Source: an optimization exercise on an open RTL-to-GDS flow (aim: small area). Production flows keep margins and buffers that such runs may drop. RTL that was checked went through simulation tests only; none was proved equivalent to the original. Some runs may be left out. An edit can pass the tests and still lose a function that they never use. For run 2, only the layout was checked, not whether the RTL still works. Power figures rest on the tool's default switching activity, not on a simulated workload.

**design.v**
```verilog
`timescale 1ns / 1ps
module VGA_pixel(
	input [9:0] X, input [9:0] Y,           
	input [9:0] Bx, input [9:0] By,         
	input [8:0] p1h, input [8:0] p2h,       
	input [19:0] CBlocks,                   
	input [2:0] CBall, input flag,
	input switch, input game_clk,
	output R_temp, output G_temp, output B_temp,
	output reg [2:0] CBall_n, output reg flag_n,
	output reg [19:0] CBlocks_n,
	output [1:0] ai_ctl
	);
wire [9:0] paddle_x_P1 = {p1h, 1'b1};
wire [9:0] paddle_x_P2 = {p2h, 1'b1};
wire active = (X < 10'd630) && (Y < 10'd480);
wire [10:0] dP1 = {1'b0, X} - {1'b0, paddle_x_P1};
wire [10:0] dP2 = {1'b0, X} - {1'b0, paddle_x_P2};
wire [10:0] dBX = {1'b0, X} - {1'b0, Bx};
wire [10:0] dBY = {1'b0, Y} - {1'b0, By};
wire signed [10:0] sP1 = dP1, sP2 = dP2, sBX = dBX, sBY = dBY;
wire RightBorder = (X >= 10'd610 && X <= 10'd630);
wire LeftBorder = (X <= 10'd20);
wire TopBorder = (Y <= 10'd20);
wire border_Rico = RightBorder | LeftBorder | TopBorder;
wire border = RightBorder | LeftBorder;
wire paddle_P1 = (sP1 >= -11'sd60) && (sP1 <= 11'sd60) && (Y >= 10'd460 && Y < 10'd480);
wire paddle_P2 = (sP2 >= -11'sd60) && (sP2 <= 11'sd60) && (Y < 10'd20);
wire paddle_P1_left  = (sP1 >= -11'sd60) && (sP1 <= -11'sd20);
wire paddle_P1_right = (sP1 >= 11'sd20) && (sP1 <= 11'sd60);
wire paddle_P2_left  = (sP2 >= -11'sd60) && (sP2 <= -11'sd20);
wire paddle_P2_right = (sP2 >= 11'sd20) && (sP2 <= 11'sd60);
wire ball = (sBX >= 11'sd0) && (sBX <= 11'sd20) && (sBY >= 11'sd0) && (sBY <= 11'sd20);
wire ball_reset = (By > 10'd530);
wire xMid = (sBX == 11'sd10);          
wire yMid = (sBY == 11'sd10);          
wire ball_top_2 = xMid && (sBY == -11'sd5);
wire ball_bot_2 = xMid && (sBY == 11'sd25);
wire ball_right_2 = (sBX == 11'sd25) && yMid;
wire ball_left_2 = (sBX == -11'sd5) && yMid;
wire ball_all_2 = ball_top_2 | ball_left_2 | ball_right_2 | ball_bot_2;
wire yb1 = (Y >= 10'd30) && (Y <= 10'd90);
wire yb3 = (Y >= 10'd100) && (Y <= 10'd150);
wire yb5 = (Y >= 10'd200) && (Y <= 10'd250);
wire yb6 = (Y >= 10'd260) && (Y <= 10'd310);
wire xOff = (X >= 10'd640) && (X <= 10'd700);
wire xA = (X >= 10'd30) && (X <= 10'd90);
wire xB = (X >= 10'd100) && (X <= 10'd160);
wire xC = (X >= 10'd520) && (X <= 10'd580);
wire x220 = (X >= 10'd220), x305 = (X >= 10'd305), x450 = (X >= 10'd450);
wire le285 = (X <= 10'd285), le620 = (X <= 10'd620), le380 = (X <= 10'd380);
wire le510 = (X <= 10'd510), le630 = (X <= 10'd630);
wire [19:0] bx;
assign bx[0]  = ~CBlocks[0] & xA;
assign bx[1]  = ~CBlocks[1] & xB;
assign bx[2]  = ~CBlocks[2] & xA;
assign bx[3]  = ~CBlocks[3] & xB;
assign bx[4]  = ~CBlocks[4] & xA;
assign bx[5]  = ~CBlocks[5] & xB;
assign bx[6]  = ~CBlocks[6] & xA;
assign bx[7]  = ~CBlocks[7] & xB;
assign bx[8]  = ~CBlocks[8] & x220 & (CBlocks[9] ? le620 : le285);
assign bx[9]  = ~CBlocks[9] & x305 & le380;
assign bx[10] = ~CBlocks[10] & x220 & (CBlocks[11] ? le620 : le285);
assign bx[11] = ~CBlocks[11] & x305 & le380;
assign bx[12] = ~CBlocks[12] & x450 & (CBlocks[13] ? le630 : le510);
assign bx[13] = ~CBlocks[13] & xC;
assign bx[14] = ~CBlocks[14] & x450 & (CBlocks[15] ? le630 : le510);
assign bx[15] = ~CBlocks[15] & xC;
assign bx[16] = ~CBlocks[16] & x450 & (CBlocks[17] ? le630 : le510);
assign bx[17] = ~CBlocks[17] & xC;
assign bx[18] = ~CBlocks[18] & x450 & (CBlocks[19] ? le630 : le510);
assign bx[19] = ~CBlocks[19] & xC;
wire [19:0] yb = {yb6, yb6, yb5, yb5, yb3, yb3, yb1, yb1, yb3, yb3, yb1, yb1, yb6, yb6, yb5, yb5, yb3, yb3, yb1, yb1};
wire [19:0] blk = bx & yb;
wire Blocks = |blk;
wire offBlk = xOff & ((yb1 & (CBlocks[0] | CBlocks[1] | CBlocks[13])) |
                      (yb3 & (CBlocks[2] | CBlocks[3] | CBlocks[15])) |
                      (yb5 & (CBlocks[4] | CBlocks[5] | CBlocks[17])) |
                      (yb6 & (CBlocks[6] | CBlocks[7] | CBlocks[19])));
wire Rocks = ((Y >= 10'd30 && Y <= 10'd150) || (Y >= 10'd200 && Y <= 10'd310)) &&
             ((X >= 10'd170 && X <= 10'd200) || (X >= 10'd400 && X <= 10'd430));
wire ANYTHING = switch ? (paddle_P1 | border_Rico | Rocks) : (paddle_P1 | border | paddle_P2);
assign ai_ctl = (By < 10'd300) ? ((paddle_x_P2 > Bx) ? 2'd1 : (paddle_x_P2 < Bx) ? 2'd2 : 2'd0) : 2'd0;
always @(*) begin
	CBall_n = CBall; flag_n = flag;
	if (game_clk) begin CBall_n = 3'd7; flag_n = 1'b0; end
	else if (ANYTHING && ball_top_2 && !flag && !border) begin
		flag_n = 1'b1;
		CBall_n = (paddle_P1_left || paddle_P1_right) ? 3'd2 : 3'd1;
	end
	else if (ANYTHING && ball_bot_2 && !flag && !border) begin
		flag_n = 1'b1;
		CBall_n = (paddle_P2_left || paddle_P2_right) ? 3'd4 : 3'd3;
	end
	else if (ANYTHING && ball_left_2 && !flag && !paddle_P1 && !paddle_P2) begin
		CBall_n = 3'd5; flag_n = 1'b1;
	end
	else if (ANYTHING && ball_right_2 && !flag && !paddle_P1 && !paddle_P2) begin
		CBall_n = 3'd6; flag_n = 1'b1;
	end
	else if (ball_reset) CBall_n = 3'd0;
end
wire [19:0] hit = blk & {20{ball_all_2}};
wire [19:0] first_hit = hit & ~(hit - 1'b1);
always @(*) begin
	CBlocks_n = CBlocks;
	if (ball_all_2 & Blocks) CBlocks_n = CBlocks | first_hit;
	else if (ball_reset & ~(ball_all_2 & offBlk)) CBlocks_n = 20'd0;
end
wire pong = border | paddle_P1 | paddle_P2 | ball;
wire ricochet = border_Rico | paddle_P1 | ball | Blocks;
assign R_temp = switch ? (ricochet ^ border_Rico ^ Blocks) & active : (pong ^ paddle_P1) & active;
assign B_temp = switch ? (ricochet ^ Blocks ^ ball ^ Rocks) & active : (pong ^ paddle_P2 ^ ball) & active;
assign G_temp = switch ? (ricochet ^ border_Rico ^ ball ^ Rocks) & active : (pong ^ ball) & active;
endmodule
`timescale 1ns / 1ps
module VGA_Display(input clk, input left, input left_2, input rst, input switch, input AI_switch,
						 output [2:0] R, output [2:0] G, output [1:0] B, output vga_out_vsync, output vga_out_hsync,
						 output reg flag, output [6:0] OUT, output[3:0] EN,
						 input MISO, output SS, output MOSI, output SCLK,
						 input MISO_P2, output SS_P2, output MOSI_P2, output SCLK_P2 ,output test,
						 input fast);
reg [9:0] X, Y;
wire H_MAX = X[9] & X[8] & X[4] & X[2] & X[0];   
wire V_MAX = Y[9] & Y[3] & Y[1] & Y[0];          
always @(posedge clk or posedge rst)
	if (rst) X <= 10'd0;
	else if (H_MAX) X <= 10'd0;
	else X <= X + 1'b1;
always @(posedge clk or posedge rst)
	if (rst) Y <= 10'd0;
	else if (H_MAX) Y <= V_MAX ? 10'd0 : Y + 1'b1;
assign vga_out_hsync = ~(X >= 10'd646 && X < 10'd742);
assign vga_out_vsync = ~(Y >= 10'd491 && Y <= 10'd493);
wire active = (X < 10'd630) && (Y < 10'd480);
reg [5:0] gl;
reg [9:0] gh;
wire game_clk = fast ? ((|gh) | (&gl))
                     : ((gh == 10'd400) & gl[4] & gl[2] & gl[1]);
always @(posedge clk or posedge rst)
	if (rst) begin gl <= 6'd0; gh <= 10'd0; end
	else if (game_clk) begin gl <= 6'd0; gh <= 10'd0; end
	else begin
		gl <= gl + 1'b1;
		if (&gl) gh <= {gh[8:0], ~(gh[9] ^ gh[6])};
	end
reg [6:0] pl;
reg [8:0] ph;
wire temp_clk = fast ? ((|ph) | (pl[6] & (pl[5] | pl[4] | (&pl[3:0]))))
                     : ((ph == 9'd380) & pl[6] & pl[5] & pl[2] & pl[1]);
always @(posedge clk or posedge rst)
	if (rst) begin pl <= 7'd0; ph <= 9'd0; end
	else if (temp_clk) begin pl <= 7'd0; ph <= 9'd0; end
	else begin
		pl <= pl + 1'b1;
		if (&pl) ph <= {ph[7:0], ~(ph[8] ^ ph[4])};
	end
wire ball_clk = switch ? temp_clk : game_clk;
reg [15:0] rcnt;
reg sndRec;
wire rc_end = (rcnt == 16'd38023);
always @(posedge clk or posedge rst)
	if (rst) begin rcnt <= 16'd0; sndRec <= 1'b0; end
	else if (rc_end) begin rcnt <= 16'd0; sndRec <= ~sndRec; end
	else rcnt <= {rcnt[14:0], ~(rcnt[15] ^ rcnt[14] ^ rcnt[12] ^ rcnt[3])};
reg [7:0] scnt;
reg SCK;
wire sc_end = (scnt == 8'd76);
wire sRise = sc_end & ~SCK;
wire sFall = sc_end & SCK;
always @(posedge clk or posedge rst)
	if (rst) begin scnt <= 8'd0; SCK <= 1'b0; end
	else if (sc_end) begin scnt <= 8'd0; SCK <= ~SCK; end
	else scnt <= {scnt[6:0], ~(scnt[7] ^ scnt[5] ^ scnt[4] ^ scnt[3])};
localparam M_IDLE = 2'd0, M_INIT = 2'd1, M_RXTX = 2'd2, M_DONE = 2'd3;
reg [1:0] mState;
reg [3:0] bitCount;
reg CE, BUSY;
reg mosiL;             
localparam C_IDLE = 3'd0, C_INIT = 3'd1, C_WAIT = 3'd2, C_CHECK = 3'd3, C_DONE = 3'd4;
reg [2:0] cState;
reg [2:0] byteCnt;
reg getByte, SSr, sndNZ;
always @(posedge clk or posedge rst)
	if (rst) begin
		CE <= 1'b0; BUSY <= 1'b0; bitCount <= 4'd0; mState <= M_IDLE; mosiL <= 1'b0;
	end
	else if (sFall) begin
		case (mState)
			M_IDLE: begin
				CE <= 1'b0; BUSY <= 1'b0; bitCount <= 4'd0; mosiL <= sndNZ;
				mState <= getByte ? M_INIT : M_IDLE;
			end
			M_INIT: begin
				BUSY <= 1'b1; bitCount <= 4'd0; CE <= 1'b0; mState <= M_RXTX;
			end
			M_RXTX: begin
				BUSY <= 1'b1; bitCount <= bitCount + 1'b1;
				CE <= (bitCount >= 4'd8) ? 1'b0 : 1'b1;
				mState <= (bitCount == 4'd8) ? M_DONE : M_RXTX;
			end
			M_DONE: begin
				CE <= 1'b0; BUSY <= 1'b1; bitCount <= 4'd0; mState <= M_IDLE; mosiL <= 1'b0;
			end
		endcase
	end
always @(posedge clk or posedge rst)
	if (rst) begin
		SSr <= 1'b1; getByte <= 1'b0; sndNZ <= 1'b0; byteCnt <= 3'd0; cState <= C_IDLE;
	end
	else if (sFall) begin
		case (cState)
			C_IDLE: begin
				SSr <= 1'b1; getByte <= 1'b0; sndNZ <= 1'b0; byteCnt <= 3'd0;
				cState <= sndRec ? C_INIT : C_IDLE;
			end
			C_INIT: begin
				SSr <= 1'b0; getByte <= 1'b1; sndNZ <= 1'b1;
				if (BUSY) begin cState <= C_WAIT; byteCnt <= byteCnt + 1'b1; end
			end
			C_WAIT: begin
				SSr <= 1'b0; getByte <= 1'b0;
				if (!BUSY) cState <= C_CHECK;
			end
			C_CHECK: begin
				SSr <= 1'b0; getByte <= 1'b0;
				cState <= (byteCnt == 3'd5) ? C_DONE : C_INIT;
			end
			C_DONE: begin
				SSr <= 1'b1; getByte <= 1'b0; sndNZ <= 1'b0;
				if (!sndRec) cState <= C_IDLE;
			end
			default: cState <= C_IDLE;
		endcase
	end
assign SS = SSr;
assign SS_P2 = SSr;
assign SCLK = CE & SCK;
assign SCLK_P2 = CE & SCK;
wire m_first = (mState == M_IDLE) | (mState == M_INIT) |
               ((mState == M_RXTX) & (bitCount[3:1] == 3'd0));
wire m_rx = (mState == M_RXTX);
assign MOSI    = mosiL & (m_first | (m_rx & (bitCount == 4'd7)));
assign MOSI_P2 = mosiL & (m_first | (m_rx & (bitCount == 4'd8)));
	function [2:0] jstk1_next;
	  input [3:0] k;    
	  input [2:0] s;
	  input m;
	  begin
	    jstk1_next = 3'd0;
	    case (k)
	      4'd1: case (m)
	          1'b0: jstk1_next = 3'd1;
	          1'b1: jstk1_next = 3'd0;
	          default: jstk1_next = 3'd0;
	        endcase
	      4'd2: case ({s, m})
	          {3'd0, 1'b0}: jstk1_next = 3'd1;
	          {3'd0, 1'b1}: jstk1_next = 3'd3;
	          {3'd1, 1'b0}: jstk1_next = 3'd2;
	          {3'd1, 1'b1}: jstk1_next = 3'd0;
	          default: jstk1_next = 3'd0;
	        endcase
	      4'd3: case ({s, m})
	          {3'd0, 1'b0}: jstk1_next = 3'd0;
	          {3'd0, 1'b1}: jstk1_next = 3'd0;
	          {3'd1, 1'b0}: jstk1_next = 3'd1;
	          {3'd1, 1'b1}: jstk1_next = 3'd4;
	          {3'd2, 1'b0}: jstk1_next = 3'd3;
	          {3'd2, 1'b1}: jstk1_next = 3'd2;
	          {3'd3, 1'b0}: jstk1_next = 3'd4;
	          {3'd3, 1'b1}: jstk1_next = 3'd5;
	          default: jstk1_next = 3'd0;
	        endcase
	      4'd4: case ({s, m})
	          {3'd0, 1'b0}: jstk1_next = 3'd0;
	          {3'd0, 1'b1}: jstk1_next = 3'd0;
	          {3'd1, 1'b0}: jstk1_next = 3'd0;
	          {3'd1, 1'b1}: jstk1_next = 3'd3;
	          {3'd2, 1'b0}: jstk1_next = 3'd1;
	          {3'd2, 1'b1}: jstk1_next = 3'd0;
	          {3'd3, 1'b0}: jstk1_next = 3'd2;
	          {3'd3, 1'b1}: jstk1_next = 3'd2;
	          {3'd4, 1'b0}: jstk1_next = 3'd3;
	          {3'd4, 1'b1}: jstk1_next = 3'd3;
	          {3'd5, 1'b0}: jstk1_next = 3'd4;
	          {3'd5, 1'b1}: jstk1_next = 3'd3;
	          default: jstk1_next = 3'd0;
	        endcase
	      4'd5: case ({s, m})
	          {3'd0, 1'b0}: jstk1_next = 3'd0;
	          {3'd0, 1'b1}: jstk1_next = 3'd0;
	          {3'd1, 1'b0}: jstk1_next = 3'd1;
	          {3'd1, 1'b1}: jstk1_next = 3'd0;
	          {3'd2, 1'b0}: jstk1_next = 3'd2;
	          {3'd2, 1'b1}: jstk1_next = 3'd2;
	          {3'd3, 1'b0}: jstk1_next = 3'd3;
	          {3'd3, 1'b1}: jstk1_next = 3'd3;
	          {3'd4, 1'b0}: jstk1_next = 3'd4;
	          {3'd4, 1'b1}: jstk1_next = 3'd5;
	          default: jstk1_next = 3'd0;
	        endcase
	      4'd6: case ({s, m})
	          {3'd0, 1'b0}: jstk1_next = 3'd0;
	          {3'd0, 1'b1}: jstk1_next = 3'd0;
	          {3'd1, 1'b0}: jstk1_next = 3'd2;
	          {3'd1, 1'b1}: jstk1_next = 3'd1;
	          {3'd2, 1'b0}: jstk1_next = 3'd2;
	          {3'd2, 1'b1}: jstk1_next = 3'd2;
	          {3'd3, 1'b0}: jstk1_next = 3'd3;
	          {3'd3, 1'b1}: jstk1_next = 3'd3;
	          {3'd4, 1'b0}: jstk1_next = 3'd4;
	          {3'd4, 1'b1}: jstk1_next = 3'd6;
	          {3'd5, 1'b0}: jstk1_next = 3'd5;
	          {3'd5, 1'b1}: jstk1_next = 3'd3;
	          default: jstk1_next = 3'd0;
	        endcase
	      4'd7: case ({s, m})
	          {3'd0, 1'b0}: jstk1_next = 3'd0;
	          {3'd0, 1'b1}: jstk1_next = 3'd0;
	          {3'd1, 1'b0}: jstk1_next = 3'd2;
	          {3'd1, 1'b1}: jstk1_next = 3'd1;
	          {3'd2, 1'b0}: jstk1_next = 3'd2;
	          {3'd2, 1'b1}: jstk1_next = 3'd2;
	          {3'd3, 1'b0}: jstk1_next = 3'd3;
	          {3'd3, 1'b1}: jstk1_next = 3'd3;
	          {3'd4, 1'b0}: jstk1_next = 3'd4;
	          {3'd4, 1'b1}: jstk1_next = 3'd5;
	          {3'd5, 1'b0}: jstk1_next = 3'd5;
	          {3'd5, 1'b1}: jstk1_next = 3'd3;
	          {3'd6, 1'b0}: jstk1_next = 3'd5;
	          {3'd6, 1'b1}: jstk1_next = 3'd5;
	          default: jstk1_next = 3'd0;
	        endcase
	      4'd8: case ({s, m})
	          {3'd0, 1'b0}: jstk1_next = 3'd0;
	          {3'd0, 1'b1}: jstk1_next = 3'd0;
	          {3'd1, 1'b0}: jstk1_next = 3'd1;
	          {3'd1, 1'b1}: jstk1_next = 3'd0;
	          {3'd2, 1'b0}: jstk1_next = 3'd1;
	          {3'd2, 1'b1}: jstk1_next = 3'd1;
	          {3'd3, 1'b0}: jstk1_next = 3'd2;
	          {3'd3, 1'b1}: jstk1_next = 3'd2;
	          {3'd4, 1'b0}: jstk1_next = 3'd2;
	          {3'd4, 1'b1}: jstk1_next = 3'd3;
	          {3'd5, 1'b0}: jstk1_next = 3'd3;
	          {3'd5, 1'b1}: jstk1_next = 3'd3;
	          default: jstk1_next = 3'd0;
	        endcase
	      4'd9: case ({s, m})
	          {3'd0, 1'b0}: jstk1_next = 3'd1;
	          {3'd0, 1'b1}: jstk1_next = 3'd0;
	          {3'd1, 1'b0}: jstk1_next = 3'd1;
	          {3'd1, 1'b1}: jstk1_next = 3'd4;
	          {3'd2, 1'b0}: jstk1_next = 3'd2;
	          {3'd2, 1'b1}: jstk1_next = 3'd0;
	          {3'd3, 1'b0}: jstk1_next = 3'd3;
	          {3'd3, 1'b1}: jstk1_next = 3'd0;
	          default: jstk1_next = 3'd0;
	        endcase
	      4'd10: case ({s, m})
	          {3'd0, 1'b0}: jstk1_next = 3'd2;
	          {3'd0, 1'b1}: jstk1_next = 3'd2;
	          {3'd1, 1'b0}: jstk1_next = 3'd1;
	          {3'd1, 1'b1}: jstk1_next = 3'd1;
	          {3'd2, 1'b0}: jstk1_next = 3'd1;
	          {3'd2, 1'b1}: jstk1_next = 3'd0;
	          {3'd3, 1'b0}: jstk1_next = 3'd1;
	          {3'd3, 1'b1}: jstk1_next = 3'd3;
	          {3'd4, 1'b0}: jstk1_next = 3'd0;
	          {3'd4, 1'b1}: jstk1_next = 3'd2;
	          default: jstk1_next = 3'd0;
	        endcase
	      default: jstk1_next = s;
	    endcase
	  end
	endfunction
	function [2:0] jstk2_next;
	  input [3:0] k;    
	  input [2:0] s;
	  input m;
	  begin
	    jstk2_next = 3'd0;
	    case (k)
	      4'd1: case (m)
	          1'b0: jstk2_next = 3'd1;
	          1'b1: jstk2_next = 3'd0;
	          default: jstk2_next = 3'd0;
	        endcase
	      4'd2: case ({s, m})
	          {3'd0, 1'b0}: jstk2_next = 3'd1;
	          {3'd0, 1'b1}: jstk2_next = 3'd3;
	          {3'd1, 1'b0}: jstk2_next = 3'd2;
	          {3'd1, 1'b1}: jstk2_next = 3'd0;
	          default: jstk2_next = 3'd0;
	        endcase
	      4'd3: case ({s, m})
	          {3'd0, 1'b0}: jstk2_next = 3'd0;
	          {3'd0, 1'b1}: jstk2_next = 3'd0;
	          {3'd1, 1'b0}: jstk2_next = 3'd1;
	          {3'd1, 1'b1}: jstk2_next = 3'd4;
	          {3'd2, 1'b0}: jstk2_next = 3'd3;
	          {3'd2, 1'b1}: jstk2_next = 3'd2;
	          {3'd3, 1'b0}: jstk2_next = 3'd4;
	          {3'd3, 1'b1}: jstk2_next = 3'd4;
	          default: jstk2_next = 3'd0;
	        endcase
	      4'd4: case ({s, m})
	          {3'd0, 1'b0}: jstk2_next = 3'd0;
	          {3'd0, 1'b1}: jstk2_next = 3'd0;
	          {3'd1, 1'b0}: jstk2_next = 3'd0;
	          {3'd1, 1'b1}: jstk2_next = 3'd3;
	          {3'd2, 1'b0}: jstk2_next = 3'd1;
	          {3'd2, 1'b1}: jstk2_next = 3'd0;
	          {3'd3, 1'b0}: jstk2_next = 3'd2;
	          {3'd3, 1'b1}: jstk2_next = 3'd2;
	          {3'd4, 1'b0}: jstk2_next = 3'd3;
	          {3'd4, 1'b1}: jstk2_next = 3'd3;
	          default: jstk2_next = 3'd0;
	        endcase
	      4'd5: case ({s, m})
	          {3'd0, 1'b0}: jstk2_next = 3'd0;
	          {3'd0, 1'b1}: jstk2_next = 3'd0;
	          {3'd1, 1'b0}: jstk2_next = 3'd1;
	          {3'd1, 1'b1}: jstk2_next = 3'd0;
	          {3'd2, 1'b0}: jstk2_next = 3'd2;
	          {3'd2, 1'b1}: jstk2_next = 3'd2;
	          {3'd3, 1'b0}: jstk2_next = 3'd3;
	          {3'd3, 1'b1}: jstk2_next = 3'd3;
	          default: jstk2_next = 3'd0;
	        endcase
	      4'd6: case ({s, m})
	          {3'd0, 1'b0}: jstk2_next = 3'd0;
	          {3'd0, 1'b1}: jstk2_next = 3'd0;
	          {3'd1, 1'b0}: jstk2_next = 3'd2;
	          {3'd1, 1'b1}: jstk2_next = 3'd1;
	          {3'd2, 1'b0}: jstk2_next = 3'd2;
	          {3'd2, 1'b1}: jstk2_next = 3'd2;
	          {3'd3, 1'b0}: jstk2_next = 3'd3;
	          {3'd3, 1'b1}: jstk2_next = 3'd3;
	          default: jstk2_next = 3'd0;
	        endcase
	      4'd7: case ({s, m})
	          {3'd0, 1'b0}: jstk2_next = 3'd0;
	          {3'd0, 1'b1}: jstk2_next = 3'd0;
	          {3'd1, 1'b0}: jstk2_next = 3'd2;
	          {3'd1, 1'b1}: jstk2_next = 3'd1;
	          {3'd2, 1'b0}: jstk2_next = 3'd2;
	          {3'd2, 1'b1}: jstk2_next = 3'd2;
	          {3'd3, 1'b0}: jstk2_next = 3'd3;
	          {3'd3, 1'b1}: jstk2_next = 3'd3;
	          default: jstk2_next = 3'd0;
	        endcase
	      4'd8: case ({s, m})
	          {3'd0, 1'b0}: jstk2_next = 3'd0;
	          {3'd0, 1'b1}: jstk2_next = 3'd0;
	          {3'd1, 1'b0}: jstk2_next = 3'd1;
	          {3'd1, 1'b1}: jstk2_next = 3'd0;
	          {3'd2, 1'b0}: jstk2_next = 3'd1;
	          {3'd2, 1'b1}: jstk2_next = 3'd1;
	          {3'd3, 1'b0}: jstk2_next = 3'd2;
	          {3'd3, 1'b1}: jstk2_next = 3'd2;
	          default: jstk2_next = 3'd0;
	        endcase
	      4'd9: case ({s, m})
	          {3'd0, 1'b0}: jstk2_next = 3'd1;
	          {3'd0, 1'b1}: jstk2_next = 3'd0;
	          {3'd1, 1'b0}: jstk2_next = 3'd1;
	          {3'd1, 1'b1}: jstk2_next = 3'd3;
	          {3'd2, 1'b0}: jstk2_next = 3'd2;
	          {3'd2, 1'b1}: jstk2_next = 3'd0;
	          default: jstk2_next = 3'd0;
	        endcase
	      4'd10: case ({s, m})
	          {3'd0, 1'b0}: jstk2_next = 3'd2;
	          {3'd0, 1'b1}: jstk2_next = 3'd2;
	          {3'd1, 1'b0}: jstk2_next = 3'd1;
	          {3'd1, 1'b1}: jstk2_next = 3'd1;
	          {3'd2, 1'b0}: jstk2_next = 3'd1;
	          {3'd2, 1'b1}: jstk2_next = 3'd0;
	          {3'd3, 1'b0}: jstk2_next = 3'd0;
	          {3'd3, 1'b1}: jstk2_next = 3'd2;
	          default: jstk2_next = 3'd0;
	        endcase
	      default: jstk2_next = s;
	    endcase
	  end
	endfunction
wire shiftIn = sRise & m_rx & CE;
wire jUpd = shiftIn & ((byteCnt == 3'd1) | ((byteCnt == 3'd2) & (bitCount[3] | (bitCount == 4'd7))));
wire [3:0] jStep = (byteCnt == 3'd1) ? bitCount : {2'b10, bitCount[3], ~bitCount[3]};    
reg [2:0] j1s, j2s;       
reg [1:0] j1c, j2c;       
always @(posedge clk or posedge rst)
	if (rst) begin j1s <= 3'd0; j2s <= 3'd0; end
	else if (jUpd) begin
		j1s <= jstk1_next(jStep, j1s, MISO);
		j2s <= jstk2_next(jStep, j2s, MISO_P2);
	end
always @(posedge clk or posedge rst)
	if (rst) begin j1c <= 2'd1; j2c <= 2'd1; end
	else if (sFall & (cState == C_DONE)) begin j1c <= j1s[1:0]; j2c <= j2s[1:0]; end
assign test = (j1c == 2'd3);
wire [1:0] controls_P1 = (j1c == 2'd3) ? 2'd0 : j1c;
wire [1:0] left_P2 = j2c;
reg [8:0] p1h, p2h;
reg [9:0] Bx, By;
reg vxOne, vxNeg, vxThree;    
reg vyNeg, vyTwo;             
reg [2:0] CBall;
wire [1:0] ai_ctl;
wire [1:0] controls_P2 = AI_switch ? ai_ctl : left_P2;
always @(posedge clk or posedge rst)
	if (rst) begin p1h <= 9'd147; p2h <= 9'd147; end
	else if (game_clk) begin
		if (controls_P1 == 2'd1 && p1h >= 9'd40) p1h <= p1h - 1'b1;
		else if (controls_P1 == 2'd2 && p1h <= 9'd274) p1h <= p1h + 1'b1;
		if (controls_P2 == 2'd1 && p2h >= 9'd40) p2h <= p2h - 1'b1;
		else if (controls_P2 == 2'd2 && p2h <= 9'd274) p2h <= p2h + 1'b1;
	end
wire vx23 = ~vxOne & ~vxNeg;    
wire [9:0] Vx10 = {{8{vxNeg}}, vxOne ? 2'b01 : (vxNeg ? (vxThree ? 2'b01 : 2'b10) : (vxThree ? 2'b11 : 2'b10))};
wire [9:0] Vy10 = {{8{vyNeg}}, vyTwo | vyNeg, ~vyTwo};
always @(posedge clk or posedge rst)
	if (rst) begin
		Bx <= 10'd295; By <= 10'd240;
		vxOne <= 1'b1; vxNeg <= 1'b0; vxThree <= 1'b0; vyNeg <= 1'b1; vyTwo <= 1'b0;
	end
	else if (ball_clk) begin
		case (CBall)
			3'd0: begin
				Bx <= 10'd295; By <= 10'd240;
				vxOne <= 1'b1; vxNeg <= 1'b0; vxThree <= 1'b0; vyNeg <= 1'b1; vyTwo <= 1'b0;
			end
			3'd1, 3'd2, 3'd3, 3'd4: begin
				vyNeg <= CBall[1] & CBall[0] | CBall[2];
				vyTwo <= CBall[0];
				vxOne <= 1'b0; vxNeg <= ~vx23; vxThree <= ~CBall[0];
			end
			3'd5: begin    
				vxThree <= vxNeg & vxThree; vxNeg <= 1'b0; vxOne <= 1'b0;
			end
			3'd6: begin    
				vxThree <= ~vxNeg & vxThree & ~vxOne; vxNeg <= 1'b1; vxOne <= 1'b0;
			end
			3'd7: begin
				Bx <= Bx + Vx10; By <= By + Vy10;
			end
		endcase
	end
reg [19:0] CBlocks;
wire R_temp, G_temp, B_temp;
wire [2:0] CBall_n;
wire flag_n;
wire [19:0] CBlocks_n;
VGA_pixel pix(.X(X), .Y(Y), .Bx(Bx), .By(By), .p1h(p1h), .p2h(p2h), .CBlocks(CBlocks),
	.CBall(CBall), .flag(flag), .switch(switch), .game_clk(game_clk),
	.R_temp(R_temp), .G_temp(G_temp), .B_temp(B_temp),
	.CBall_n(CBall_n), .flag_n(flag_n), .CBlocks_n(CBlocks_n), .ai_ctl(ai_ctl));
always @(posedge clk or posedge rst)
	if (rst) begin CBall <= 3'd7; flag <= 1'b0; CBlocks <= 20'd0; end
	else begin CBall <= CBall_n; flag <= flag_n; CBlocks <= CBlocks_n; end
assign R = {3{R_temp}};
assign G = {3{G_temp}};
assign B = {2{B_temp}};
wire sc1 = (By >= 10'd1) && (By <= 10'd2);
wire sc2 = (By >= 10'd480) && (By <= 10'd482);
reg sc1_d, sc2_d;
reg [3:0] d0, d1, d2, d3;
wire f1 = sc1_d & ~sc1;
wire f2 = sc2_d & ~sc2;
always @(posedge clk or posedge rst)
	if (rst) begin sc1_d <= 1'b0; sc2_d <= 1'b0; d0 <= 4'd0; d1 <= 4'd0; d2 <= 4'd0; d3 <= 4'd0; end
	else begin
		sc1_d <= sc1; sc2_d <= sc2;
		if (f1) begin
			d0 <= (d0 == 4'd9) ? 4'd0 : d0 + 1'b1;
			if (d0 == 4'd9) d1 <= (d1 == 4'd9) ? 4'd0 : d1 + 1'b1;
		end
		if (f2) begin
			d2 <= (d2 == 4'd9) ? 4'd0 : d2 + 1'b1;
			if (d2 == 4'd9) d3 <= (d3 == 4'd9) ? 4'd0 : d3 + 1'b1;
		end
	end
reg [1:0] shown;
reg [3:0] dsp;
wire [1:0] sel = shown + 1'b1;
always @(posedge clk or posedge rst)
	if (rst) begin shown <= 2'd3; dsp <= 4'd15; end
	else if (ball_clk) begin
		shown <= sel;
		case (sel)
			2'd0: dsp <= d3;
			2'd1: dsp <= d2;
			2'd2: dsp <= d1;
			2'd3: dsp <= d0;
		endcase
	end
wire blank = &dsp;
assign EN = blank ? 4'b1111 : ~(4'b1000 >> shown);
reg [6:0] seg;
always @(*)
	case (dsp)
		4'd0: seg = 7'b0000001;
		4'd1: seg = 7'b1001111;
		4'd2: seg = 7'b0010010;
		4'd3: seg = 7'b0000110;
		4'd4: seg = 7'b1001100;
		4'd5: seg = 7'b0100100;
		4'd6: seg = 7'b0100000;
		4'd7: seg = 7'b0001111;
		4'd8: seg = 7'b0000000;
		4'd9: seg = 7'b0000100;
		default: seg = 7'b1111111;
	endcase
assign OUT = seg;
endmodule
```
**run.sh**
```bash
#!/bin/bash
# synth_recipe.tcl (not shown) runs the flow's synth.tcl, then flattens the netlist and writes it again
# the make line also repeats each setting of config.mk as NAME=value (left out here)
make -C /OpenROAD-flow-scripts/flow DESIGN_CONFIG=/design/flow/config.mk WORK_HOME=/design/flow/orfs CLKGATE_MAP_FILE= SYNTH_SCRIPT=/design/flow/synth_recipe.tcl finish
```
**config.mk**
```make
export PLATFORM = sky130hd
export DESIGN_NAME = VGA_Display
export DESIGN_NICKNAME = VGA_Display
export VERILOG_FILES = /design/flow/design.v
export SDC_FILE = /design/flow/constraint.sdc
export NUM_CORES = 4
export LEC_CHECK = 0
export CAP_MARGIN = 20
export CORE_MARGIN = 2
export CORE_UTILIZATION = 40
export SLEW_MARGIN = 20
```
**constraint.sdc**
```tcl
create_clock -name core_clock -period 10.0 [get_ports {clk}]
set_input_delay 2.0000 -clock core_clock [delete_from_list [all_inputs] [get_ports {clk}]]
set_output_delay 2.0000 -clock core_clock [all_outputs]
set_load 0.01 [all_outputs]
```
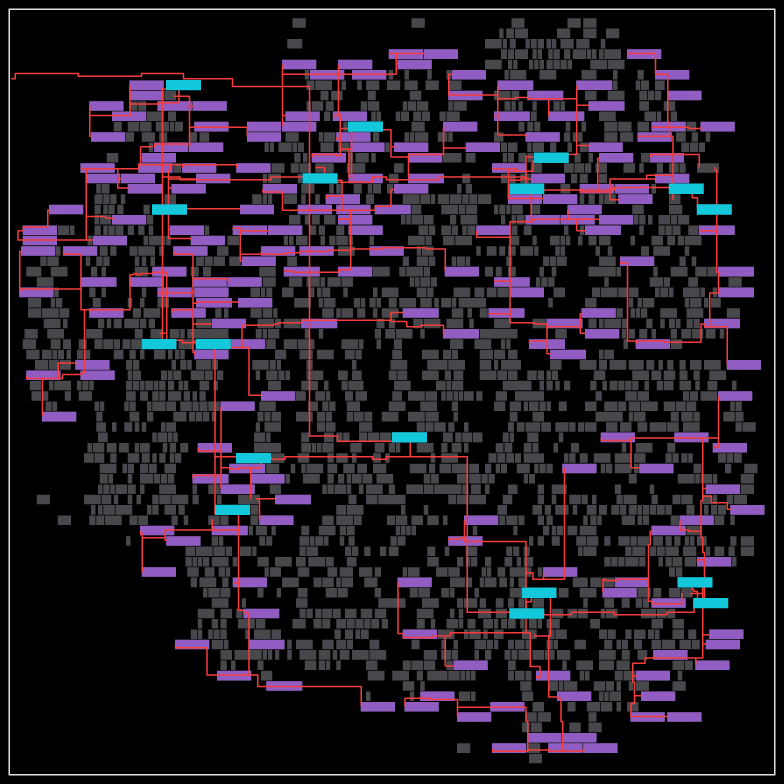
run_1/clock_wires.png
cyan -> clock-net drivers  # count 17
red -> clock wires  # length 2970 µm
purple -> flip-flops  # count 197
routed clock nets = 18
flops lie = all over the die

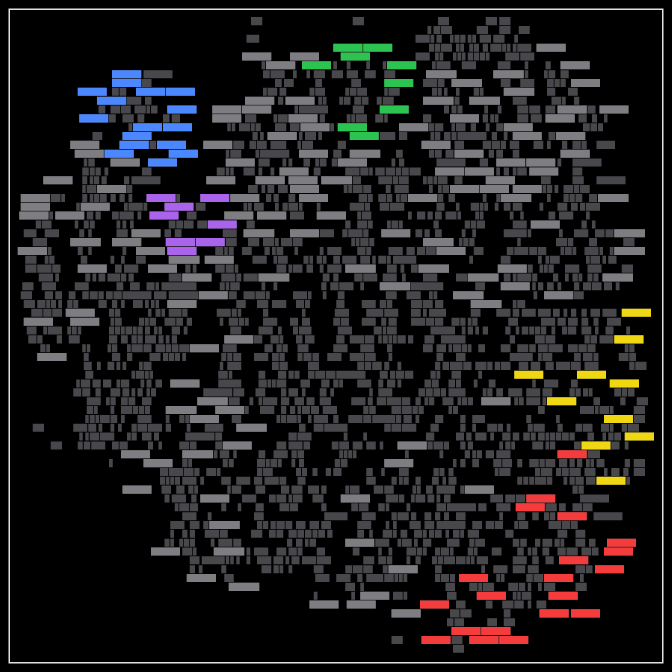
run_1/ff_map.png
blue -> `rcnt`  # sequential cells 16, where top left
green -> `ph`  # sequential cells 9, where top middle
red -> `CBlocks`  # sequential cells 20, where bottom right
purple -> `scnt`  # sequential cells 8
yellow -> `Y`  # sequential cells 10, where right middle
Seq/total area: 29.73%
sequential power: 0.00108 W
fin util: 43.55%

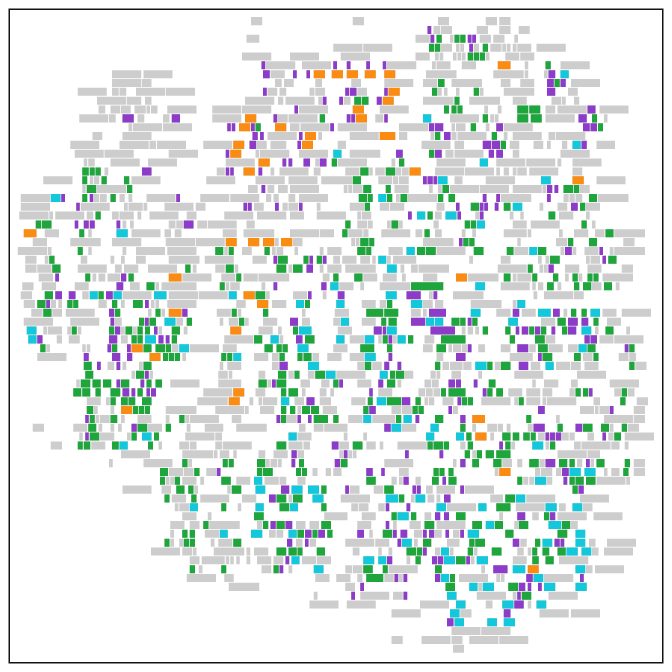
run_1/gates.png
green -> aoi and oai cells  # cells 412
orange -> mux cells  # cells 42
cyan -> non-inverting ao/oa cells  # cells 123
purple -> nor cells  # cells 275, where all over the die

run 1: state kept, by name (all words and copies together) (netlist names), 4 cells and up:
name and count:
Bx 10, By 10, CBlocks 20, X 10, Y 10, bitCount 4, d0 4, d1 4
d2 4, d3 4, dsp 4, gh 10, gl 6, p1h 9, p2h 9, ph 9
pl 7, rcnt 16, scnt 8
run 1: cell usage in the layout (no fill, tap or decap), types with 46 or more instances in the layout:
cell     count
inv_1      116
dfrtp_1    166
xnor2_1     55
nor3_1      46
a21oi_1    108
o21ai_0    122
nand3_1     51
ha_1       117
nand2_1    141
nor2_1     148
run 1: worst max-delay path, stage by stage, from the launching register on:
cell and delay, ns:
dfrtp_1 0.77, inv_1 0.33, fa_1 0.50, nor2b_1 0.26, o21a_1 0.17, o311ai_0 0.18, a311o_1 0.42, nor4_1 0.53
o21ai_0 0.32, a21boi_0 0.30, xnor2_1 0.14, nand3_1 0.10, a31oi_1 0.40, clkdlybuf4s50_1 0.61
run 1: layout make-up:
| type | count | area (µm²) |
|---|---|---|
| tap | 518 | 648.1 |
| fill | 3838 | 21660 |
| clock buffer | 19 | 442.9 |
| multi-input combinational | 1393 | 9639 |
| clock inverter | 13 | 160.2 |
| timing repair buffer | 41 | 395.4 |
| inverter | 120 | 457.9 |
| sequential | 197 | 4969 |
run 1: worst max-delay path by stage:
stage,slack (ns),start,cells after the start,endpoint
after CTS,2.58,X[1],13,G[1]
after detailed placement,3.12,X[1],13,G[1]
after global routing,2.16,X[1],13,G[1]
after global placement,3.24,X[1],13,G[0]
final,2.49,X[1],13,G[1]
after floorplan,2.68,rst,1,BUSY
run 1: metrics by stage:
stage          util [%]  cells  power, W  worst slack [ns]
6_report          43.55   2301  0.003367             2.486
5_1_grt           43.55   2301  0.003654             2.155
4_1_cts           43.53   2300  0.003394             2.585
2_1_floorplan         -   1800  0.002279             2.682
3_3_place_gp      41.94   2267  0.002601             3.235
3_5_place_dp      41.96   2268  0.002655             3.116
run 1: power breakdown:
group	switching, W	internal, W
combinational	0.000875	0.000690
clock	0.000357	0.000364
sequential	0.000147	0.000936
run 1: cell families after synthesis:
| logic type | after synthesis | share of synthesized area (%) |
|---|---|---|
| multiplexers | 42 | 2.759 |
| AO/OA/AOI/OAI | 535 | 23.97 |
| buffers and inverters | 210 | 5.566 |
| AND/OR/NAND/NOR | 604 | 20.15 |
| flip-flops | 197 | 32.13 |
| XOR/XNOR | 87 | 4.927 |
| adder cells (fa/ha/maj) | 125 | 10.50 |
run 1: per-layer routing:
layer  global-route usage, %  part of all wire (%)  vias up
met4                   4.735                   1.4        0
met3                   3.149                   3.8       33
li1                        -                     -     6514
met2                   30.89                    46      244
met5                       0                     0        -
met1                   26.22                    48     6414
==> results_dict.tcl, run 1 <==
set metrics [dict create \
    synthTopCellsByCount "dfrtp_1 (166), nor2_1 (148), nand2_1 (141)" \
    ys.flop_type "dfrtp_1" \
    yosys-top-cells-area "dfrtp_1 (27%), ha_1 (9.5%), dfstp_2 (5.3%)" \
    dieArea_um2 40250 \
    synth-edff-count 0 \
    synthDistinctLibCells 100 \
    layout-drive-gt1-share_pct 6.618 \
    core_area_um2 38380 \
    overflow 0 \
    cts-buffers-inserted 17 \
    syn_nets 1934 \
    fp.dieH_um 200.6 \
    worstMarginPinSlew_ns 0.9621 \
    fmax_ghz 0.1331 \
    min_from "scnt[1]" \
    rsz0062_at_grt "false" \
    worstReg2RegEnd "CBlocks[8]" \
    synth_area_um2 15460 \
    fin_skew_ns 0.01728 \
    async_flop_share_pct 100.0 \
    fin_nets 1904 \
    routed_wl_mm 37.38 \
    hold_path_depth 0 \
    grt_pass1_wl_mm 63.78 \
    worst_setup_path_start_kind "register" \
    synth_top_cell_by_area "dfrtp_1" \
    fp.dieW_um 200.6 \
    fin_crit_sh_pct 75.14 \
    area_delta_synth_final_pct 8.066 \
    drv_cap 0 \
    antenna_found_initial 0 \
    r2r-start "X[0]" \
    status "timing/DRC/antenna clean" \
    syn_avg_cell_area_um2 8.592 \
    cp_max_fo 18 \
    tns_ns 0 \
    hold_ws_ns 0.3772 \
    drc 0 \
    crit_type "register to primary output" \
    synth_most_common_cell "dfrtp_1" \
    place_area_um2 16100 \
    ys_seq_elements 197 \
    vias_per_cell 5.739 \
    critPathCaptureType "primary output" \
    cts_tree "yes" \
    cts_setup_buffers 0 \
    synthCells 1800 \
    final_area_um2 16710 \
    first_pass_iters 5 \
    rr_worst_depth 13 \
    drv_slew 0 \
    num_vias 13210 \
    grt_start_max_net_pins 127 \
    clock_sinks 197 \
    power.density_nw_per_um2 201.5 \
    cts_max_level 4 \
    grt_pass1_vias 12700 \
    drtIter0Drc 813 \
    numPortBuffers 35 \
    hold_viol 0 \
    min_path_type "register to register" \
    ant_nets 0 \
    hold_buffers 0 \
]
## Run 2: files that changed since run 1, shown whole
==> design.v <==
`timescale 1ns / 1ps
module VGA_pixel(
	input [9:0] X, input [9:0] Y,           
	input [9:0] Bx, input [9:0] By,         
	input [8:0] p1h, input [8:0] p2h,       
	input [19:0] CBlocks,                   
	input [2:0] CBall, input flag,
	input switch, input game_clk,
	output R_temp, output G_temp, output B_temp,
	output reg [2:0] CBall_n, output reg flag_n,
	output reg [19:0] CBlocks_n,
	output [1:0] ai_ctl
	);
function [10:0] sub11;
	input [9:0] a, b;
	reg c; integer i;
	begin
		c = 1'b1;
		for (i = 0; i < 10; i = i + 1) begin
			sub11[i] = a[i] ^ ~b[i] ^ c;
			c = (a[i] & ~b[i]) | (a[i] & c) | (~b[i] & c);
		end
		sub11[10] = ~c;
	end
endfunction
function geC;                     
	input [10:0] x, k;
	integer i;
	begin
		geC = 1'b1;
		for (i = 0; i < 11; i = i + 1)
			geC = k[i] ? (x[i] & geC) : (x[i] | geC);
	end
endfunction
function leC;                     
	input [10:0] x, k;
	integer i;
	begin
		leC = 1'b1;
		for (i = 0; i < 11; i = i + 1)
			leC = k[i] ? (~x[i] | leC) : (~x[i] & leC);
	end
endfunction
function inS;                     
	input [10:0] d, lo, hi;
	inS = geC(d ^ 11'h400, lo ^ 11'h400) & leC(d ^ 11'h400, hi ^ 11'h400);
endfunction
wire [9:0] paddle_x_P1 = {p1h, 1'b1};
wire [9:0] paddle_x_P2 = {p2h, 1'b1};
wire active = (leC({1'b0, X}, 11'd629)) && (leC({1'b0, Y}, 11'd479));
wire [10:0] dP1 = sub11(X, paddle_x_P1);
wire [10:0] dP2 = sub11(X, paddle_x_P2);
wire [10:0] dBX = sub11(X, Bx);
wire [10:0] dBY = sub11(Y, By);
wire signed [10:0] sP1 = dP1, sP2 = dP2, sBX = dBX, sBY = dBY;
wire RightBorder = (geC({1'b0, X}, 11'd610) && leC({1'b0, X}, 11'd630));
wire LeftBorder = (leC({1'b0, X}, 11'd20));
wire TopBorder = (leC({1'b0, Y}, 11'd20));
wire border_Rico = RightBorder | LeftBorder | TopBorder;
wire border = RightBorder | LeftBorder;
wire paddle_P1 = inS(dP1, -11'sd60, 11'sd60) && (geC({1'b0, Y}, 11'd460) && leC({1'b0, Y}, 11'd479));
wire paddle_P2 = inS(dP2, -11'sd60, 11'sd60) && (leC({1'b0, Y}, 11'd19));
wire paddle_P1_left  = inS(dP1, -11'sd60, -11'sd20);
wire paddle_P1_right = inS(dP1, 11'sd20, 11'sd60);
wire paddle_P2_left  = inS(dP2, -11'sd60, -11'sd20);
wire paddle_P2_right = inS(dP2, 11'sd20, 11'sd60);
wire ball = inS(dBX, 11'sd0, 11'sd20) && inS(dBY, 11'sd0, 11'sd20);
wire ball_reset = (geC({1'b0, By}, 11'd531));
wire xMid = (sBX == 11'sd10);          
wire yMid = (sBY == 11'sd10);          
wire ball_top_2 = xMid && (sBY == -11'sd5);
wire ball_bot_2 = xMid && (sBY == 11'sd25);
wire ball_right_2 = (sBX == 11'sd25) && yMid;
wire ball_left_2 = (sBX == -11'sd5) && yMid;
wire ball_all_2 = ball_top_2 | ball_left_2 | ball_right_2 | ball_bot_2;
wire yb1 = (geC({1'b0, Y}, 11'd30)) && (leC({1'b0, Y}, 11'd90));
wire yb3 = (geC({1'b0, Y}, 11'd100)) && (leC({1'b0, Y}, 11'd150));
wire yb5 = (geC({1'b0, Y}, 11'd200)) && (leC({1'b0, Y}, 11'd250));
wire yb6 = (geC({1'b0, Y}, 11'd260)) && (leC({1'b0, Y}, 11'd310));
wire xOff = (geC({1'b0, X}, 11'd640)) && (leC({1'b0, X}, 11'd700));
wire xA = (geC({1'b0, X}, 11'd30)) && (leC({1'b0, X}, 11'd90));
wire xB = (geC({1'b0, X}, 11'd100)) && (leC({1'b0, X}, 11'd160));
wire xC = (geC({1'b0, X}, 11'd520)) && (leC({1'b0, X}, 11'd580));
wire x220 = (geC({1'b0, X}, 11'd220)), x305 = (geC({1'b0, X}, 11'd305)), x450 = (geC({1'b0, X}, 11'd450));
wire le285 = (leC({1'b0, X}, 11'd285)), le620 = (leC({1'b0, X}, 11'd620)), le380 = (leC({1'b0, X}, 11'd380));
wire le510 = (leC({1'b0, X}, 11'd510)), le630 = (leC({1'b0, X}, 11'd630));
wire [19:0] bx;
assign bx[0]  = ~CBlocks[0] & xA;
assign bx[1]  = ~CBlocks[1] & xB;
assign bx[2]  = ~CBlocks[2] & xA;
assign bx[3]  = ~CBlocks[3] & xB;
assign bx[4]  = ~CBlocks[4] & xA;
assign bx[5]  = ~CBlocks[5] & xB;
assign bx[6]  = ~CBlocks[6] & xA;
assign bx[7]  = ~CBlocks[7] & xB;
assign bx[8]  = ~CBlocks[8] & x220 & (CBlocks[9] ? le620 : le285);
assign bx[9]  = ~CBlocks[9] & x305 & le380;
assign bx[10] = ~CBlocks[10] & x220 & (CBlocks[11] ? le620 : le285);
assign bx[11] = ~CBlocks[11] & x305 & le380;
assign bx[12] = ~CBlocks[12] & x450 & (CBlocks[13] ? le630 : le510);
assign bx[13] = ~CBlocks[13] & xC;
assign bx[14] = ~CBlocks[14] & x450 & (CBlocks[15] ? le630 : le510);
assign bx[15] = ~CBlocks[15] & xC;
assign bx[16] = ~CBlocks[16] & x450 & (CBlocks[17] ? le630 : le510);
assign bx[17] = ~CBlocks[17] & xC;
assign bx[18] = ~CBlocks[18] & x450 & (CBlocks[19] ? le630 : le510);
assign bx[19] = ~CBlocks[19] & xC;
wire [19:0] yb = {yb6, yb6, yb5, yb5, yb3, yb3, yb1, yb1, yb3, yb3, yb1, yb1, yb6, yb6, yb5, yb5, yb3, yb3, yb1, yb1};
wire [19:0] blk = bx & yb;
wire Blocks = |blk;
wire offBlk = xOff & ((yb1 & (CBlocks[0] | CBlocks[1] | CBlocks[13])) |
                      (yb3 & (CBlocks[2] | CBlocks[3] | CBlocks[15])) |
                      (yb5 & (CBlocks[4] | CBlocks[5] | CBlocks[17])) |
                      (yb6 & (CBlocks[6] | CBlocks[7] | CBlocks[19])));
wire Rocks = ((geC({1'b0, Y}, 11'd30) && leC({1'b0, Y}, 11'd150)) || (geC({1'b0, Y}, 11'd200) && leC({1'b0, Y}, 11'd310))) &&
             ((geC({1'b0, X}, 11'd170) && leC({1'b0, X}, 11'd200)) || (geC({1'b0, X}, 11'd400) && leC({1'b0, X}, 11'd430)));
wire ANYTHING = switch ? (paddle_P1 | border_Rico | Rocks) : (paddle_P1 | border | paddle_P2);
wire [10:0] dPB = sub11(paddle_x_P2, Bx);
assign ai_ctl = leC({1'b0, By}, 11'd299) ? {dPB[10], ~dPB[10] & (|dPB[9:0])} : 2'd0;
always @(*) begin
	CBall_n = CBall; flag_n = flag;
	if (game_clk) begin CBall_n = 3'd7; flag_n = 1'b0; end
	else if (ANYTHING && ball_top_2 && !flag && !border) begin
		flag_n = 1'b1;
		CBall_n = (paddle_P1_left || paddle_P1_right) ? 3'd2 : 3'd1;
	end
	else if (ANYTHING && ball_bot_2 && !flag && !border) begin
		flag_n = 1'b1;
		CBall_n = (paddle_P2_left || paddle_P2_right) ? 3'd4 : 3'd3;
	end
	else if (ANYTHING && ball_left_2 && !flag && !paddle_P1 && !paddle_P2) begin
		CBall_n = 3'd5; flag_n = 1'b1;
	end
	else if (ANYTHING && ball_right_2 && !flag && !paddle_P1 && !paddle_P2) begin
		CBall_n = 3'd6; flag_n = 1'b1;
	end
	else if (ball_reset) CBall_n = 3'd0;
end
wire [19:0] hit = blk & {20{ball_all_2}};
reg [19:0] first_hit;
reg seen;
integer fi;
always @(*) begin
	seen = 1'b0;
	for (fi = 0; fi < 20; fi = fi + 1) begin
		first_hit[fi] = hit[fi] & ~seen;
		seen = seen | hit[fi];
	end
end
always @(*) begin
	CBlocks_n = CBlocks;
	if (ball_all_2 & Blocks) CBlocks_n = CBlocks | first_hit;
	else if (ball_reset & ~(ball_all_2 & offBlk)) CBlocks_n = 20'd0;
end
wire pong = border | paddle_P1 | paddle_P2 | ball;
wire ricochet = border_Rico | paddle_P1 | ball | Blocks;
assign R_temp = switch ? (ricochet ^ border_Rico ^ Blocks) & active : (pong ^ paddle_P1) & active;
assign B_temp = switch ? (ricochet ^ Blocks ^ ball ^ Rocks) & active : (pong ^ paddle_P2 ^ ball) & active;
assign G_temp = switch ? (ricochet ^ border_Rico ^ ball ^ Rocks) & active : (pong ^ ball) & active;
endmodule
`timescale 1ns / 1ps
module jstk1_class(input b2, input [3:0] bc, input [2:0] s, input m, output reg [2:0] n);
wire p = s[2];
wire [1:0] xy = s[1:0];
wire [7:0] c39 = 8'b00100111, c144 = 8'b10010000, c225 = 8'b11100001, c233 = 8'b11101001;
wire [2:0] ix = 3'd0 - bc[2:0];    
reg c;
always @(*)
	case (xy)
		2'd0: c = c39[ix];
		2'd1: c = c144[ix];
		2'd2: c = c225[ix];
		default: c = c233[ix];
	endcase
wire above = m & ~c;
reg [1:0] dcls;
always @(*)
	case (xy)
		2'd0: dcls = above ? 2'd1 : 2'd0;
		2'd1: dcls = above ? 2'd2 : 2'd1;
		2'd2: dcls = (above & (bc != 4'd4)) ? 2'd3 : 2'd2;
		default: dcls = above ? 2'd2 : 2'd3;
	endcase
wire [1:0] cls = p ? ((xy == 2'd0) ? 2'd1 : (xy == 2'd1) ? 2'd2 : 2'd3) : xy;
always @(*) begin
	n = s;
	if (!b2) begin
		if (bc == 4'd1) n = {1'b1, m, 1'b0};
		else if (p & (bc == 4'd2) & (xy == 2'd2)) n = {1'b1, m, ~m};
		else if (p & (bc == 4'd5) & (xy == 2'd2)) n = {1'b1, 1'b1, m};
		else if (p & (m != c)) n = {1'b0, dcls};
	end
	else if (!bc[3]) n = m ? {2'b10, cls != 2'd0} : {1'b0, cls[1] & cls[0], ~cls[1] | cls[0]};
	else n = s[2] ? {1'b0, m | s[0], 1'b0} : (m ? {1'b0, s[1:0]} : 3'b001);
end
endmodule
module jstk2_class(input b2, input [3:0] bc, input [2:0] s, input m, output reg [2:0] n);
wire [7:0] c39 = 8'b00100111, c144 = 8'b10010000;
wire c = s[1] ? c144[4'd8 - bc] : c39[4'd8 - bc];
wire u = s[2], g = s[1], e = s[0];
wire A = ~g | (~e & ~u);
wire B = g | e;
always @(*) begin
  if (!b2) begin
    if (bc == 4'd1) n = {1'b0, m, 1'b1};
    else n = {u | (e & g & m & ~c), g | (e & ~g & m & ~c), e & ~(m ^ c)};
  end else if (!bc[3]) n = {1'b0, m, m ? B : A};
  else n = {1'b0, g & (m | e), ~g & (~m | e)};
end
endmodule
`timescale 1ns / 1ps
module VGA_Display(input clk, input left, input left_2, input rst, input switch, input AI_switch,
						 output [2:0] R, output [2:0] G, output [1:0] B, output vga_out_vsync, output vga_out_hsync,
						 output reg flag, output [6:0] OUT, output[3:0] EN,
						 input MISO, output SS, output MOSI, output SCLK,
						 input MISO_P2, output SS_P2, output MOSI_P2, output SCLK_P2 ,output test,
						 input fast);
function [15:0] inc16;            
	input [15:0] x;
	reg c; integer i;
	begin
		c = 1'b1;
		for (i = 0; i < 16; i = i + 1) begin
			inc16[i] = x[i] ^ c;
			c = x[i] & c;
		end
	end
endfunction
function [9:0] add10;             
	input [9:0] a, b;
	reg c; integer i;
	begin
		c = 1'b0;
		for (i = 0; i < 10; i = i + 1) begin
			add10[i] = a[i] ^ b[i] ^ c;
			c = (a[i] & b[i]) | (a[i] & c) | (b[i] & c);
		end
	end
endfunction
function geC;                     
	input [9:0] x, k;
	integer i;
	begin
		geC = 1'b1;
		for (i = 0; i < 10; i = i + 1)
			geC = k[i] ? (x[i] & geC) : (x[i] | geC);
	end
endfunction
function leC;                     
	input [9:0] x, k;
	integer i;
	begin
		leC = 1'b1;
		for (i = 0; i < 10; i = i + 1)
			leC = k[i] ? (~x[i] | leC) : (~x[i] & leC);
	end
endfunction
reg [9:0] X, Y;
wire H_MAX = X[9] & X[8] & X[4] & X[2] & X[0];   
wire V_MAX = Y[9] & Y[3] & Y[1] & Y[0];          
always @(posedge clk or posedge rst)
	if (rst) X <= 10'd0;
	else if (H_MAX) X <= 10'd0;
	else X <= inc16({6'd0, X});
always @(posedge clk or posedge rst)
	if (rst) Y <= 10'd0;
	else if (H_MAX) Y <= V_MAX ? 10'd0 : inc16({6'd0, Y});
assign vga_out_hsync = ~(geC(X, 10'd646) && leC(X, 10'd741));
assign vga_out_vsync = ~(geC(Y, 10'd491) && leC(Y, 10'd493));
reg [5:0] gl;
reg [9:0] gh;
wire game_clk = fast ? ((|gh) | (&gl))
                     : ((gh == 10'd400) & gl[4] & gl[2] & gl[1]);
always @(posedge clk or posedge rst)
	if (rst) begin gl <= 6'd0; gh <= 10'd0; end
	else if (game_clk) begin gl <= 6'd0; gh <= 10'd0; end
	else begin
		gl <= inc16({10'd0, gl});
		if (&gl) gh <= {gh[8:0], ~(gh[9] ^ gh[6])};
	end
reg [6:0] pl;
reg [8:0] ph;
wire temp_clk = fast ? ((|ph) | (pl[6] & (pl[5] | pl[4] | (&pl[3:0]))))
                     : ((ph == 9'd380) & pl[6] & pl[5] & pl[2] & pl[1]);
always @(posedge clk or posedge rst)
	if (rst) begin pl <= 7'd0; ph <= 9'd0; end
	else if (temp_clk) begin pl <= 7'd0; ph <= 9'd0; end
	else begin
		pl <= inc16({9'd0, pl});
		if (&pl) ph <= {ph[7:0], ~(ph[8] ^ ph[4])};
	end
wire ball_clk = switch ? temp_clk : game_clk;
reg [15:0] rcnt;
reg sndRec;
wire rc_end = (rcnt == 16'd38023);
always @(posedge clk or posedge rst)
	if (rst) begin rcnt <= 16'd0; sndRec <= 1'b0; end
	else if (rc_end) begin rcnt <= 16'd0; sndRec <= ~sndRec; end
	else rcnt <= {rcnt[14:0], ~(rcnt[15] ^ rcnt[14] ^ rcnt[12] ^ rcnt[3])};
reg [7:0] scnt;
reg SCK;
wire sc_end = (scnt == 8'd76);
wire sRise = sc_end & ~SCK;
wire sFall = sc_end & SCK;
always @(posedge clk or posedge rst)
	if (rst) begin scnt <= 8'd0; SCK <= 1'b0; end
	else if (sc_end) begin scnt <= 8'd0; SCK <= ~SCK; end
	else scnt <= {scnt[6:0], ~(scnt[7] ^ scnt[5] ^ scnt[4] ^ scnt[3])};
localparam M_IDLE = 2'd0, M_INIT = 2'd1, M_RXTX = 2'd2, M_DONE = 2'd3;
reg [1:0] mState;
reg [3:0] bitCount;
reg CE, BUSY;
reg mosiL;             
localparam C_IDLE = 3'd0, C_INIT = 3'd1, C_WAIT = 3'd2, C_CHECK = 3'd3, C_DONE = 3'd4;
reg [2:0] cState;
reg [2:0] byteCnt;
reg getByte, SSr, sndNZ;
always @(posedge clk or posedge rst)
	if (rst) begin
		CE <= 1'b0; BUSY <= 1'b0; bitCount <= 4'd0; mState <= M_IDLE; mosiL <= 1'b0;
	end
	else if (sFall) begin
		case (mState)
			M_IDLE: begin
				CE <= 1'b0; BUSY <= 1'b0; bitCount <= 4'd0; mosiL <= sndNZ;
				mState <= getByte ? M_INIT : M_IDLE;
			end
			M_INIT: begin
				BUSY <= 1'b1; bitCount <= 4'd0; CE <= 1'b0; mState <= M_RXTX;
			end
			M_RXTX: begin
				BUSY <= 1'b1; bitCount <= inc16({12'd0, bitCount});
				CE <= (bitCount >= 4'd8) ? 1'b0 : 1'b1;
				mState <= (bitCount == 4'd8) ? M_DONE : M_RXTX;
			end
			M_DONE: begin
				CE <= 1'b0; BUSY <= 1'b1; bitCount <= 4'd0; mState <= M_IDLE; mosiL <= 1'b0;
			end
		endcase
	end
always @(posedge clk or posedge rst)
	if (rst) begin
		SSr <= 1'b1; getByte <= 1'b0; sndNZ <= 1'b0; byteCnt <= 3'd0; cState <= C_IDLE;
	end
	else if (sFall) begin
		case (cState)
			C_IDLE: begin
				SSr <= 1'b1; getByte <= 1'b0; sndNZ <= 1'b0; byteCnt <= 3'd0;
				cState <= sndRec ? C_INIT : C_IDLE;
			end
			C_INIT: begin
				SSr <= 1'b0; getByte <= 1'b1; sndNZ <= 1'b1;
				if (BUSY) begin cState <= C_WAIT; byteCnt <= inc16({13'd0, byteCnt}); end
			end
			C_WAIT: begin
				SSr <= 1'b0; getByte <= 1'b0;
				if (!BUSY) cState <= C_CHECK;
			end
			C_CHECK: begin
				SSr <= 1'b0; getByte <= 1'b0;
				cState <= (byteCnt == 3'd5) ? C_DONE : C_INIT;
			end
			C_DONE: begin
				SSr <= 1'b1; getByte <= 1'b0; sndNZ <= 1'b0;
				if (!sndRec) cState <= C_IDLE;
			end
			default: cState <= C_IDLE;
		endcase
	end
assign SS = SSr;
assign SS_P2 = SSr;
assign SCLK = CE & SCK;
assign SCLK_P2 = CE & SCK;
wire m_first = (mState == M_IDLE) | (mState == M_INIT) |
               ((mState == M_RXTX) & (bitCount[3:1] == 3'd0));
wire m_rx = (mState == M_RXTX);
assign MOSI    = mosiL & (m_first | (m_rx & (bitCount == 4'd7)));
assign MOSI_P2 = mosiL & (m_first | (m_rx & (bitCount == 4'd8)));
wire shiftIn = sRise & m_rx & CE;
wire jUpd = shiftIn & ((byteCnt == 3'd1) | ((byteCnt == 3'd2) & (bitCount[3] | (bitCount == 4'd7))));
reg [2:0] j1s, j2s;       
wire [2:0] j1n, j2n;
jstk1_class jc1(.b2(byteCnt[1]), .bc(bitCount), .s(j1s), .m(MISO), .n(j1n));
jstk2_class jc2(.b2(byteCnt[1]), .bc(bitCount), .s(j2s), .m(MISO_P2), .n(j2n));
reg [1:0] j1c, j2c;       
always @(posedge clk or posedge rst)
	if (rst) begin j1s <= 3'd0; j2s <= 3'd0; end
	else if (jUpd) begin
		j1s <= j1n;
		j2s <= j2n;
	end
always @(posedge clk or posedge rst)
	if (rst) begin j1c <= 2'd1; j2c <= 2'd1; end
	else if (sFall & (cState == C_DONE)) begin j1c <= j1s[1:0]; j2c <= j2s[1:0]; end
assign test = (j1c == 2'd3);
wire [1:0] controls_P1 = (j1c == 2'd3) ? 2'd0 : j1c;
wire [1:0] left_P2 = j2c;
reg [8:0] p1h, p2h;
reg [9:0] Bx, By;
reg vxOne, vxNeg, vxThree;    
reg vyNeg, vyTwo;             
reg [2:0] CBall;
wire [1:0] ai_ctl;
wire [1:0] controls_P2 = AI_switch ? ai_ctl : left_P2;
wire p1mv = controls_P1[0] ? geC({1'b0, p1h}, 10'd40) : (controls_P1[1] & leC({1'b0, p1h}, 10'd274));
wire p2mv = controls_P2[0] ? geC({1'b0, p2h}, 10'd40) : (controls_P2[1] & leC({1'b0, p2h}, 10'd274));
wire [9:0] p1nx = add10({1'b0, p1h}, {{9{controls_P1[0]}}, 1'b1});
wire [9:0] p2nx = add10({1'b0, p2h}, {{9{controls_P2[0]}}, 1'b1});
always @(posedge clk or posedge rst)
	if (rst) begin p1h <= 9'd147; p2h <= 9'd147; end
	else if (game_clk) begin
		if (p1mv) p1h <= p1nx[8:0];
		if (p2mv) p2h <= p2nx[8:0];
	end
wire vx23 = ~vxOne & ~vxNeg;    
wire [9:0] Vx10 = {{8{vxNeg}}, vxOne ? 2'b01 : (vxNeg ? (vxThree ? 2'b01 : 2'b10) : (vxThree ? 2'b11 : 2'b10))};
wire [9:0] Vy10 = {{8{vyNeg}}, vyTwo | vyNeg, ~vyTwo};
always @(posedge clk or posedge rst)
	if (rst) begin
		Bx <= 10'd295; By <= 10'd240;
		vxOne <= 1'b1; vxNeg <= 1'b0; vxThree <= 1'b0; vyNeg <= 1'b1; vyTwo <= 1'b0;
	end
	else if (ball_clk) begin
		case (CBall)
			3'd0: begin
				Bx <= 10'd295; By <= 10'd240;
				vxOne <= 1'b1; vxNeg <= 1'b0; vxThree <= 1'b0; vyNeg <= 1'b1; vyTwo <= 1'b0;
			end
			3'd1, 3'd2, 3'd3, 3'd4: begin
				vyNeg <= CBall[1] & CBall[0] | CBall[2];
				vyTwo <= CBall[0];
				vxOne <= 1'b0; vxNeg <= ~vx23; vxThree <= ~CBall[0];
			end
			3'd5: begin    
				vxThree <= vxNeg & vxThree; vxNeg <= 1'b0; vxOne <= 1'b0;
			end
			3'd6: begin    
				vxThree <= ~vxNeg & vxThree & ~vxOne; vxNeg <= 1'b1; vxOne <= 1'b0;
			end
			3'd7: begin
				Bx <= add10(Bx, Vx10); By <= add10(By, Vy10);
			end
		endcase
	end
reg [19:0] CBlocks;
wire R_temp, G_temp, B_temp;
wire [2:0] CBall_n;
wire flag_n;
wire [19:0] CBlocks_n;
VGA_pixel pix(.X(X), .Y(Y), .Bx(Bx), .By(By), .p1h(p1h), .p2h(p2h), .CBlocks(CBlocks),
	.CBall(CBall), .flag(flag), .switch(switch), .game_clk(game_clk),
	.R_temp(R_temp), .G_temp(G_temp), .B_temp(B_temp),
	.CBall_n(CBall_n), .flag_n(flag_n), .CBlocks_n(CBlocks_n), .ai_ctl(ai_ctl));
always @(posedge clk or posedge rst)
	if (rst) begin CBall <= 3'd7; flag <= 1'b0; CBlocks <= 20'd0; end
	else begin CBall <= CBall_n; flag <= flag_n; CBlocks <= CBlocks_n; end
assign R = {3{R_temp}};
assign G = {3{G_temp}};
assign B = {2{B_temp}};
wire sc1 = geC(By, 10'd1) && leC(By, 10'd2);
wire sc2 = geC(By, 10'd480) && leC(By, 10'd482);
reg sc1_d, sc2_d;
reg [3:0] d0, d1, d2, d3;
wire f1 = sc1_d & ~sc1;
wire f2 = sc2_d & ~sc2;
always @(posedge clk or posedge rst)
	if (rst) begin sc1_d <= 1'b0; sc2_d <= 1'b0; d0 <= 4'd0; d1 <= 4'd0; d2 <= 4'd0; d3 <= 4'd0; end
	else begin
		sc1_d <= sc1; sc2_d <= sc2;
		if (f1) begin
			d0 <= (d0 == 4'd9) ? 4'd0 : inc16({12'd0, d0});
			if (d0 == 4'd9) d1 <= (d1 == 4'd9) ? 4'd0 : inc16({12'd0, d1});
		end
		if (f2) begin
			d2 <= (d2 == 4'd9) ? 4'd0 : inc16({12'd0, d2});
			if (d2 == 4'd9) d3 <= (d3 == 4'd9) ? 4'd0 : inc16({12'd0, d3});
		end
	end
reg [1:0] shown;
reg [3:0] dsp;
wire [1:0] sel = {shown[1] ^ shown[0], ~shown[0]};
always @(posedge clk or posedge rst)
	if (rst) begin shown <= 2'd3; dsp <= 4'd15; end
	else if (ball_clk) begin
		shown <= sel;
		case (sel)
			2'd0: dsp <= d3;
			2'd1: dsp <= d2;
			2'd2: dsp <= d1;
			2'd3: dsp <= d0;
		endcase
	end
wire blank = &dsp;
assign EN = blank ? 4'b1111 : ~(4'b1000 >> shown);
reg [6:0] seg;
always @(*)
	case (dsp)
		4'd0: seg = 7'b0000001;
		4'd1: seg = 7'b1001111;
		4'd2: seg = 7'b0010010;
		4'd3: seg = 7'b0000110;
		4'd4: seg = 7'b1001100;
		4'd5: seg = 7'b0100100;
		4'd6: seg = 7'b0100000;
		4'd7: seg = 7'b0001111;
		4'd8: seg = 7'b0000000;
		4'd9: seg = 7'b0000100;
		default: seg = 7'b1111111;
	endcase
assign OUT = seg;
endmodule
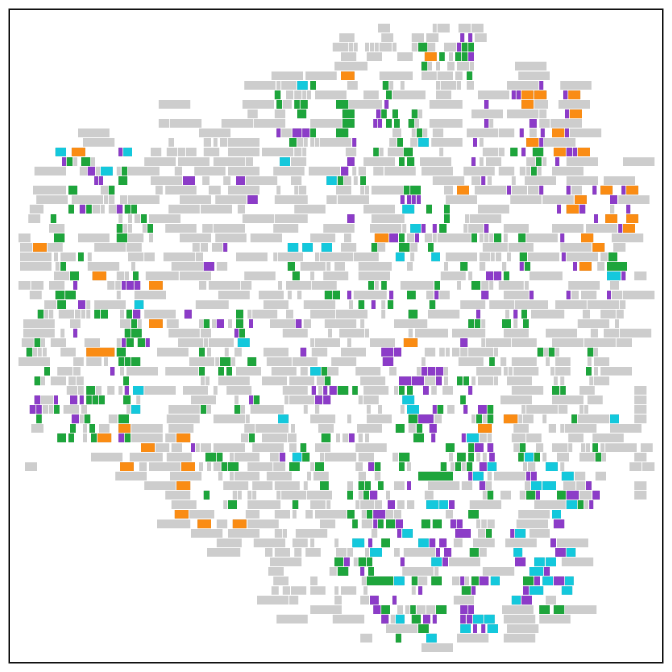
run_2/gates.png
purple -> nor cells  # cells 196, where all over the die
green -> aoi and oai cells  # cells 240, where all over the die
orange -> mux cells  # cells 42
cyan -> non-inverting ao/oa cells  # cells 61

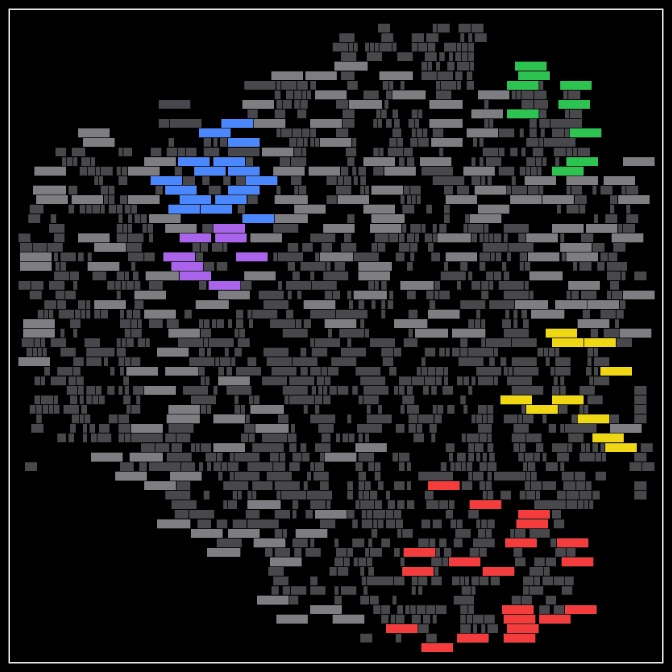
run_2/ff_map.png
red -> `CBlocks`  # sequential cells 20, where bottom right
yellow -> `Y`  # sequential cells 10, where right middle
green -> `ph`  # sequential cells 9, where top right
purple -> `scnt`  # sequential cells 8
blue -> `rcnt`  # sequential cells 16
not coloured = 134

==> run 2 against run 1 <==
Effect of this change: largest power group is now sequential cells; utilization rose by 0.82 points; cell area decreased by 13%; critical path depth is 7 higher; still clean; hold slack got worse by 0.0055 ns; flip-flop and latch count unchanged; first-iteration DRC count shrank 18%.
==> results_dict.tcl, run 2 <==
set metrics [dict create \
    worstMarginPinSlew_ns 1.151 \
    synth_mux_area_share_pct 3.445 \
    tns_ns 0 \
    ys.flop_type "dfrtp_1" \
    slowest_delay_ns 0.69 \
    hold_viol 0 \
    synth_top_cell_by_area "dfrtp_1" \
    routed_wl_mm 28.22 \
    grt_start_max_net_pins 140 \
    layout_min_cycle_time_ns 9.458 \
    cts_setup_buffers 0 \
    critPathCaptureType "primary output" \
    crit_chain "inv_1 -> ha_1 -> a211oi_1 -> fa_1 -> inv_1 -> fa_1 -> fa_1 -> fa_1 -> fa_1 -> fa_1 -> fa_1 -> fa_1 -> and4b_1 -> o311ai_0 -> a2111oi_4 -> nor2_1 -> a211oi_1 -> o21ai_0 -> nor3_1 -> clkdlybuf4s50_1" \
    crit_family "adder cells" \
    antenna_found_initial 0 \
    min_path_type "register to register" \
    syn_avg_cell_area_um2 9.647 \
    cp_max_fo 8 \
    regArea_um2 4969 \
    placed_cells 1784 \
    cp-startpoint "p1h[0]" \
    cts_max_level 4 \
    ys_seq_elements 197 \
    first_pass_iters 5 \
    antenna_cells 0 \
    most-common-layout-cells "dfrtp_1 (166), inv_1 (123), nand2_1 (112), nor2_1 (101), o21ai_0 (80)" \
    root_buffer "clkbuf_16" \
    clk_latency_ns 0.46 \
    min_from "rcnt[5]" \
    vias_per_cell 5.367 \
    ys_seq_area_share_pct 37.48 \
    synth_top_area_share_pct 31.34 \
    syn_nets 1526 \
    num_vias 9746 \
    rsz0062_at_grt "false" \
    p_seq_share_pct 38.5 \
    dieArea_um2 34610 \
    cp.required_ns 8.00 \
    synthXorXnorAreaFrac_pct 2.048 \
    cts-buffers-inserted 17 \
    largest_reg_flops 20 \
    ant_nets 0 \
    cts_tree "yes" \
    stdcell_count 1816 \
    synth_fa_ha_area_share_pct 17.65 \
    async_flop_share_pct 100.0 \
    synth_most_common_cell "dfrtp_1" \
    rows 66 \
    synth-compound-area-share_pct 15.08 \
    cpMaxStageDelayCell "a2111oi_4" \
    synth-edff-count 0 \
    clock_sinks 197 \
    layout-drive-gt1-share_pct 8.079 \
    reg_top3 "CBlocks (20), rcnt (16)" \
    nFillCells 3110 \
    fp.dieW_um 186.0 \
    core_area_um2 32620 \
    synthDistinctLibCells 86 \
    grt_pass1_vias 9548 \
    post-dp-hpwl_mm 20.21 \
    switching_share_pct 38.20 \
    drc 0 \
    drtIter0Drc 669 \
    crit_path_frequent_cell "fa_1" \
    p_clk_share_pct 24.5 \
    status "timing/DRC/antenna clean" \
    crit_type "register to primary output" \
    synth_area_um2 13260 \
    layout_commonest_cell "dfrtp_1" \
    regMostFlops "CBlocks" \
    fin_crit_sh_pct 94.58 \
    r2r-start "p2h[0]" \
    p_comb_share_pct 36.9 \
    slew_headroom_pct 22.29 \
    numPortBuffers 35 \
    synthTopCellsByCount "dfrtp_1 (166), inv_1 (124), nand2_1 (112)" \
    p_leak_nw 6.216 \
    yosys-top-cells-area "dfrtp_1 (31%), fa_1 (11%), ha_1 (6.7%)" \
    fin_skew_ns 0.01187 \
    fin_nets 1513 \
    final_area_um2 14470 \
    drv_slew 0 \
    overflow 0 \
    synthCells 1374 \
    worst_setup_path_start_kind "register" \
    fp.dieH_um 186.0 \
    path_buf_inv 3 \
    drv_cap 0 \
    place_area_um2 13890 \
    grt_pass1_wl_mm 48.56 \
    synth_simple_gate_area_share_pct 18.20 \
    multiInputGateArea_um2 7506 \
    area_delta_synth_final_pct 9.194 \
    fmax_ghz 0.1057 \
    synth_top_family_by_area "simple AND/OR/NAND/NOR gates" \
]
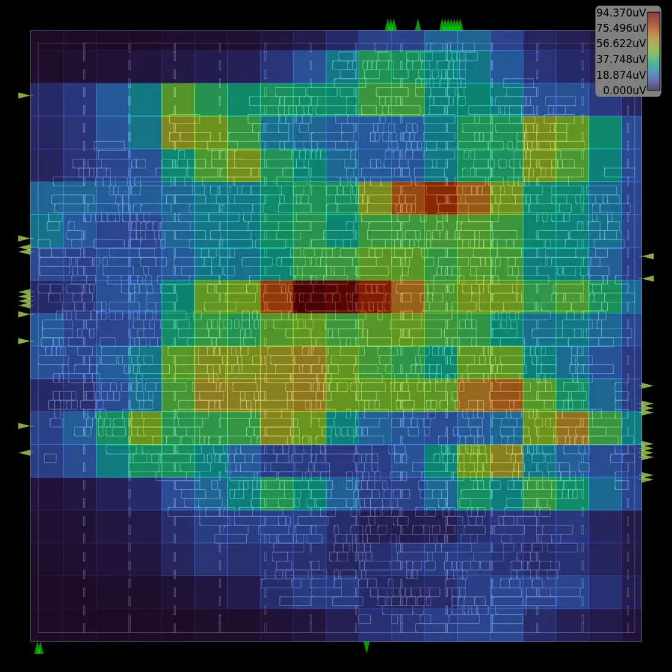
run_2/ir_map.png
internal power: 0.001723 W
Net Switching: 0.001065 W
Total Power: 0.002789 W
power per cell area: 192.7 nW/µm²

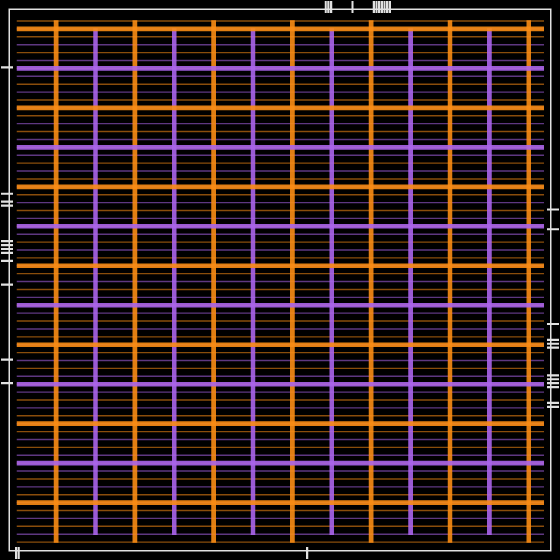
run_2/floorplan.png
Pins as bars on the die edge.
orange -> VSS
purple -> VDD
met4 straps = 13
met5 straps = 13
signal pins = 38

-- run 2: cell types whose count changed after synthesis, sizes merged, moves of 20 or more --
cell,change
ha,-46
nor2,-47
xor2,-25
nand2,-30
o21ai,-42
a21oi,-44
xnor2,-31
fa,+64
a21o,-20
-- run 2: cell type report --
cell class / count / area share (%)
multi-input combinational: 979 / 51.86
tap: 442 / 3.821
inverter: 124 / 3.268
clock buffer: 18 / 2.965
timing repair buffer: 42 / 2.784
sequential: 197 / 34.33
clock inverter: 14 / 0.9768
-- run 2: worst paths after layout --
path | to | slack, ns | cells past startpoint
min in group asynchronous | mState[1] | 2.12 | 2
worst min-delay path | rcnt[6] | 0.37 | 0
max in group asynchronous | CBlocks[6] | 6.45 | 3
worst max register to register | p2h[8] | 1.75 | 24
worst min register to register | rcnt[6] | 0.37 | 0
worst max-delay path | B[1] | 0.54 | 20
-- run 2: metal layers --
layer | share of wire (%) | track usage [%] | routed length (µm)
met5 | 0 | 0 | 0
met1 | 50 | 24.97 | 14150
met2 | 45 | 27.79 | 12760
met4 | 1.3 | 4.504 | 366
met3 | 3.3 | 2.935 | 935
-- run 2: metrics by stage --
| stage | total power (W) | setup WS, ns | utilization, % | hold WS (ns) |
|---|---|---|---|---|
| floorplan | 0.001828 | 2.133 | - | 0.4099 |
| global route | 0.003032 | 0.05422 | 44.37 | 0.3916 |
| CTS | 0.002823 | 0.4120 | 44.33 | 0.3754 |
| detailed placement | 0.002119 | 0.9257 | 42.59 | 0.3566 |
| global placement | 0.002079 | 1.068 | 42.59 | 0.3576 |
| finish | 0.002789 | 0.5421 | 44.37 | 0.3717 |
-- run 2: cell families after synthesis --
kind of cell	Yosys count
AND/OR/NAND/NOR	461
adder cells (fa/ha/maj)	144
XOR/XNOR	31
multiplexers	42
flip-flops	197
buffers and inverters	198
AO/OA/AOI/OAI	301
-- run 2: repair_timing --
| action | in CTS | in global routing |
|---|---|---|
| resized for setup | 0 | 1 |
| endpoints found under the setup margin | 0 | 8 |
| hold buffers | 0 | 0 |
-- run 2: power groups by stage --
stage	clock network [W]	registers, W	logic, W
after global routing	0.000739	0.00110	0.00119
after floorplan	0	0.00104	0.000785
after CTS	0.000708	0.00108	0.00104
after global placement	0	0.00109	0.000989
final	0.000683	0.00107	0.00103
after detailed placement	0	0.00109	0.00103
==> run 3: changes to the inputs <==
--- a/design.v
+++ b/design.v
@@ -138,19 +138,7 @@
 end
 wire [19:0] hit = blk & {20{ball_all_2}};
-reg [19:0] first_hit;
-reg seen;
-integer fi;
-always @(*) begin
-	seen = 1'b0;
-	for (fi = 0; fi < 20; fi = fi + 1) begin
-		first_hit[fi] = hit[fi] & ~seen;
-		seen = seen | hit[fi];
-	end
-end
-always @(*) begin
-	CBlocks_n = CBlocks;
-	if (ball_all_2 & Blocks) CBlocks_n = CBlocks | first_hit;
-	else if (ball_reset & ~(ball_all_2 & offBlk)) CBlocks_n = 20'd0;
-end
+wire [19:0] first_hit = hit & ~{4'b0, hit[10], hit[10], hit[8], hit[8], 12'b0};
+wire clr = ball_reset & ~(ball_all_2 & (Blocks | offBlk));
+always @(*) CBlocks_n = {20{~clr}} & (CBlocks | first_hit);
 wire pong = border | paddle_P1 | paddle_P2 | ball;
 wire ricochet = border_Rico | paddle_P1 | ball | Blocks;
@@ -310,30 +298,31 @@
 reg [1:0] mState;
 reg [3:0] bitCount;
-reg CE, BUSY;
 reg mosiL;             
+wire CE = (mState == M_RXTX) & (|bitCount);
+wire BUSY = mState[1] | ((mState == M_IDLE) & bitCount[3]);
 localparam C_IDLE = 3'd0, C_INIT = 3'd1, C_WAIT = 3'd2, C_CHECK = 3'd3, C_DONE = 3'd4;
 reg [2:0] cState;
-reg [2:0] byteCnt;
-reg getByte, SSr, sndNZ;
+reg [2:0] byteCnt;     
+reg getByte, SSr;
+wire sndNZ = ~SSr;
 always @(posedge clk or posedge rst)
 	if (rst) begin
-		CE <= 1'b0; BUSY <= 1'b0; bitCount <= 4'd0; mState <= M_IDLE; mosiL <= 1'b0;
+		bitCount <= 4'd0; mState <= M_IDLE; mosiL <= 1'b0;
 	end
 	else if (sFall) begin
 		case (mState)
 			M_IDLE: begin
-				CE <= 1'b0; BUSY <= 1'b0; bitCount <= 4'd0; mosiL <= sndNZ;
+				bitCount <= 4'd0; mosiL <= sndNZ;
 				mState <= getByte ? M_INIT : M_IDLE;
 			end
 			M_INIT: begin
-				BUSY <= 1'b1; bitCount <= 4'd0; CE <= 1'b0; mState <= M_RXTX;
+				bitCount <= 4'd0; mState <= M_RXTX;
 			end
 			M_RXTX: begin
-				BUSY <= 1'b1; bitCount <= inc16({12'd0, bitCount});
-				CE <= (bitCount >= 4'd8) ? 1'b0 : 1'b1;
+				bitCount <= inc16({12'd0, bitCount});
 				mState <= (bitCount == 4'd8) ? M_DONE : M_RXTX;
 			end
 			M_DONE: begin
-				CE <= 1'b0; BUSY <= 1'b1; bitCount <= 4'd0; mState <= M_IDLE; mosiL <= 1'b0;
+				bitCount <= 4'd8; mState <= M_IDLE; mosiL <= 1'b0;
 			end
 		endcase
@@ -341,15 +330,15 @@
 always @(posedge clk or posedge rst)
 	if (rst) begin
-		SSr <= 1'b1; getByte <= 1'b0; sndNZ <= 1'b0; byteCnt <= 3'd0; cState <= C_IDLE;
+		SSr <= 1'b1; getByte <= 1'b0; cState <= C_IDLE;
 	end
 	else if (sFall) begin
 		case (cState)
 			C_IDLE: begin
-				SSr <= 1'b1; getByte <= 1'b0; sndNZ <= 1'b0; byteCnt <= 3'd0;
+				SSr <= 1'b1; getByte <= 1'b0;
 				cState <= sndRec ? C_INIT : C_IDLE;
 			end
 			C_INIT: begin
-				SSr <= 1'b0; getByte <= 1'b1; sndNZ <= 1'b1;
-				if (BUSY) begin cState <= C_WAIT; byteCnt <= inc16({13'd0, byteCnt}); end
+				SSr <= 1'b0; getByte <= 1'b1;
+				if (BUSY) cState <= C_WAIT;
 			end
 			C_WAIT: begin
@@ -362,5 +351,5 @@
 			end
 			C_DONE: begin
-				SSr <= 1'b1; getByte <= 1'b0; sndNZ <= 1'b0;
+				SSr <= 1'b1; getByte <= 1'b0;
 				if (!sndRec) cState <= C_IDLE;
 			end
@@ -368,4 +357,9 @@
 		endcase
 	end
+always @(posedge clk)
+	if (sFall) begin
+		if (cState == C_IDLE) byteCnt <= 3'd0;
+		else if ((cState == C_INIT) & BUSY) byteCnt <= inc16({13'd0, byteCnt});
+	end
 assign SS = SSr;
 assign SS_P2 = SSr;
@@ -384,7 +378,6 @@
 jstk2_class jc2(.b2(byteCnt[1]), .bc(bitCount), .s(j2s), .m(MISO_P2), .n(j2n));
 reg [1:0] j1c, j2c;       
-always @(posedge clk or posedge rst)
-	if (rst) begin j1s <= 3'd0; j2s <= 3'd0; end
-	else if (jUpd) begin
+always @(posedge clk)       
+	if (jUpd) begin
 		j1s <= j1n;
 		j2s <= j2n;
--- a/config.mk
+++ b/config.mk
@@ -9,3 +9,4 @@
 export CORE_MARGIN = 2
 export CORE_UTILIZATION = 40
+export CTS_BUF_LIST = sky130_fd_sc_hd__clkbuf_8
 export SLEW_MARGIN = 20
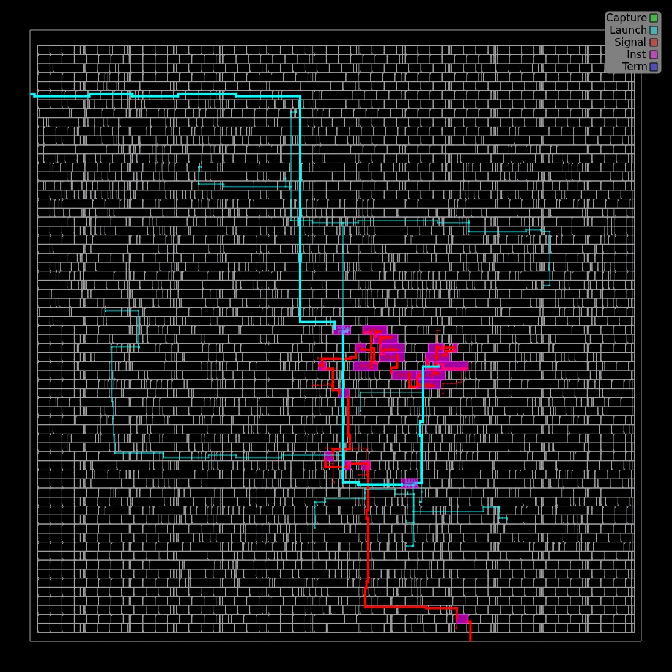
run_3/critical_path.png
fin cells: 1781
Fin Setup TNS: 0 ns
clock period minus final worst setup slack: 9.151 ns

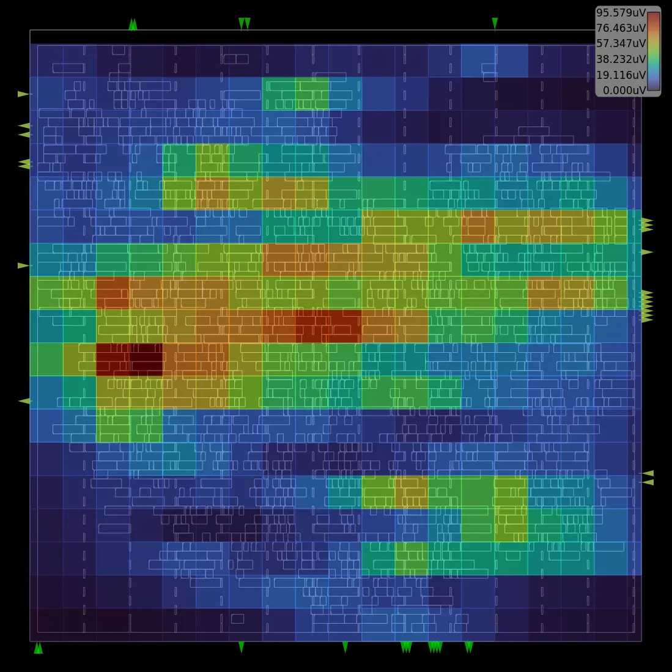
run_3/ir_map.png
power per cell area: 190.5 nW/µm²
Net Switching: 0.001065 W
internal power: 0.001606 W
Total Power: 0.002670 W

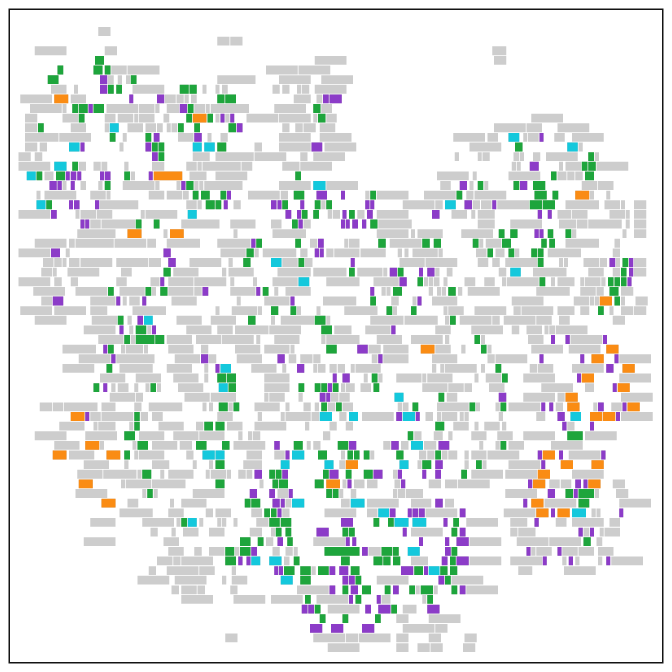
run_3/gates.png
cyan -> non-inverting ao/oa cells  # cells 42
orange -> mux cells  # cells 35
purple -> nor cells  # cells 214, where all over the die
green -> aoi and oai cells  # cells 247, where all over the die

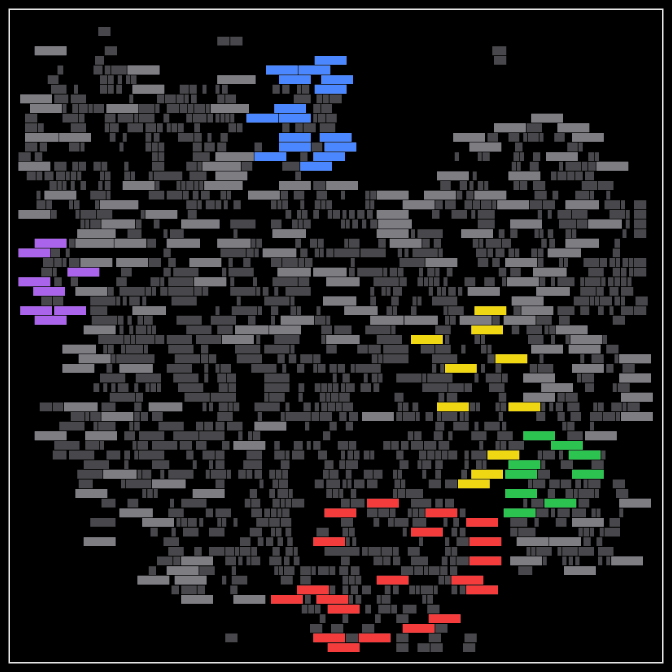
run_3/ff_map.png
fin util: 44.09%
register area: 4938 µm²
Seq/total area: 35.22%

==> run 3 against run 2 <==
Effect of this change: synthesized cell count down 2.4%; flip-flop and latch count is 3 lower; first-iteration DRC count decreased by 20%; non-clock buffer count is the same; die area down 1.9%; highest routed layer unchanged.
==> results_dict.tcl, run 3 <==
set metrics [dict create \
    critPathCaptureType "primary output" \
    status "timing/DRC/antenna clean" \
    final_area_um2 14020 \
    numPortBuffers 35 \
    gp_congestion 0.8638 \
    grt_start_max_net_pins 111 \
    synth_area_um2 12990 \
    grt_usage_pct 17.54 \
    grt_pass1_vias 9515 \
    area_delta_synth_final_pct 7.916 \
    clkTransAtPathRegs_ns 0.12 \
    root_buffer "clkbuf_8" \
    synth_top_area_share_pct 29.66 \
    fin_crit_sh_pct 91.51 \
    antenna_cells 0 \
    clk_latency_ns 0.51 \
    setup_violations 0 \
    synthTopCellsByCount "dfrtp_1 (154), inv_1 (118), nor2_1 (117)" \
    ir_drop_mv 0.1273 \
    fin_skew_ns 0.01913 \
    syn_avg_cell_area_um2 9.689 \
    synth-edff-count 9 \
    boundaryPins 38 \
    first_pass_iters 5 \
    ys_seq_area_share_pct 38.01 \
    largest_reg_flops 20 \
    crit_type "register to primary output" \
    ys_seq_elements 194 \
    drv_slew 0 \
    antenna_found_initial 0 \
    fp.dieW_um 184.2 \
    rows 65 \
    layout-drive-gt1-share_pct 8.767 \
    dieArea_um2 33940 \
    hold_buffers 0 \
    grt_pass1_wl_mm 48.09 \
    most-common-layout-cells "dfrtp_1 (154), nor2_1 (117), inv_1 (117), nand2_1 (99), a21oi_1 (87)" \
    reg_top3 "CBlocks (20), rcnt (16)" \
    cts_buffer_depth 2 \
    async_flop_share_pct 95.36 \
    synth_most_common_cell "dfrtp_1" \
    place_area_um2 13590 \
    worst_setup_path_start_kind "register" \
    post_cts_resized 0 \
    cp.required_ns 8.00 \
    worstMarginPinSlew_ns 0.9772 \
    drv_cap 0 \
    synthDistinctLibCells 86 \
    fp.dieH_um 184.2 \
    yosys_warnings 4 \
    placed_cells 1747 \
    regMostFlops "CBlocks" \
    cts_setup_buffers 0 \
    nFillCells 3043 \
    rsz0062_at_grt "false" \
    wl_per_cell_um 15.44 \
    syn_nets 1492 \
    cts_max_level 4 \
    drtIter0Drc 538 \
    overflow 0 \
    ys.flop_type "dfrtp_1" \
    cts_tree "yes" \
    post-dp-hpwl_mm 19.45 \
    drc 0 \
    start_util_pct 40.86 \
    p_leak_nw 6.061 \
    cts-buffers-inserted 17 \
    cp_max_fo 9 \
    ant_nets 0 \
    synthCells 1341 \
    multiInputGateArea_um2 7273 \
    vias_per_cell 5.326 \
    min_path_type "register to register" \
    clock_sinks 194 \
    worstPathArrival_ns 7.15 \
    num_vias 9486 \
    slew_headroom_pct 34.85 \
    layout_commonest_cell "dfrtp_1" \
    fmax_ghz 0.1093 \
    core_area_um2 31800 \
    yosys-top-cells-area "dfrtp_1 (30%), fa_1 (11%), ha_1 (6.7%)" \
    routed_wl_mm 27.50 \
    synth_top_cell_by_area "dfrtp_1" \
    fin_nets 1484 \
    hold_viol 0 \
    rrSetupSlack_ns 2.18 \
]
run 3: report_power, final:
group | internal [W] | switching (W) | total, W
combinational | 0.000456 | 0.000593 | 0.00105
clock | 0.000217 | 0.000328 | 0.000545
sequential | 0.000932 | 0.000144 | 0.00108
run 3: routing by layer:
| metal | global-route usage, % | vias up | part of all wire, % | wire length, µm |
|---|---|---|---|---|
| li1 | - | 4639 | - | - |
| met1 | 25.04 | 4653 | 50 | 13710 |
| met2 | 27.18 | 166 | 45 | 12450 |
| met3 | 3.142 | 28 | 3.3 | 915 |
| met4 | 5.344 | 0 | 1.6 | 436 |
| met5 | 0 | - | 0 | 0 |
run 3: kinds of logic after synthesis:
group           synth area share (%)
buf+inv                        6.144
mux                            2.918
xor+xnor                       2.157
fa+ha+maj                      17.91
flops                          38.01
compound gates                 14.43
simple gates                   18.43
run 3: cell type report:
| type | count | area share [%] |
|---|---|---|
| well taps | 435 | 3.882 |
| multi-input cells | 960 | 51.87 |
| clock buffers | 18 | 1.767 |
| clock inverters | 14 | 1.115 |
| repair buffers | 42 | 2.927 |
| inverters | 118 | 3.213 |
| flip-flops and latches | 194 | 35.22 |
run 3: through the flow:
| stage | hold slack, ns | setup slack, ns |
|---|---|---|
| after global placement | 0.3519 | 1.421 |
| after CTS | 0.3883 | 0.7817 |
| after global routing | 0.4109 | 0.4821 |
| final | 0.3714 | 0.8491 |
| after floorplan | 0.4099 | 2.369 |
| after detailed placement | 0.3620 | 1.322 |
run 3: final timing paths:
kind                         start      end  cells after the start
hold reg to reg            scnt[1]  scnt[2]                      0
max in group asynchronous      rst  rcnt[5]                      3
hold / removal             scnt[1]  scnt[2]                      0
setup / recovery              Y[0]     B[1]                     21
setup reg to reg            p2h[0]   p2h[8]                     27
min in group asynchronous      rst    d0[2]                      2
run 3: worst max-delay path, cell delays in order, from the launching register on:
cell and delay (ns):
dfrtp_1 0.44, inv_1 0.10, ha_1 0.15, inv_1 0.05, fa_1 0.35, inv_1 0.07
fa_1 0.15, inv_1 0.05, fa_1 0.37, fa_1 0.39, fa_1 0.39, fa_1 0.39
fa_1 0.39, fa_1 0.39, fa_1 0.46, nor4b_1 0.44, nand4_1 0.24, and3b_1 0.44
a21o_1 0.17, o21ai_0 0.07, a211oi_1 0.51, clkdlybuf4s50_1 0.64
==> run 4: changes to the inputs <==
==> flow/run.sh (new file) <==
#!/bin/bash
# Layout flow: the standard ORFS flow, with two changes that only affect
# cell choice:
#  - ABC maps the logic with an area-oriented script (flow/abc_area.script)
#    instead of ORFS's delay-oriented one (registers are mapped before ABC
#    and are untouched by it);
#  - the input/output port buffers are buf_1 cells.
# Each tool's output goes to a log file in this folder.
set -euo pipefail
WORK=$(pwd)
rm -rf "$WORK/scripts_local"
cp -r "$FLOW_HOME/scripts" "$WORK/scripts_local"
cp "$WORK/flow/abc_area.script" "$WORK/scripts_local/abc_speed.script"
bash "$WORK/standard.sh" SCRIPTS_DIR="$WORK/scripts_local" \
	BUFFER_PORTS_ARGS="-buffer_cell sky130_fd_sc_hd__buf_1" finish > "$WORK/flow_make.log" 2>&1
==> flow/abc_area.script (new file) <==
strash
&get -n
&fraig -x
&put
scorr
dc2
strash
&get -n
&syn2
&dch -f
&nf -R 1000 -p
&put
strash
dch -f
&get -n
&nf -R 1000 -p
&put
==> standard.sh (new file) <==
#!/bin/bash
# synth_recipe.tcl (not shown) runs the flow's synth.tcl, then flattens the netlist and writes it again
# the make line also repeats each setting of config.mk as NAME=value (left out here)
make -C /OpenROAD-flow-scripts/flow DESIGN_CONFIG=/design/flow/config.mk WORK_HOME=/design/flow/orfs CLKGATE_MAP_FILE= SYNTH_SCRIPT=/design/flow/synth_recipe.tcl "${@:-finish}"
--- a/config.mk
+++ b/config.mk
@@ -9,4 +9,3 @@
 export CORE_MARGIN = 2
 export CORE_UTILIZATION = 40
-export CTS_BUF_LIST = sky130_fd_sc_hd__clkbuf_8
 export SLEW_MARGIN = 20
removed: run.sh
==> run 4 against run 3 <==
Effect of this change: setup slack better by 0.23 ns; utilization up 0.41 points; clock skew is 0.0051 ns lower; area after synthesis fell by 4.2%; first-iteration DRC count rose by 10%; wire length is 3.9% lower; highest routed layer unchanged; cell area is 2.9% lower; fmax up 2.6%; clock power grew 25%.
==> results_dict.tcl, run 4 <==
set metrics [dict create \
    status "timing/DRC/antenna clean" \
    ir_drop_mv 0.1369 \
    path_buf_inv 3 \
    reg_top3 "CBlocks (20), rcnt (16)" \
    slowest_delay_ns 0.56 \
    crit_path_frequent_cell "fa_1" \
    critPathCaptureType "primary output" \
    regMostFlops "CBlocks" \
    hold_ws_ns 0.3724 \
    setup_violations 0 \
    ys_seq_elements 194 \
    first_pass_iters 5 \
    vias_per_cell 5.440 \
    area_delta_synth_final_pct 9.348 \
    synth-edff-count 9 \
    core_area_um2 30590 \
    grt_pass1_wl_mm 45.86 \
    placed_cells 1680 \
    cts-buffers-inserted 17 \
    antenna_found_initial 0 \
    cts_buffer_depth 2 \
    cts_max_level 4 \
    slew_headroom_pct 30.95 \
    clkTransAtPathRegs_ns 0.08 \
    most-common-layout-cells "dfrtp_1 (154), nor2_1 (136), clkinv_1 (113), nand2_1 (93), a21oi_1 (90)" \
    ys.flop_type "dfrtp_1" \
    place_area_um2 13030 \
    cp.required_ns 8.00 \
    synth_top_cell_by_area "dfrtp_1" \
    async_flop_share_pct 95.36 \
    fin_skew_ns 0.01402 \
    drv_cap 0 \
    overflow 0 \
    dieArea_um2 32550 \
    switching_share_pct 37.68 \
    pre_cts_ws_ns 1.412 \
    cts_tree "yes" \
    hold_viol 0 \
    min_path_type "register to register" \
    drtIter0Drc 592 \
    switchingPower_w 0.001004 \
    cpMaxStageDelayCell "dfstp_2" \
    layout-drive-gt1-share_pct 5.547 \
    syn_avg_cell_area_um2 9.856 \
    synthTopCellsByCount "dfrtp_1 (154), nor2_1 (136), clkinv_1 (114)" \
    gp_congestion 0.8065 \
    numPortBuffers 35 \
    p_clk_share_pct 25.5 \
    drc 0 \
    hold_buffers 0 \
    fp.dieW_um 180.4 \
    fin_crit_sh_pct 89.19 \
    synth_top_area_share_pct 30.96 \
    grt_usage_pct 17.01 \
    wl_per_cell_um 15.44 \
    synth_area_um2 12450 \
    clock_sinks 194 \
    yosys-top-cells-area "dfrtp_1 (31%), fa_1 (12%), ha_1 (7.0%)" \
    rsz0062_at_grt "false" \
    root_buffer "clkbuf_16" \
    crit_type "register to primary output" \
    num_vias 9314 \
    grt_pass1_vias 9241 \
    largest_reg_flops 20 \
    worstMarginPinSlew_ns 1.032 \
    tns_ns 0 \
    clk_latency_ns 0.45 \
    boundaryPins 38 \
    crit_family "adder cells" \
    fin_nets 1454 \
    post_cts_resized 0 \
    synth_most_common_cell "dfrtp_1" \
    p_comb_share_pct 34.7 \
    final_area_um2 13610 \
    worstPathArrival_ns 6.92 \
    worst_setup_path_start_kind "register" \
    fmax_ghz 0.1121 \
    cts_setup_buffers 0 \
    routed_wl_mm 26.44 \
]
## run 4: worst reg2reg max path, stage by stage, from the launching register on
cell and delay (ns):
dfstp_2 0.56, clkinv_1 0.20, ha_1 0.29, fa_1 0.38, fa_1 0.40, fa_1 0.39
fa_1 0.38, fa_1 0.39, fa_1 0.39, fa_1 0.39, fa_1 0.43, nand2_1 0.07
nor3_1 0.05, or4b_1 0.47, o21ai_0 0.26, clkinv_1 0.49, fa_1 0.53, fa_1 0.39
fa_1 0.39, fa_1 0.39, fa_1 0.39, fa_1 0.40, xnor2_1 0.16, nand2_1 0.09
xnor2_1 0.17
## run 4: final cells by class
class                   count  area, µm²
clock inverters            13      140.1
inverters                 114      435.4
multi-input cells         933       6968
well taps                 396      495.5
repair buffers             43      191.4
clock buffers              19      442.9
fillers                  2939      16980
flip-flops and latches    194       4938
## run 4: path summary, 6_finish.rpt
path / cells past startpoint / start / end / slack [ns]
setup / recovery: 21 / p2h[0] / B[1] / 1.08
hold / removal: 0 / rcnt[11] / rcnt[12] / 0.37
setup reg to reg: 24 / p2h[0] / p2h[8] / 1.43
hold reg to reg: 0 / rcnt[11] / rcnt[12] / 0.37
max in group asynchronous: 3 / rst / d1[3] / 7.24
min in group asynchronous: 2 / rst / mState[0] / 1.60
## run 4: power by group through the flow
| stage | logic (W) | registers, W | clock network (W) |
|---|---|---|---|
| CTS | 0.000935 | 0.00106 | 0.000703 |
| detailed placement | 0.000927 | 0.00108 | 0 |
| floorplan | 0.000712 | 0.00104 | 0 |
| global route | 0.00108 | 0.00109 | 0.000738 |
| global placement | 0.000889 | 0.00108 | 0 |
| finish | 0.000924 | 0.00106 | 0.000681 |
## run 4: stage by stage
stage               total power [W]  utilization (%)
global route               0.002899            44.50
finish                     0.002665            44.50
CTS                        0.002702            44.50
floorplan                  0.001752                -
global placement           0.001965            42.59
detailed placement         0.002005            42.59
## run 4: cells by family (layout without fill, tap and decap cells)
| kind of cell | Yosys count | in the layout | share of synthesized area [%] |
|---|---|---|---|
| AOI/OAI and AO/OA | 272 | 272 | 13.90 |
| xor gates and xnor gates | 29 | 29 | 2.040 |
| adders and majority gates | 142 | 142 | 18.61 |
| DFF | 194 | 194 | 39.67 |
| muxes | 39 | 39 | 3.297 |
| buffers and inverters | 136 | 189 | 4.402 |
| and+or+nand+nor | 451 | 451 | 18.07 |
## run 4: routing by layer
layer	share of wire, %	wire length [µm]	GRT usage [%]	vias up
met4	1.3	343	4.387	0
met2	47	12360	27.44	164
met1	48	12730	23.68	4600
met3	3.8	1002	3.133	20
li1	-	-	-	4530
met5	0	0	0	-
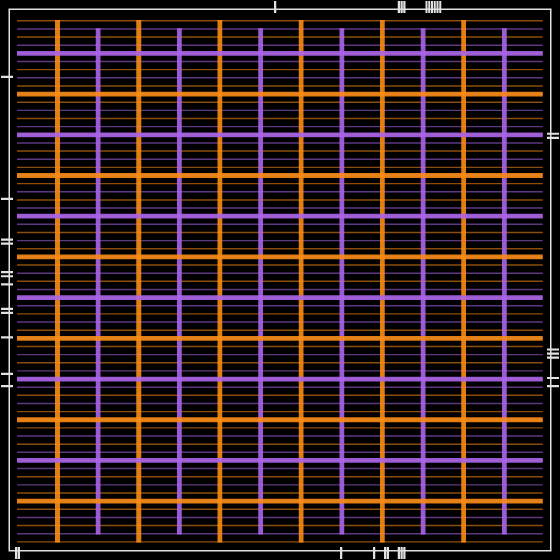
run_4/floorplan.png
Pins as bars on the die edge.
orange -> VSS
purple -> VDD
met1 rails = 65
signal pins = 38
met4 straps = 12

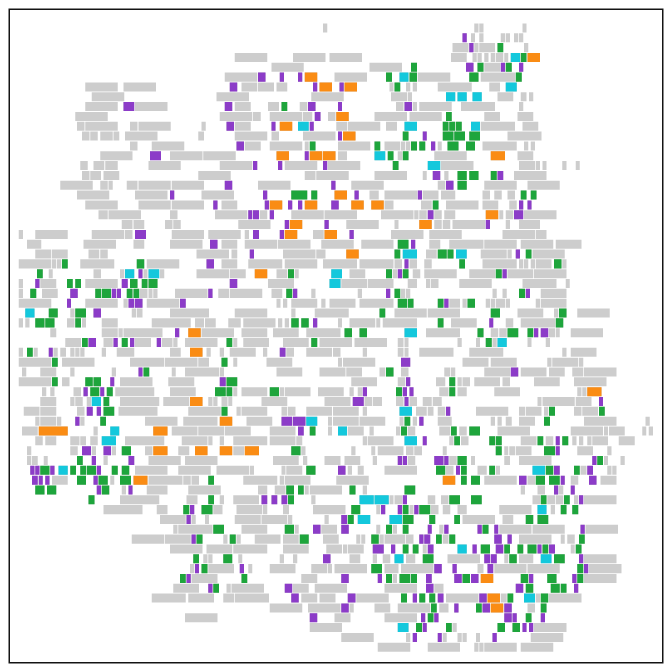
run_4/gates.png
orange -> mux cells  # cells 39
green -> aoi and oai cells  # cells 233, where all over the die
cyan -> non-inverting ao/oa cells  # cells 39, where all over the die
purple -> nor cells  # cells 220, where all over the die
commonest non-fill, non-tap cell in the layout: dfrtp_1
fin cells: 1712
fraction of standard cell area in multi-input logic: 51.19%

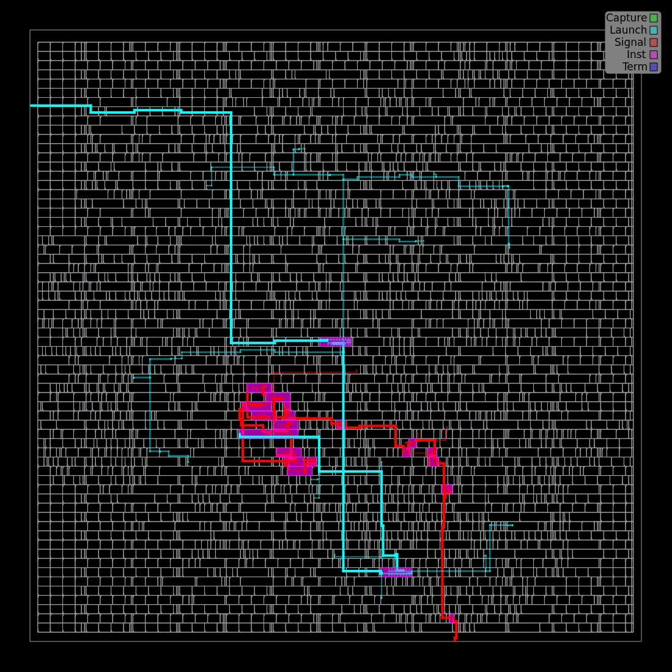
run_4/critical_path.png
fin util: 44.50%
clock period minus final worst setup slack: 8.919 ns

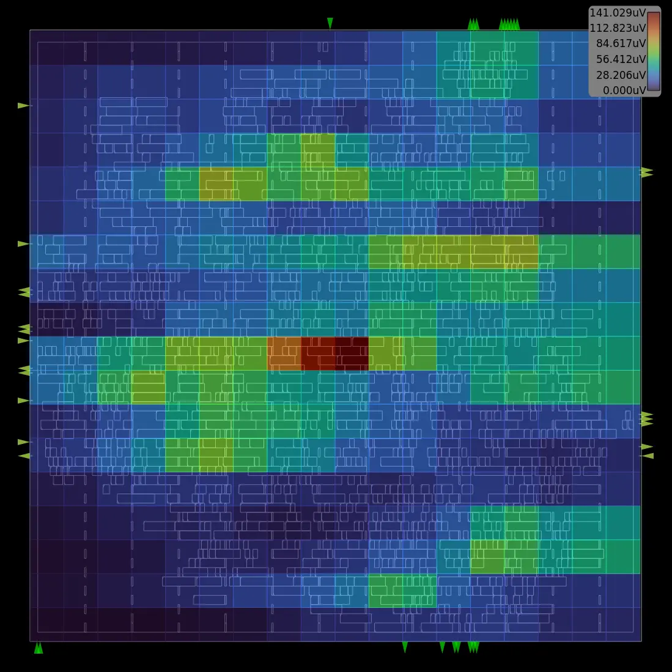
run_4/ir_map.png
internal power: 0.001661 W
Total Power: 0.002665 W
power per cell area: 195.8 nW/µm²

==> run 5: changes to the inputs <==
--- a/flow/run.sh
+++ b/flow/run.sh
@@ -5,5 +5,6 @@
 #    instead of ORFS's delay-oriented one (registers are mapped before ABC
 #    and are untouched by it);
-#  - the input/output port buffers are buf_1 cells.
+#  - the input/output port buffers are buf_1 cells;
+#  - clock tree synthesis uses clkbuf_8 and adds no dummy loads.
 # Each tool's output goes to a log file in this folder.
 set -euo pipefail
@@ -13,3 +14,4 @@
 cp "$WORK/flow/abc_area.script" "$WORK/scripts_local/abc_speed.script"
 bash "$WORK/standard.sh" SCRIPTS_DIR="$WORK/scripts_local" \
-	BUFFER_PORTS_ARGS="-buffer_cell sky130_fd_sc_hd__buf_1" finish > "$WORK/flow_make.log" 2>&1
+	BUFFER_PORTS_ARGS="-buffer_cell sky130_fd_sc_hd__buf_1" \
+	CTS_ARGS="-sink_clustering_enable -repair_clock_nets -dont_use_dummy_load -buf_list sky130_fd_sc_hd__clkbuf_8 -sink_clustering_size 10" finish > "$WORK/flow_make.log" 2>&1
==> run 5 against run 4 <==
Effect of this change: count of clock-buffer cells in the layout down 2; sequential power about the same; global-route usage down 0.19 points; utilization down 1.1 points; fmax down 0.34%; synthesized cell count unchanged; largest cell class unchanged.
==> results_dict.tcl, run 5 <==
set metrics [dict create \
    status "timing/DRC/antenna clean" \
    crit_chain "clkinv_1 -> ha_1 -> a211oi_1 -> fa_1 -> clkinv_1 -> fa_1 -> fa_1 -> fa_1 -> fa_1 -> fa_1 -> fa_1 -> fa_1 -> nand3_1 -> nor4b_1 -> o21a_1 -> nand2b_1 -> or2_0 -> nor3b_1 -> a211oi_1 -> a311oi_1 -> buf_1" \
    post-dp-hpwl_mm 19.47 \
    overflow 0 \
    hold_path_depth 0 \
    drv_slew 0 \
    vias_per_cell 5.451 \
    synthTopCellsByCount "dfrtp_1 (154), nor2_1 (136), clkinv_1 (114)" \
    cts-buffers-inserted 17 \
    wl_per_cell_um 15.46 \
    synth_area_um2 12450 \
    p_int_w 0.001472 \
    synth_top_cell_by_area "dfrtp_1" \
    antenna_cells 0 \
    core_area_um2 30590 \
    async_flop_share_pct 95.36 \
    layout-drive-gt1-share_pct 4.535 \
    largest_reg_flops 20 \
    synth_mux_area_share_pct 3.297 \
    grt_usage_pct 16.82 \
    pre_cts_ws_ns 1.412 \
    antenna_found_initial 0 \
    path_buf_inv 3 \
    crit_path_frequent_cell "fa_1" \
    fin_nets 1454 \
    switchingPower_w 0.0009118 \
    ys_seq_area_share_pct 39.67 \
    slew_headroom_pct 31.40 \
    regMostFlops "CBlocks" \
    p_seq_share_pct 44.5 \
    syn_avg_cell_area_um2 9.856 \
    ir_drop_mv 0.09628 \
    synth_top_family_by_area "adder cells" \
    cp_max_fo 5 \
    fp.dieH_um 180.4 \
    first_pass_iters 5 \
    grt_pass1_wl_mm 45.37 \
    fmax_ghz 0.1117 \
    crit_type "register to primary output" \
    cts_tree "yes" \
    synthCells 1263 \
    power.density_nw_per_um2 179.7 \
    cpMaxStageDelayCell "dfstp_2" \
    cts_buffer_depth 2 \
    synth-edff-count 9 \
    synth_fa_ha_area_share_pct 18.61 \
    rows 64 \
    switching_share_pct 38.25 \
    min_path_type "register to register" \
    critPathCaptureType "primary output" \
    tns_ns 0 \
    dieArea_um2 32550 \
    worst_setup_path_start_kind "register" \
    fp.dieW_um 180.4 \
    synth_top_area_share_pct 30.96 \
    cp.required_ns 8.00 \
    yosys-top-cells-area "dfrtp_1 (31%), fa_1 (12%), ha_1 (7.0%)" \
    worstPathArrival_ns 6.95 \
    numPortBuffers 35 \
    routed_wl_mm 26.23 \
    grt_start_max_net_pins 87 \
    final_area_um2 13260 \
    synthDistinctLibCells 70 \
    most-common-layout-cells "dfrtp_1 (154), nor2_1 (136), clkinv_1 (113), nand2_1 (93), a21oi_1 (90)" \
    fin_crit_sh_pct 89.50 \
    crit_family "adder cells" \
    cts_max_level 4 \
    hold_buffers 0 \
    ys_seq_elements 194 \
    layout_commonest_cell "dfrtp_1" \
    rsz0062_at_grt "false" \
    clock_sinks 194 \
    drtIter0Drc 570 \
    syn_nets 1414 \
    setup_violations 0 \
    area_delta_synth_final_pct 6.543 \
    drc 0 \
    clkTransAtPathRegs_ns 0.11 \
    cts_setup_buffers 0 \
    rr_worst_depth 24 \
    worstMarginPinSlew_ns 1.025 \
    post_cts_resized 0 \
    place_area_um2 13030 \
    boundaryPins 38 \
    synthXorXnorAreaFrac_pct 2.040 \
    ant_nets 0 \
    hold_viol 0 \
    gp_congestion 0.8065 \
    slowest_delay_ns 0.56 \
    start_util_pct 40.69 \
    reg_top3 "CBlocks (20), rcnt (16)" \
    drv_cap 0 \
    grt_pass1_vias 9139 \
    synth_simple_gate_area_share_pct 18.07 \
    synth-compound-area-share_pct 13.90 \
    num_vias 9250 \
    hold_ws_ns 0.3647 \
    synth_most_common_cell "dfrtp_1" \
    p_leak_nw 5.490 \
    ys.flop_type "dfrtp_1" \
    cp_num_cells 21 \
    nFillCells 2969 \
    yosys_warnings 4 \
    root_buffer "clkbuf_8" \
    p_comb_share_pct 38.7 \
]
-- run 5: through the flow --
step                cells  total power (W)  util, %
floorplan            1263         0.001752        -
global placement     1680         0.001965    42.59
detailed placement   1680         0.002005    42.59
CTS                  1697         0.002419    43.36
global route         1697         0.002611    43.36
finish               1697         0.002384    43.36
-- run 5: power by group through the flow --
stage / Clock (W) / Combinational [W] / Sequential, W
CTS: 0.000420 / 0.000934 / 0.00106
global route: 0.000451 / 0.00107 / 0.00109
finish: 0.000399 / 0.000923 / 0.00106
floorplan: 0 / 0.000712 / 0.00104
global placement: 0 / 0.000889 / 0.00108
detailed placement: 0 / 0.000927 / 0.00108
-- run 5: logic make-up (layout without fill, tap and decap cells) --
group,after synthesis,after routing
fa+ha+maj,142,142
xor+xnor,29,29
buf+inv,136,174
simple gates,451,451
flops,194,194
compound gates,272,272
mux,39,39
-- run 5: cell type report --
| type | instances | area (µm²) | share of cell area [%] |
|---|---|---|---|
| Multi-Input combinational cell | 933 | 6968 | 52.54 |
| Inverter | 114 | 435.4 | 3.283 |
| Tap cell | 396 | 495.5 | 3.736 |
| Timing Repair Buffer | 43 | 191.4 | 1.443 |
| Sequential cell | 194 | 4938 | 37.24 |
| Clock buffer | 17 | 234.0 | 1.764 |
-- run 5: final timing paths --
path                                from         to  slack, ns
min in group asynchronous            rst  mState[0]       1.55
worst max register to register    p2h[0]     p2h[8]       1.44
worst max-delay path              p2h[0]       B[1]       1.05
worst min-delay path            rcnt[11]   rcnt[12]       0.36
max in group asynchronous            rst      d1[1]       7.26
worst min register to register  rcnt[11]   rcnt[12]       0.36
-- run 5: routing by layer --
layer,global-route usage (%),up-vias,wire [µm]
li1,-,4508,-
met1,23.50,4565,12660
met2,27.44,162,12360
met3,2.910,15,982
met4,3.806,0,223
met5,0,-,0
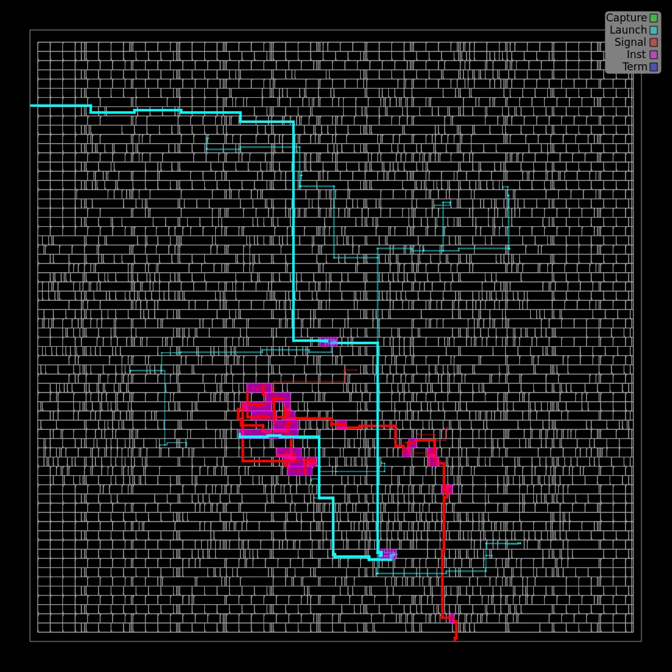
run_5/critical_path.png
PnR worst setup slack: 1.050 ns
clock period minus final worst setup slack: 8.950 ns

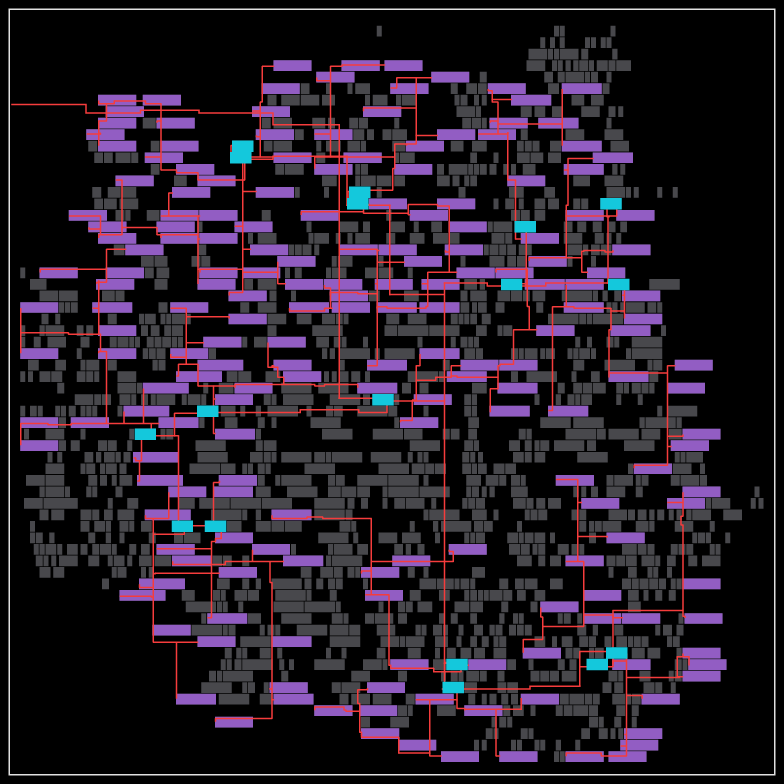
run_5/clock_wires.png
Clock power frac: 16.8%
Clk power: 0.000399 W
Clk Latency, worst-skew pair: 0.50 ns
Layout Skew: 0.04564 ns

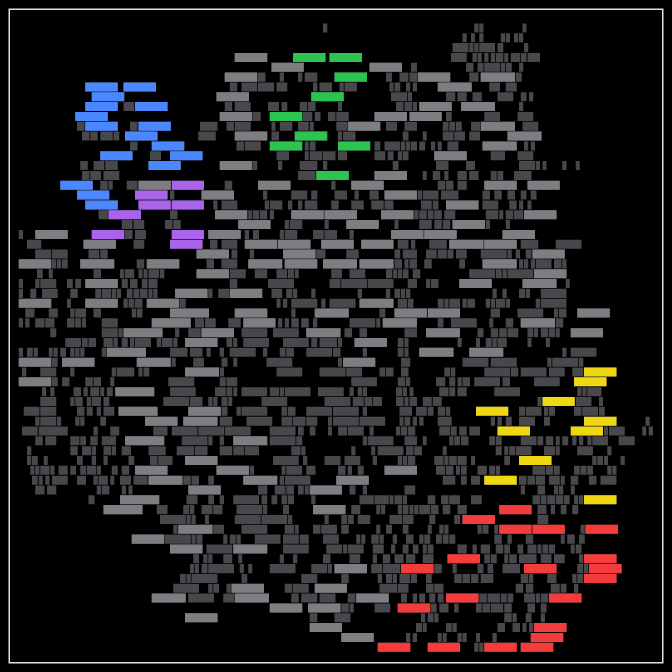
run_5/ff_map.png
green -> `ph`  # sequential cells 9, where top middle
purple -> `scnt`  # sequential cells 8
red -> `CBlocks`  # sequential cells 20, where bottom right
yellow -> `Y`  # sequential cells 10
blue -> `rcnt`  # sequential cells 16, where top left
sequential power: 0.00106 W
Seq/total area: 37.24%
fin util: 43.36%

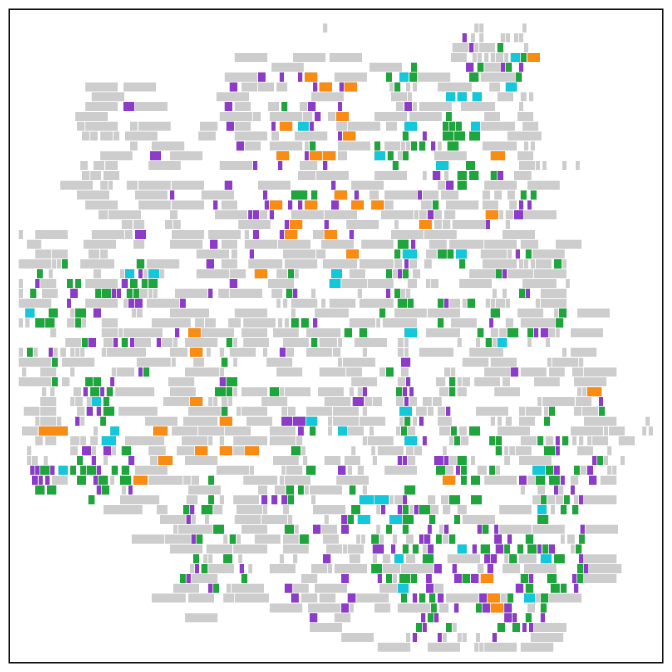
run_5/gates.png
cyan -> non-inverting ao/oa cells  # cells 39, where all over the die
purple -> nor cells  # cells 220, where all over the die
orange -> mux cells  # cells 39
green -> aoi and oai cells  # cells 233, where all over the die
fin cells: 1697
fraction of standard cell area in multi-input logic: 52.54%

separate check: timing with driven ports:
In the flow no input, the clock included, has a driving cell. The finished layouts below were timed again as built, in two steps.
Step 1 (the two cells are an assumption about what drives the block):
set clk [get_ports {clk}]
set_driving_cell -lib_cell sky130_fd_sc_hd__clkbuf_16 $clk
set_driving_cell -lib_cell sky130_fd_sc_hd__buf_2 [delete_from_list [all_inputs] $clk]
Step 2 also shifts input and output timing later by t, the mid clock arrival at the registers, as if the neighbouring blocks saw the same clock.
Three values: ideal, step 1, step 2; two values: the first two.
| run | t, ns | setup WS [ns] | clock arrival spread, ns | cell pins on the clock port's net |
|---|---|---|---|---|
| run 1 | 0.514 | 2.486 / 2.432 / 2.946 | 0.017 / 0.017 | 1 |
| run 2 | 0.498 | 0.542 / 0.495 / 0.993 | 0.012 / 0.012 | 1 |
| run 3 | 0.547 | 0.849 / 0.803 / 1.350 | 0.020 / 0.020 | 1 |
| run 4 | 0.496 | 1.081 / 1.032 / 1.434 | 0.015 / 0.015 | 1 |
| run 5 | 0.520 | 1.050 / 1.006 / 1.444 | 0.046 / 0.046 | 1 |
After both steps every run listed still meets setup and hold.
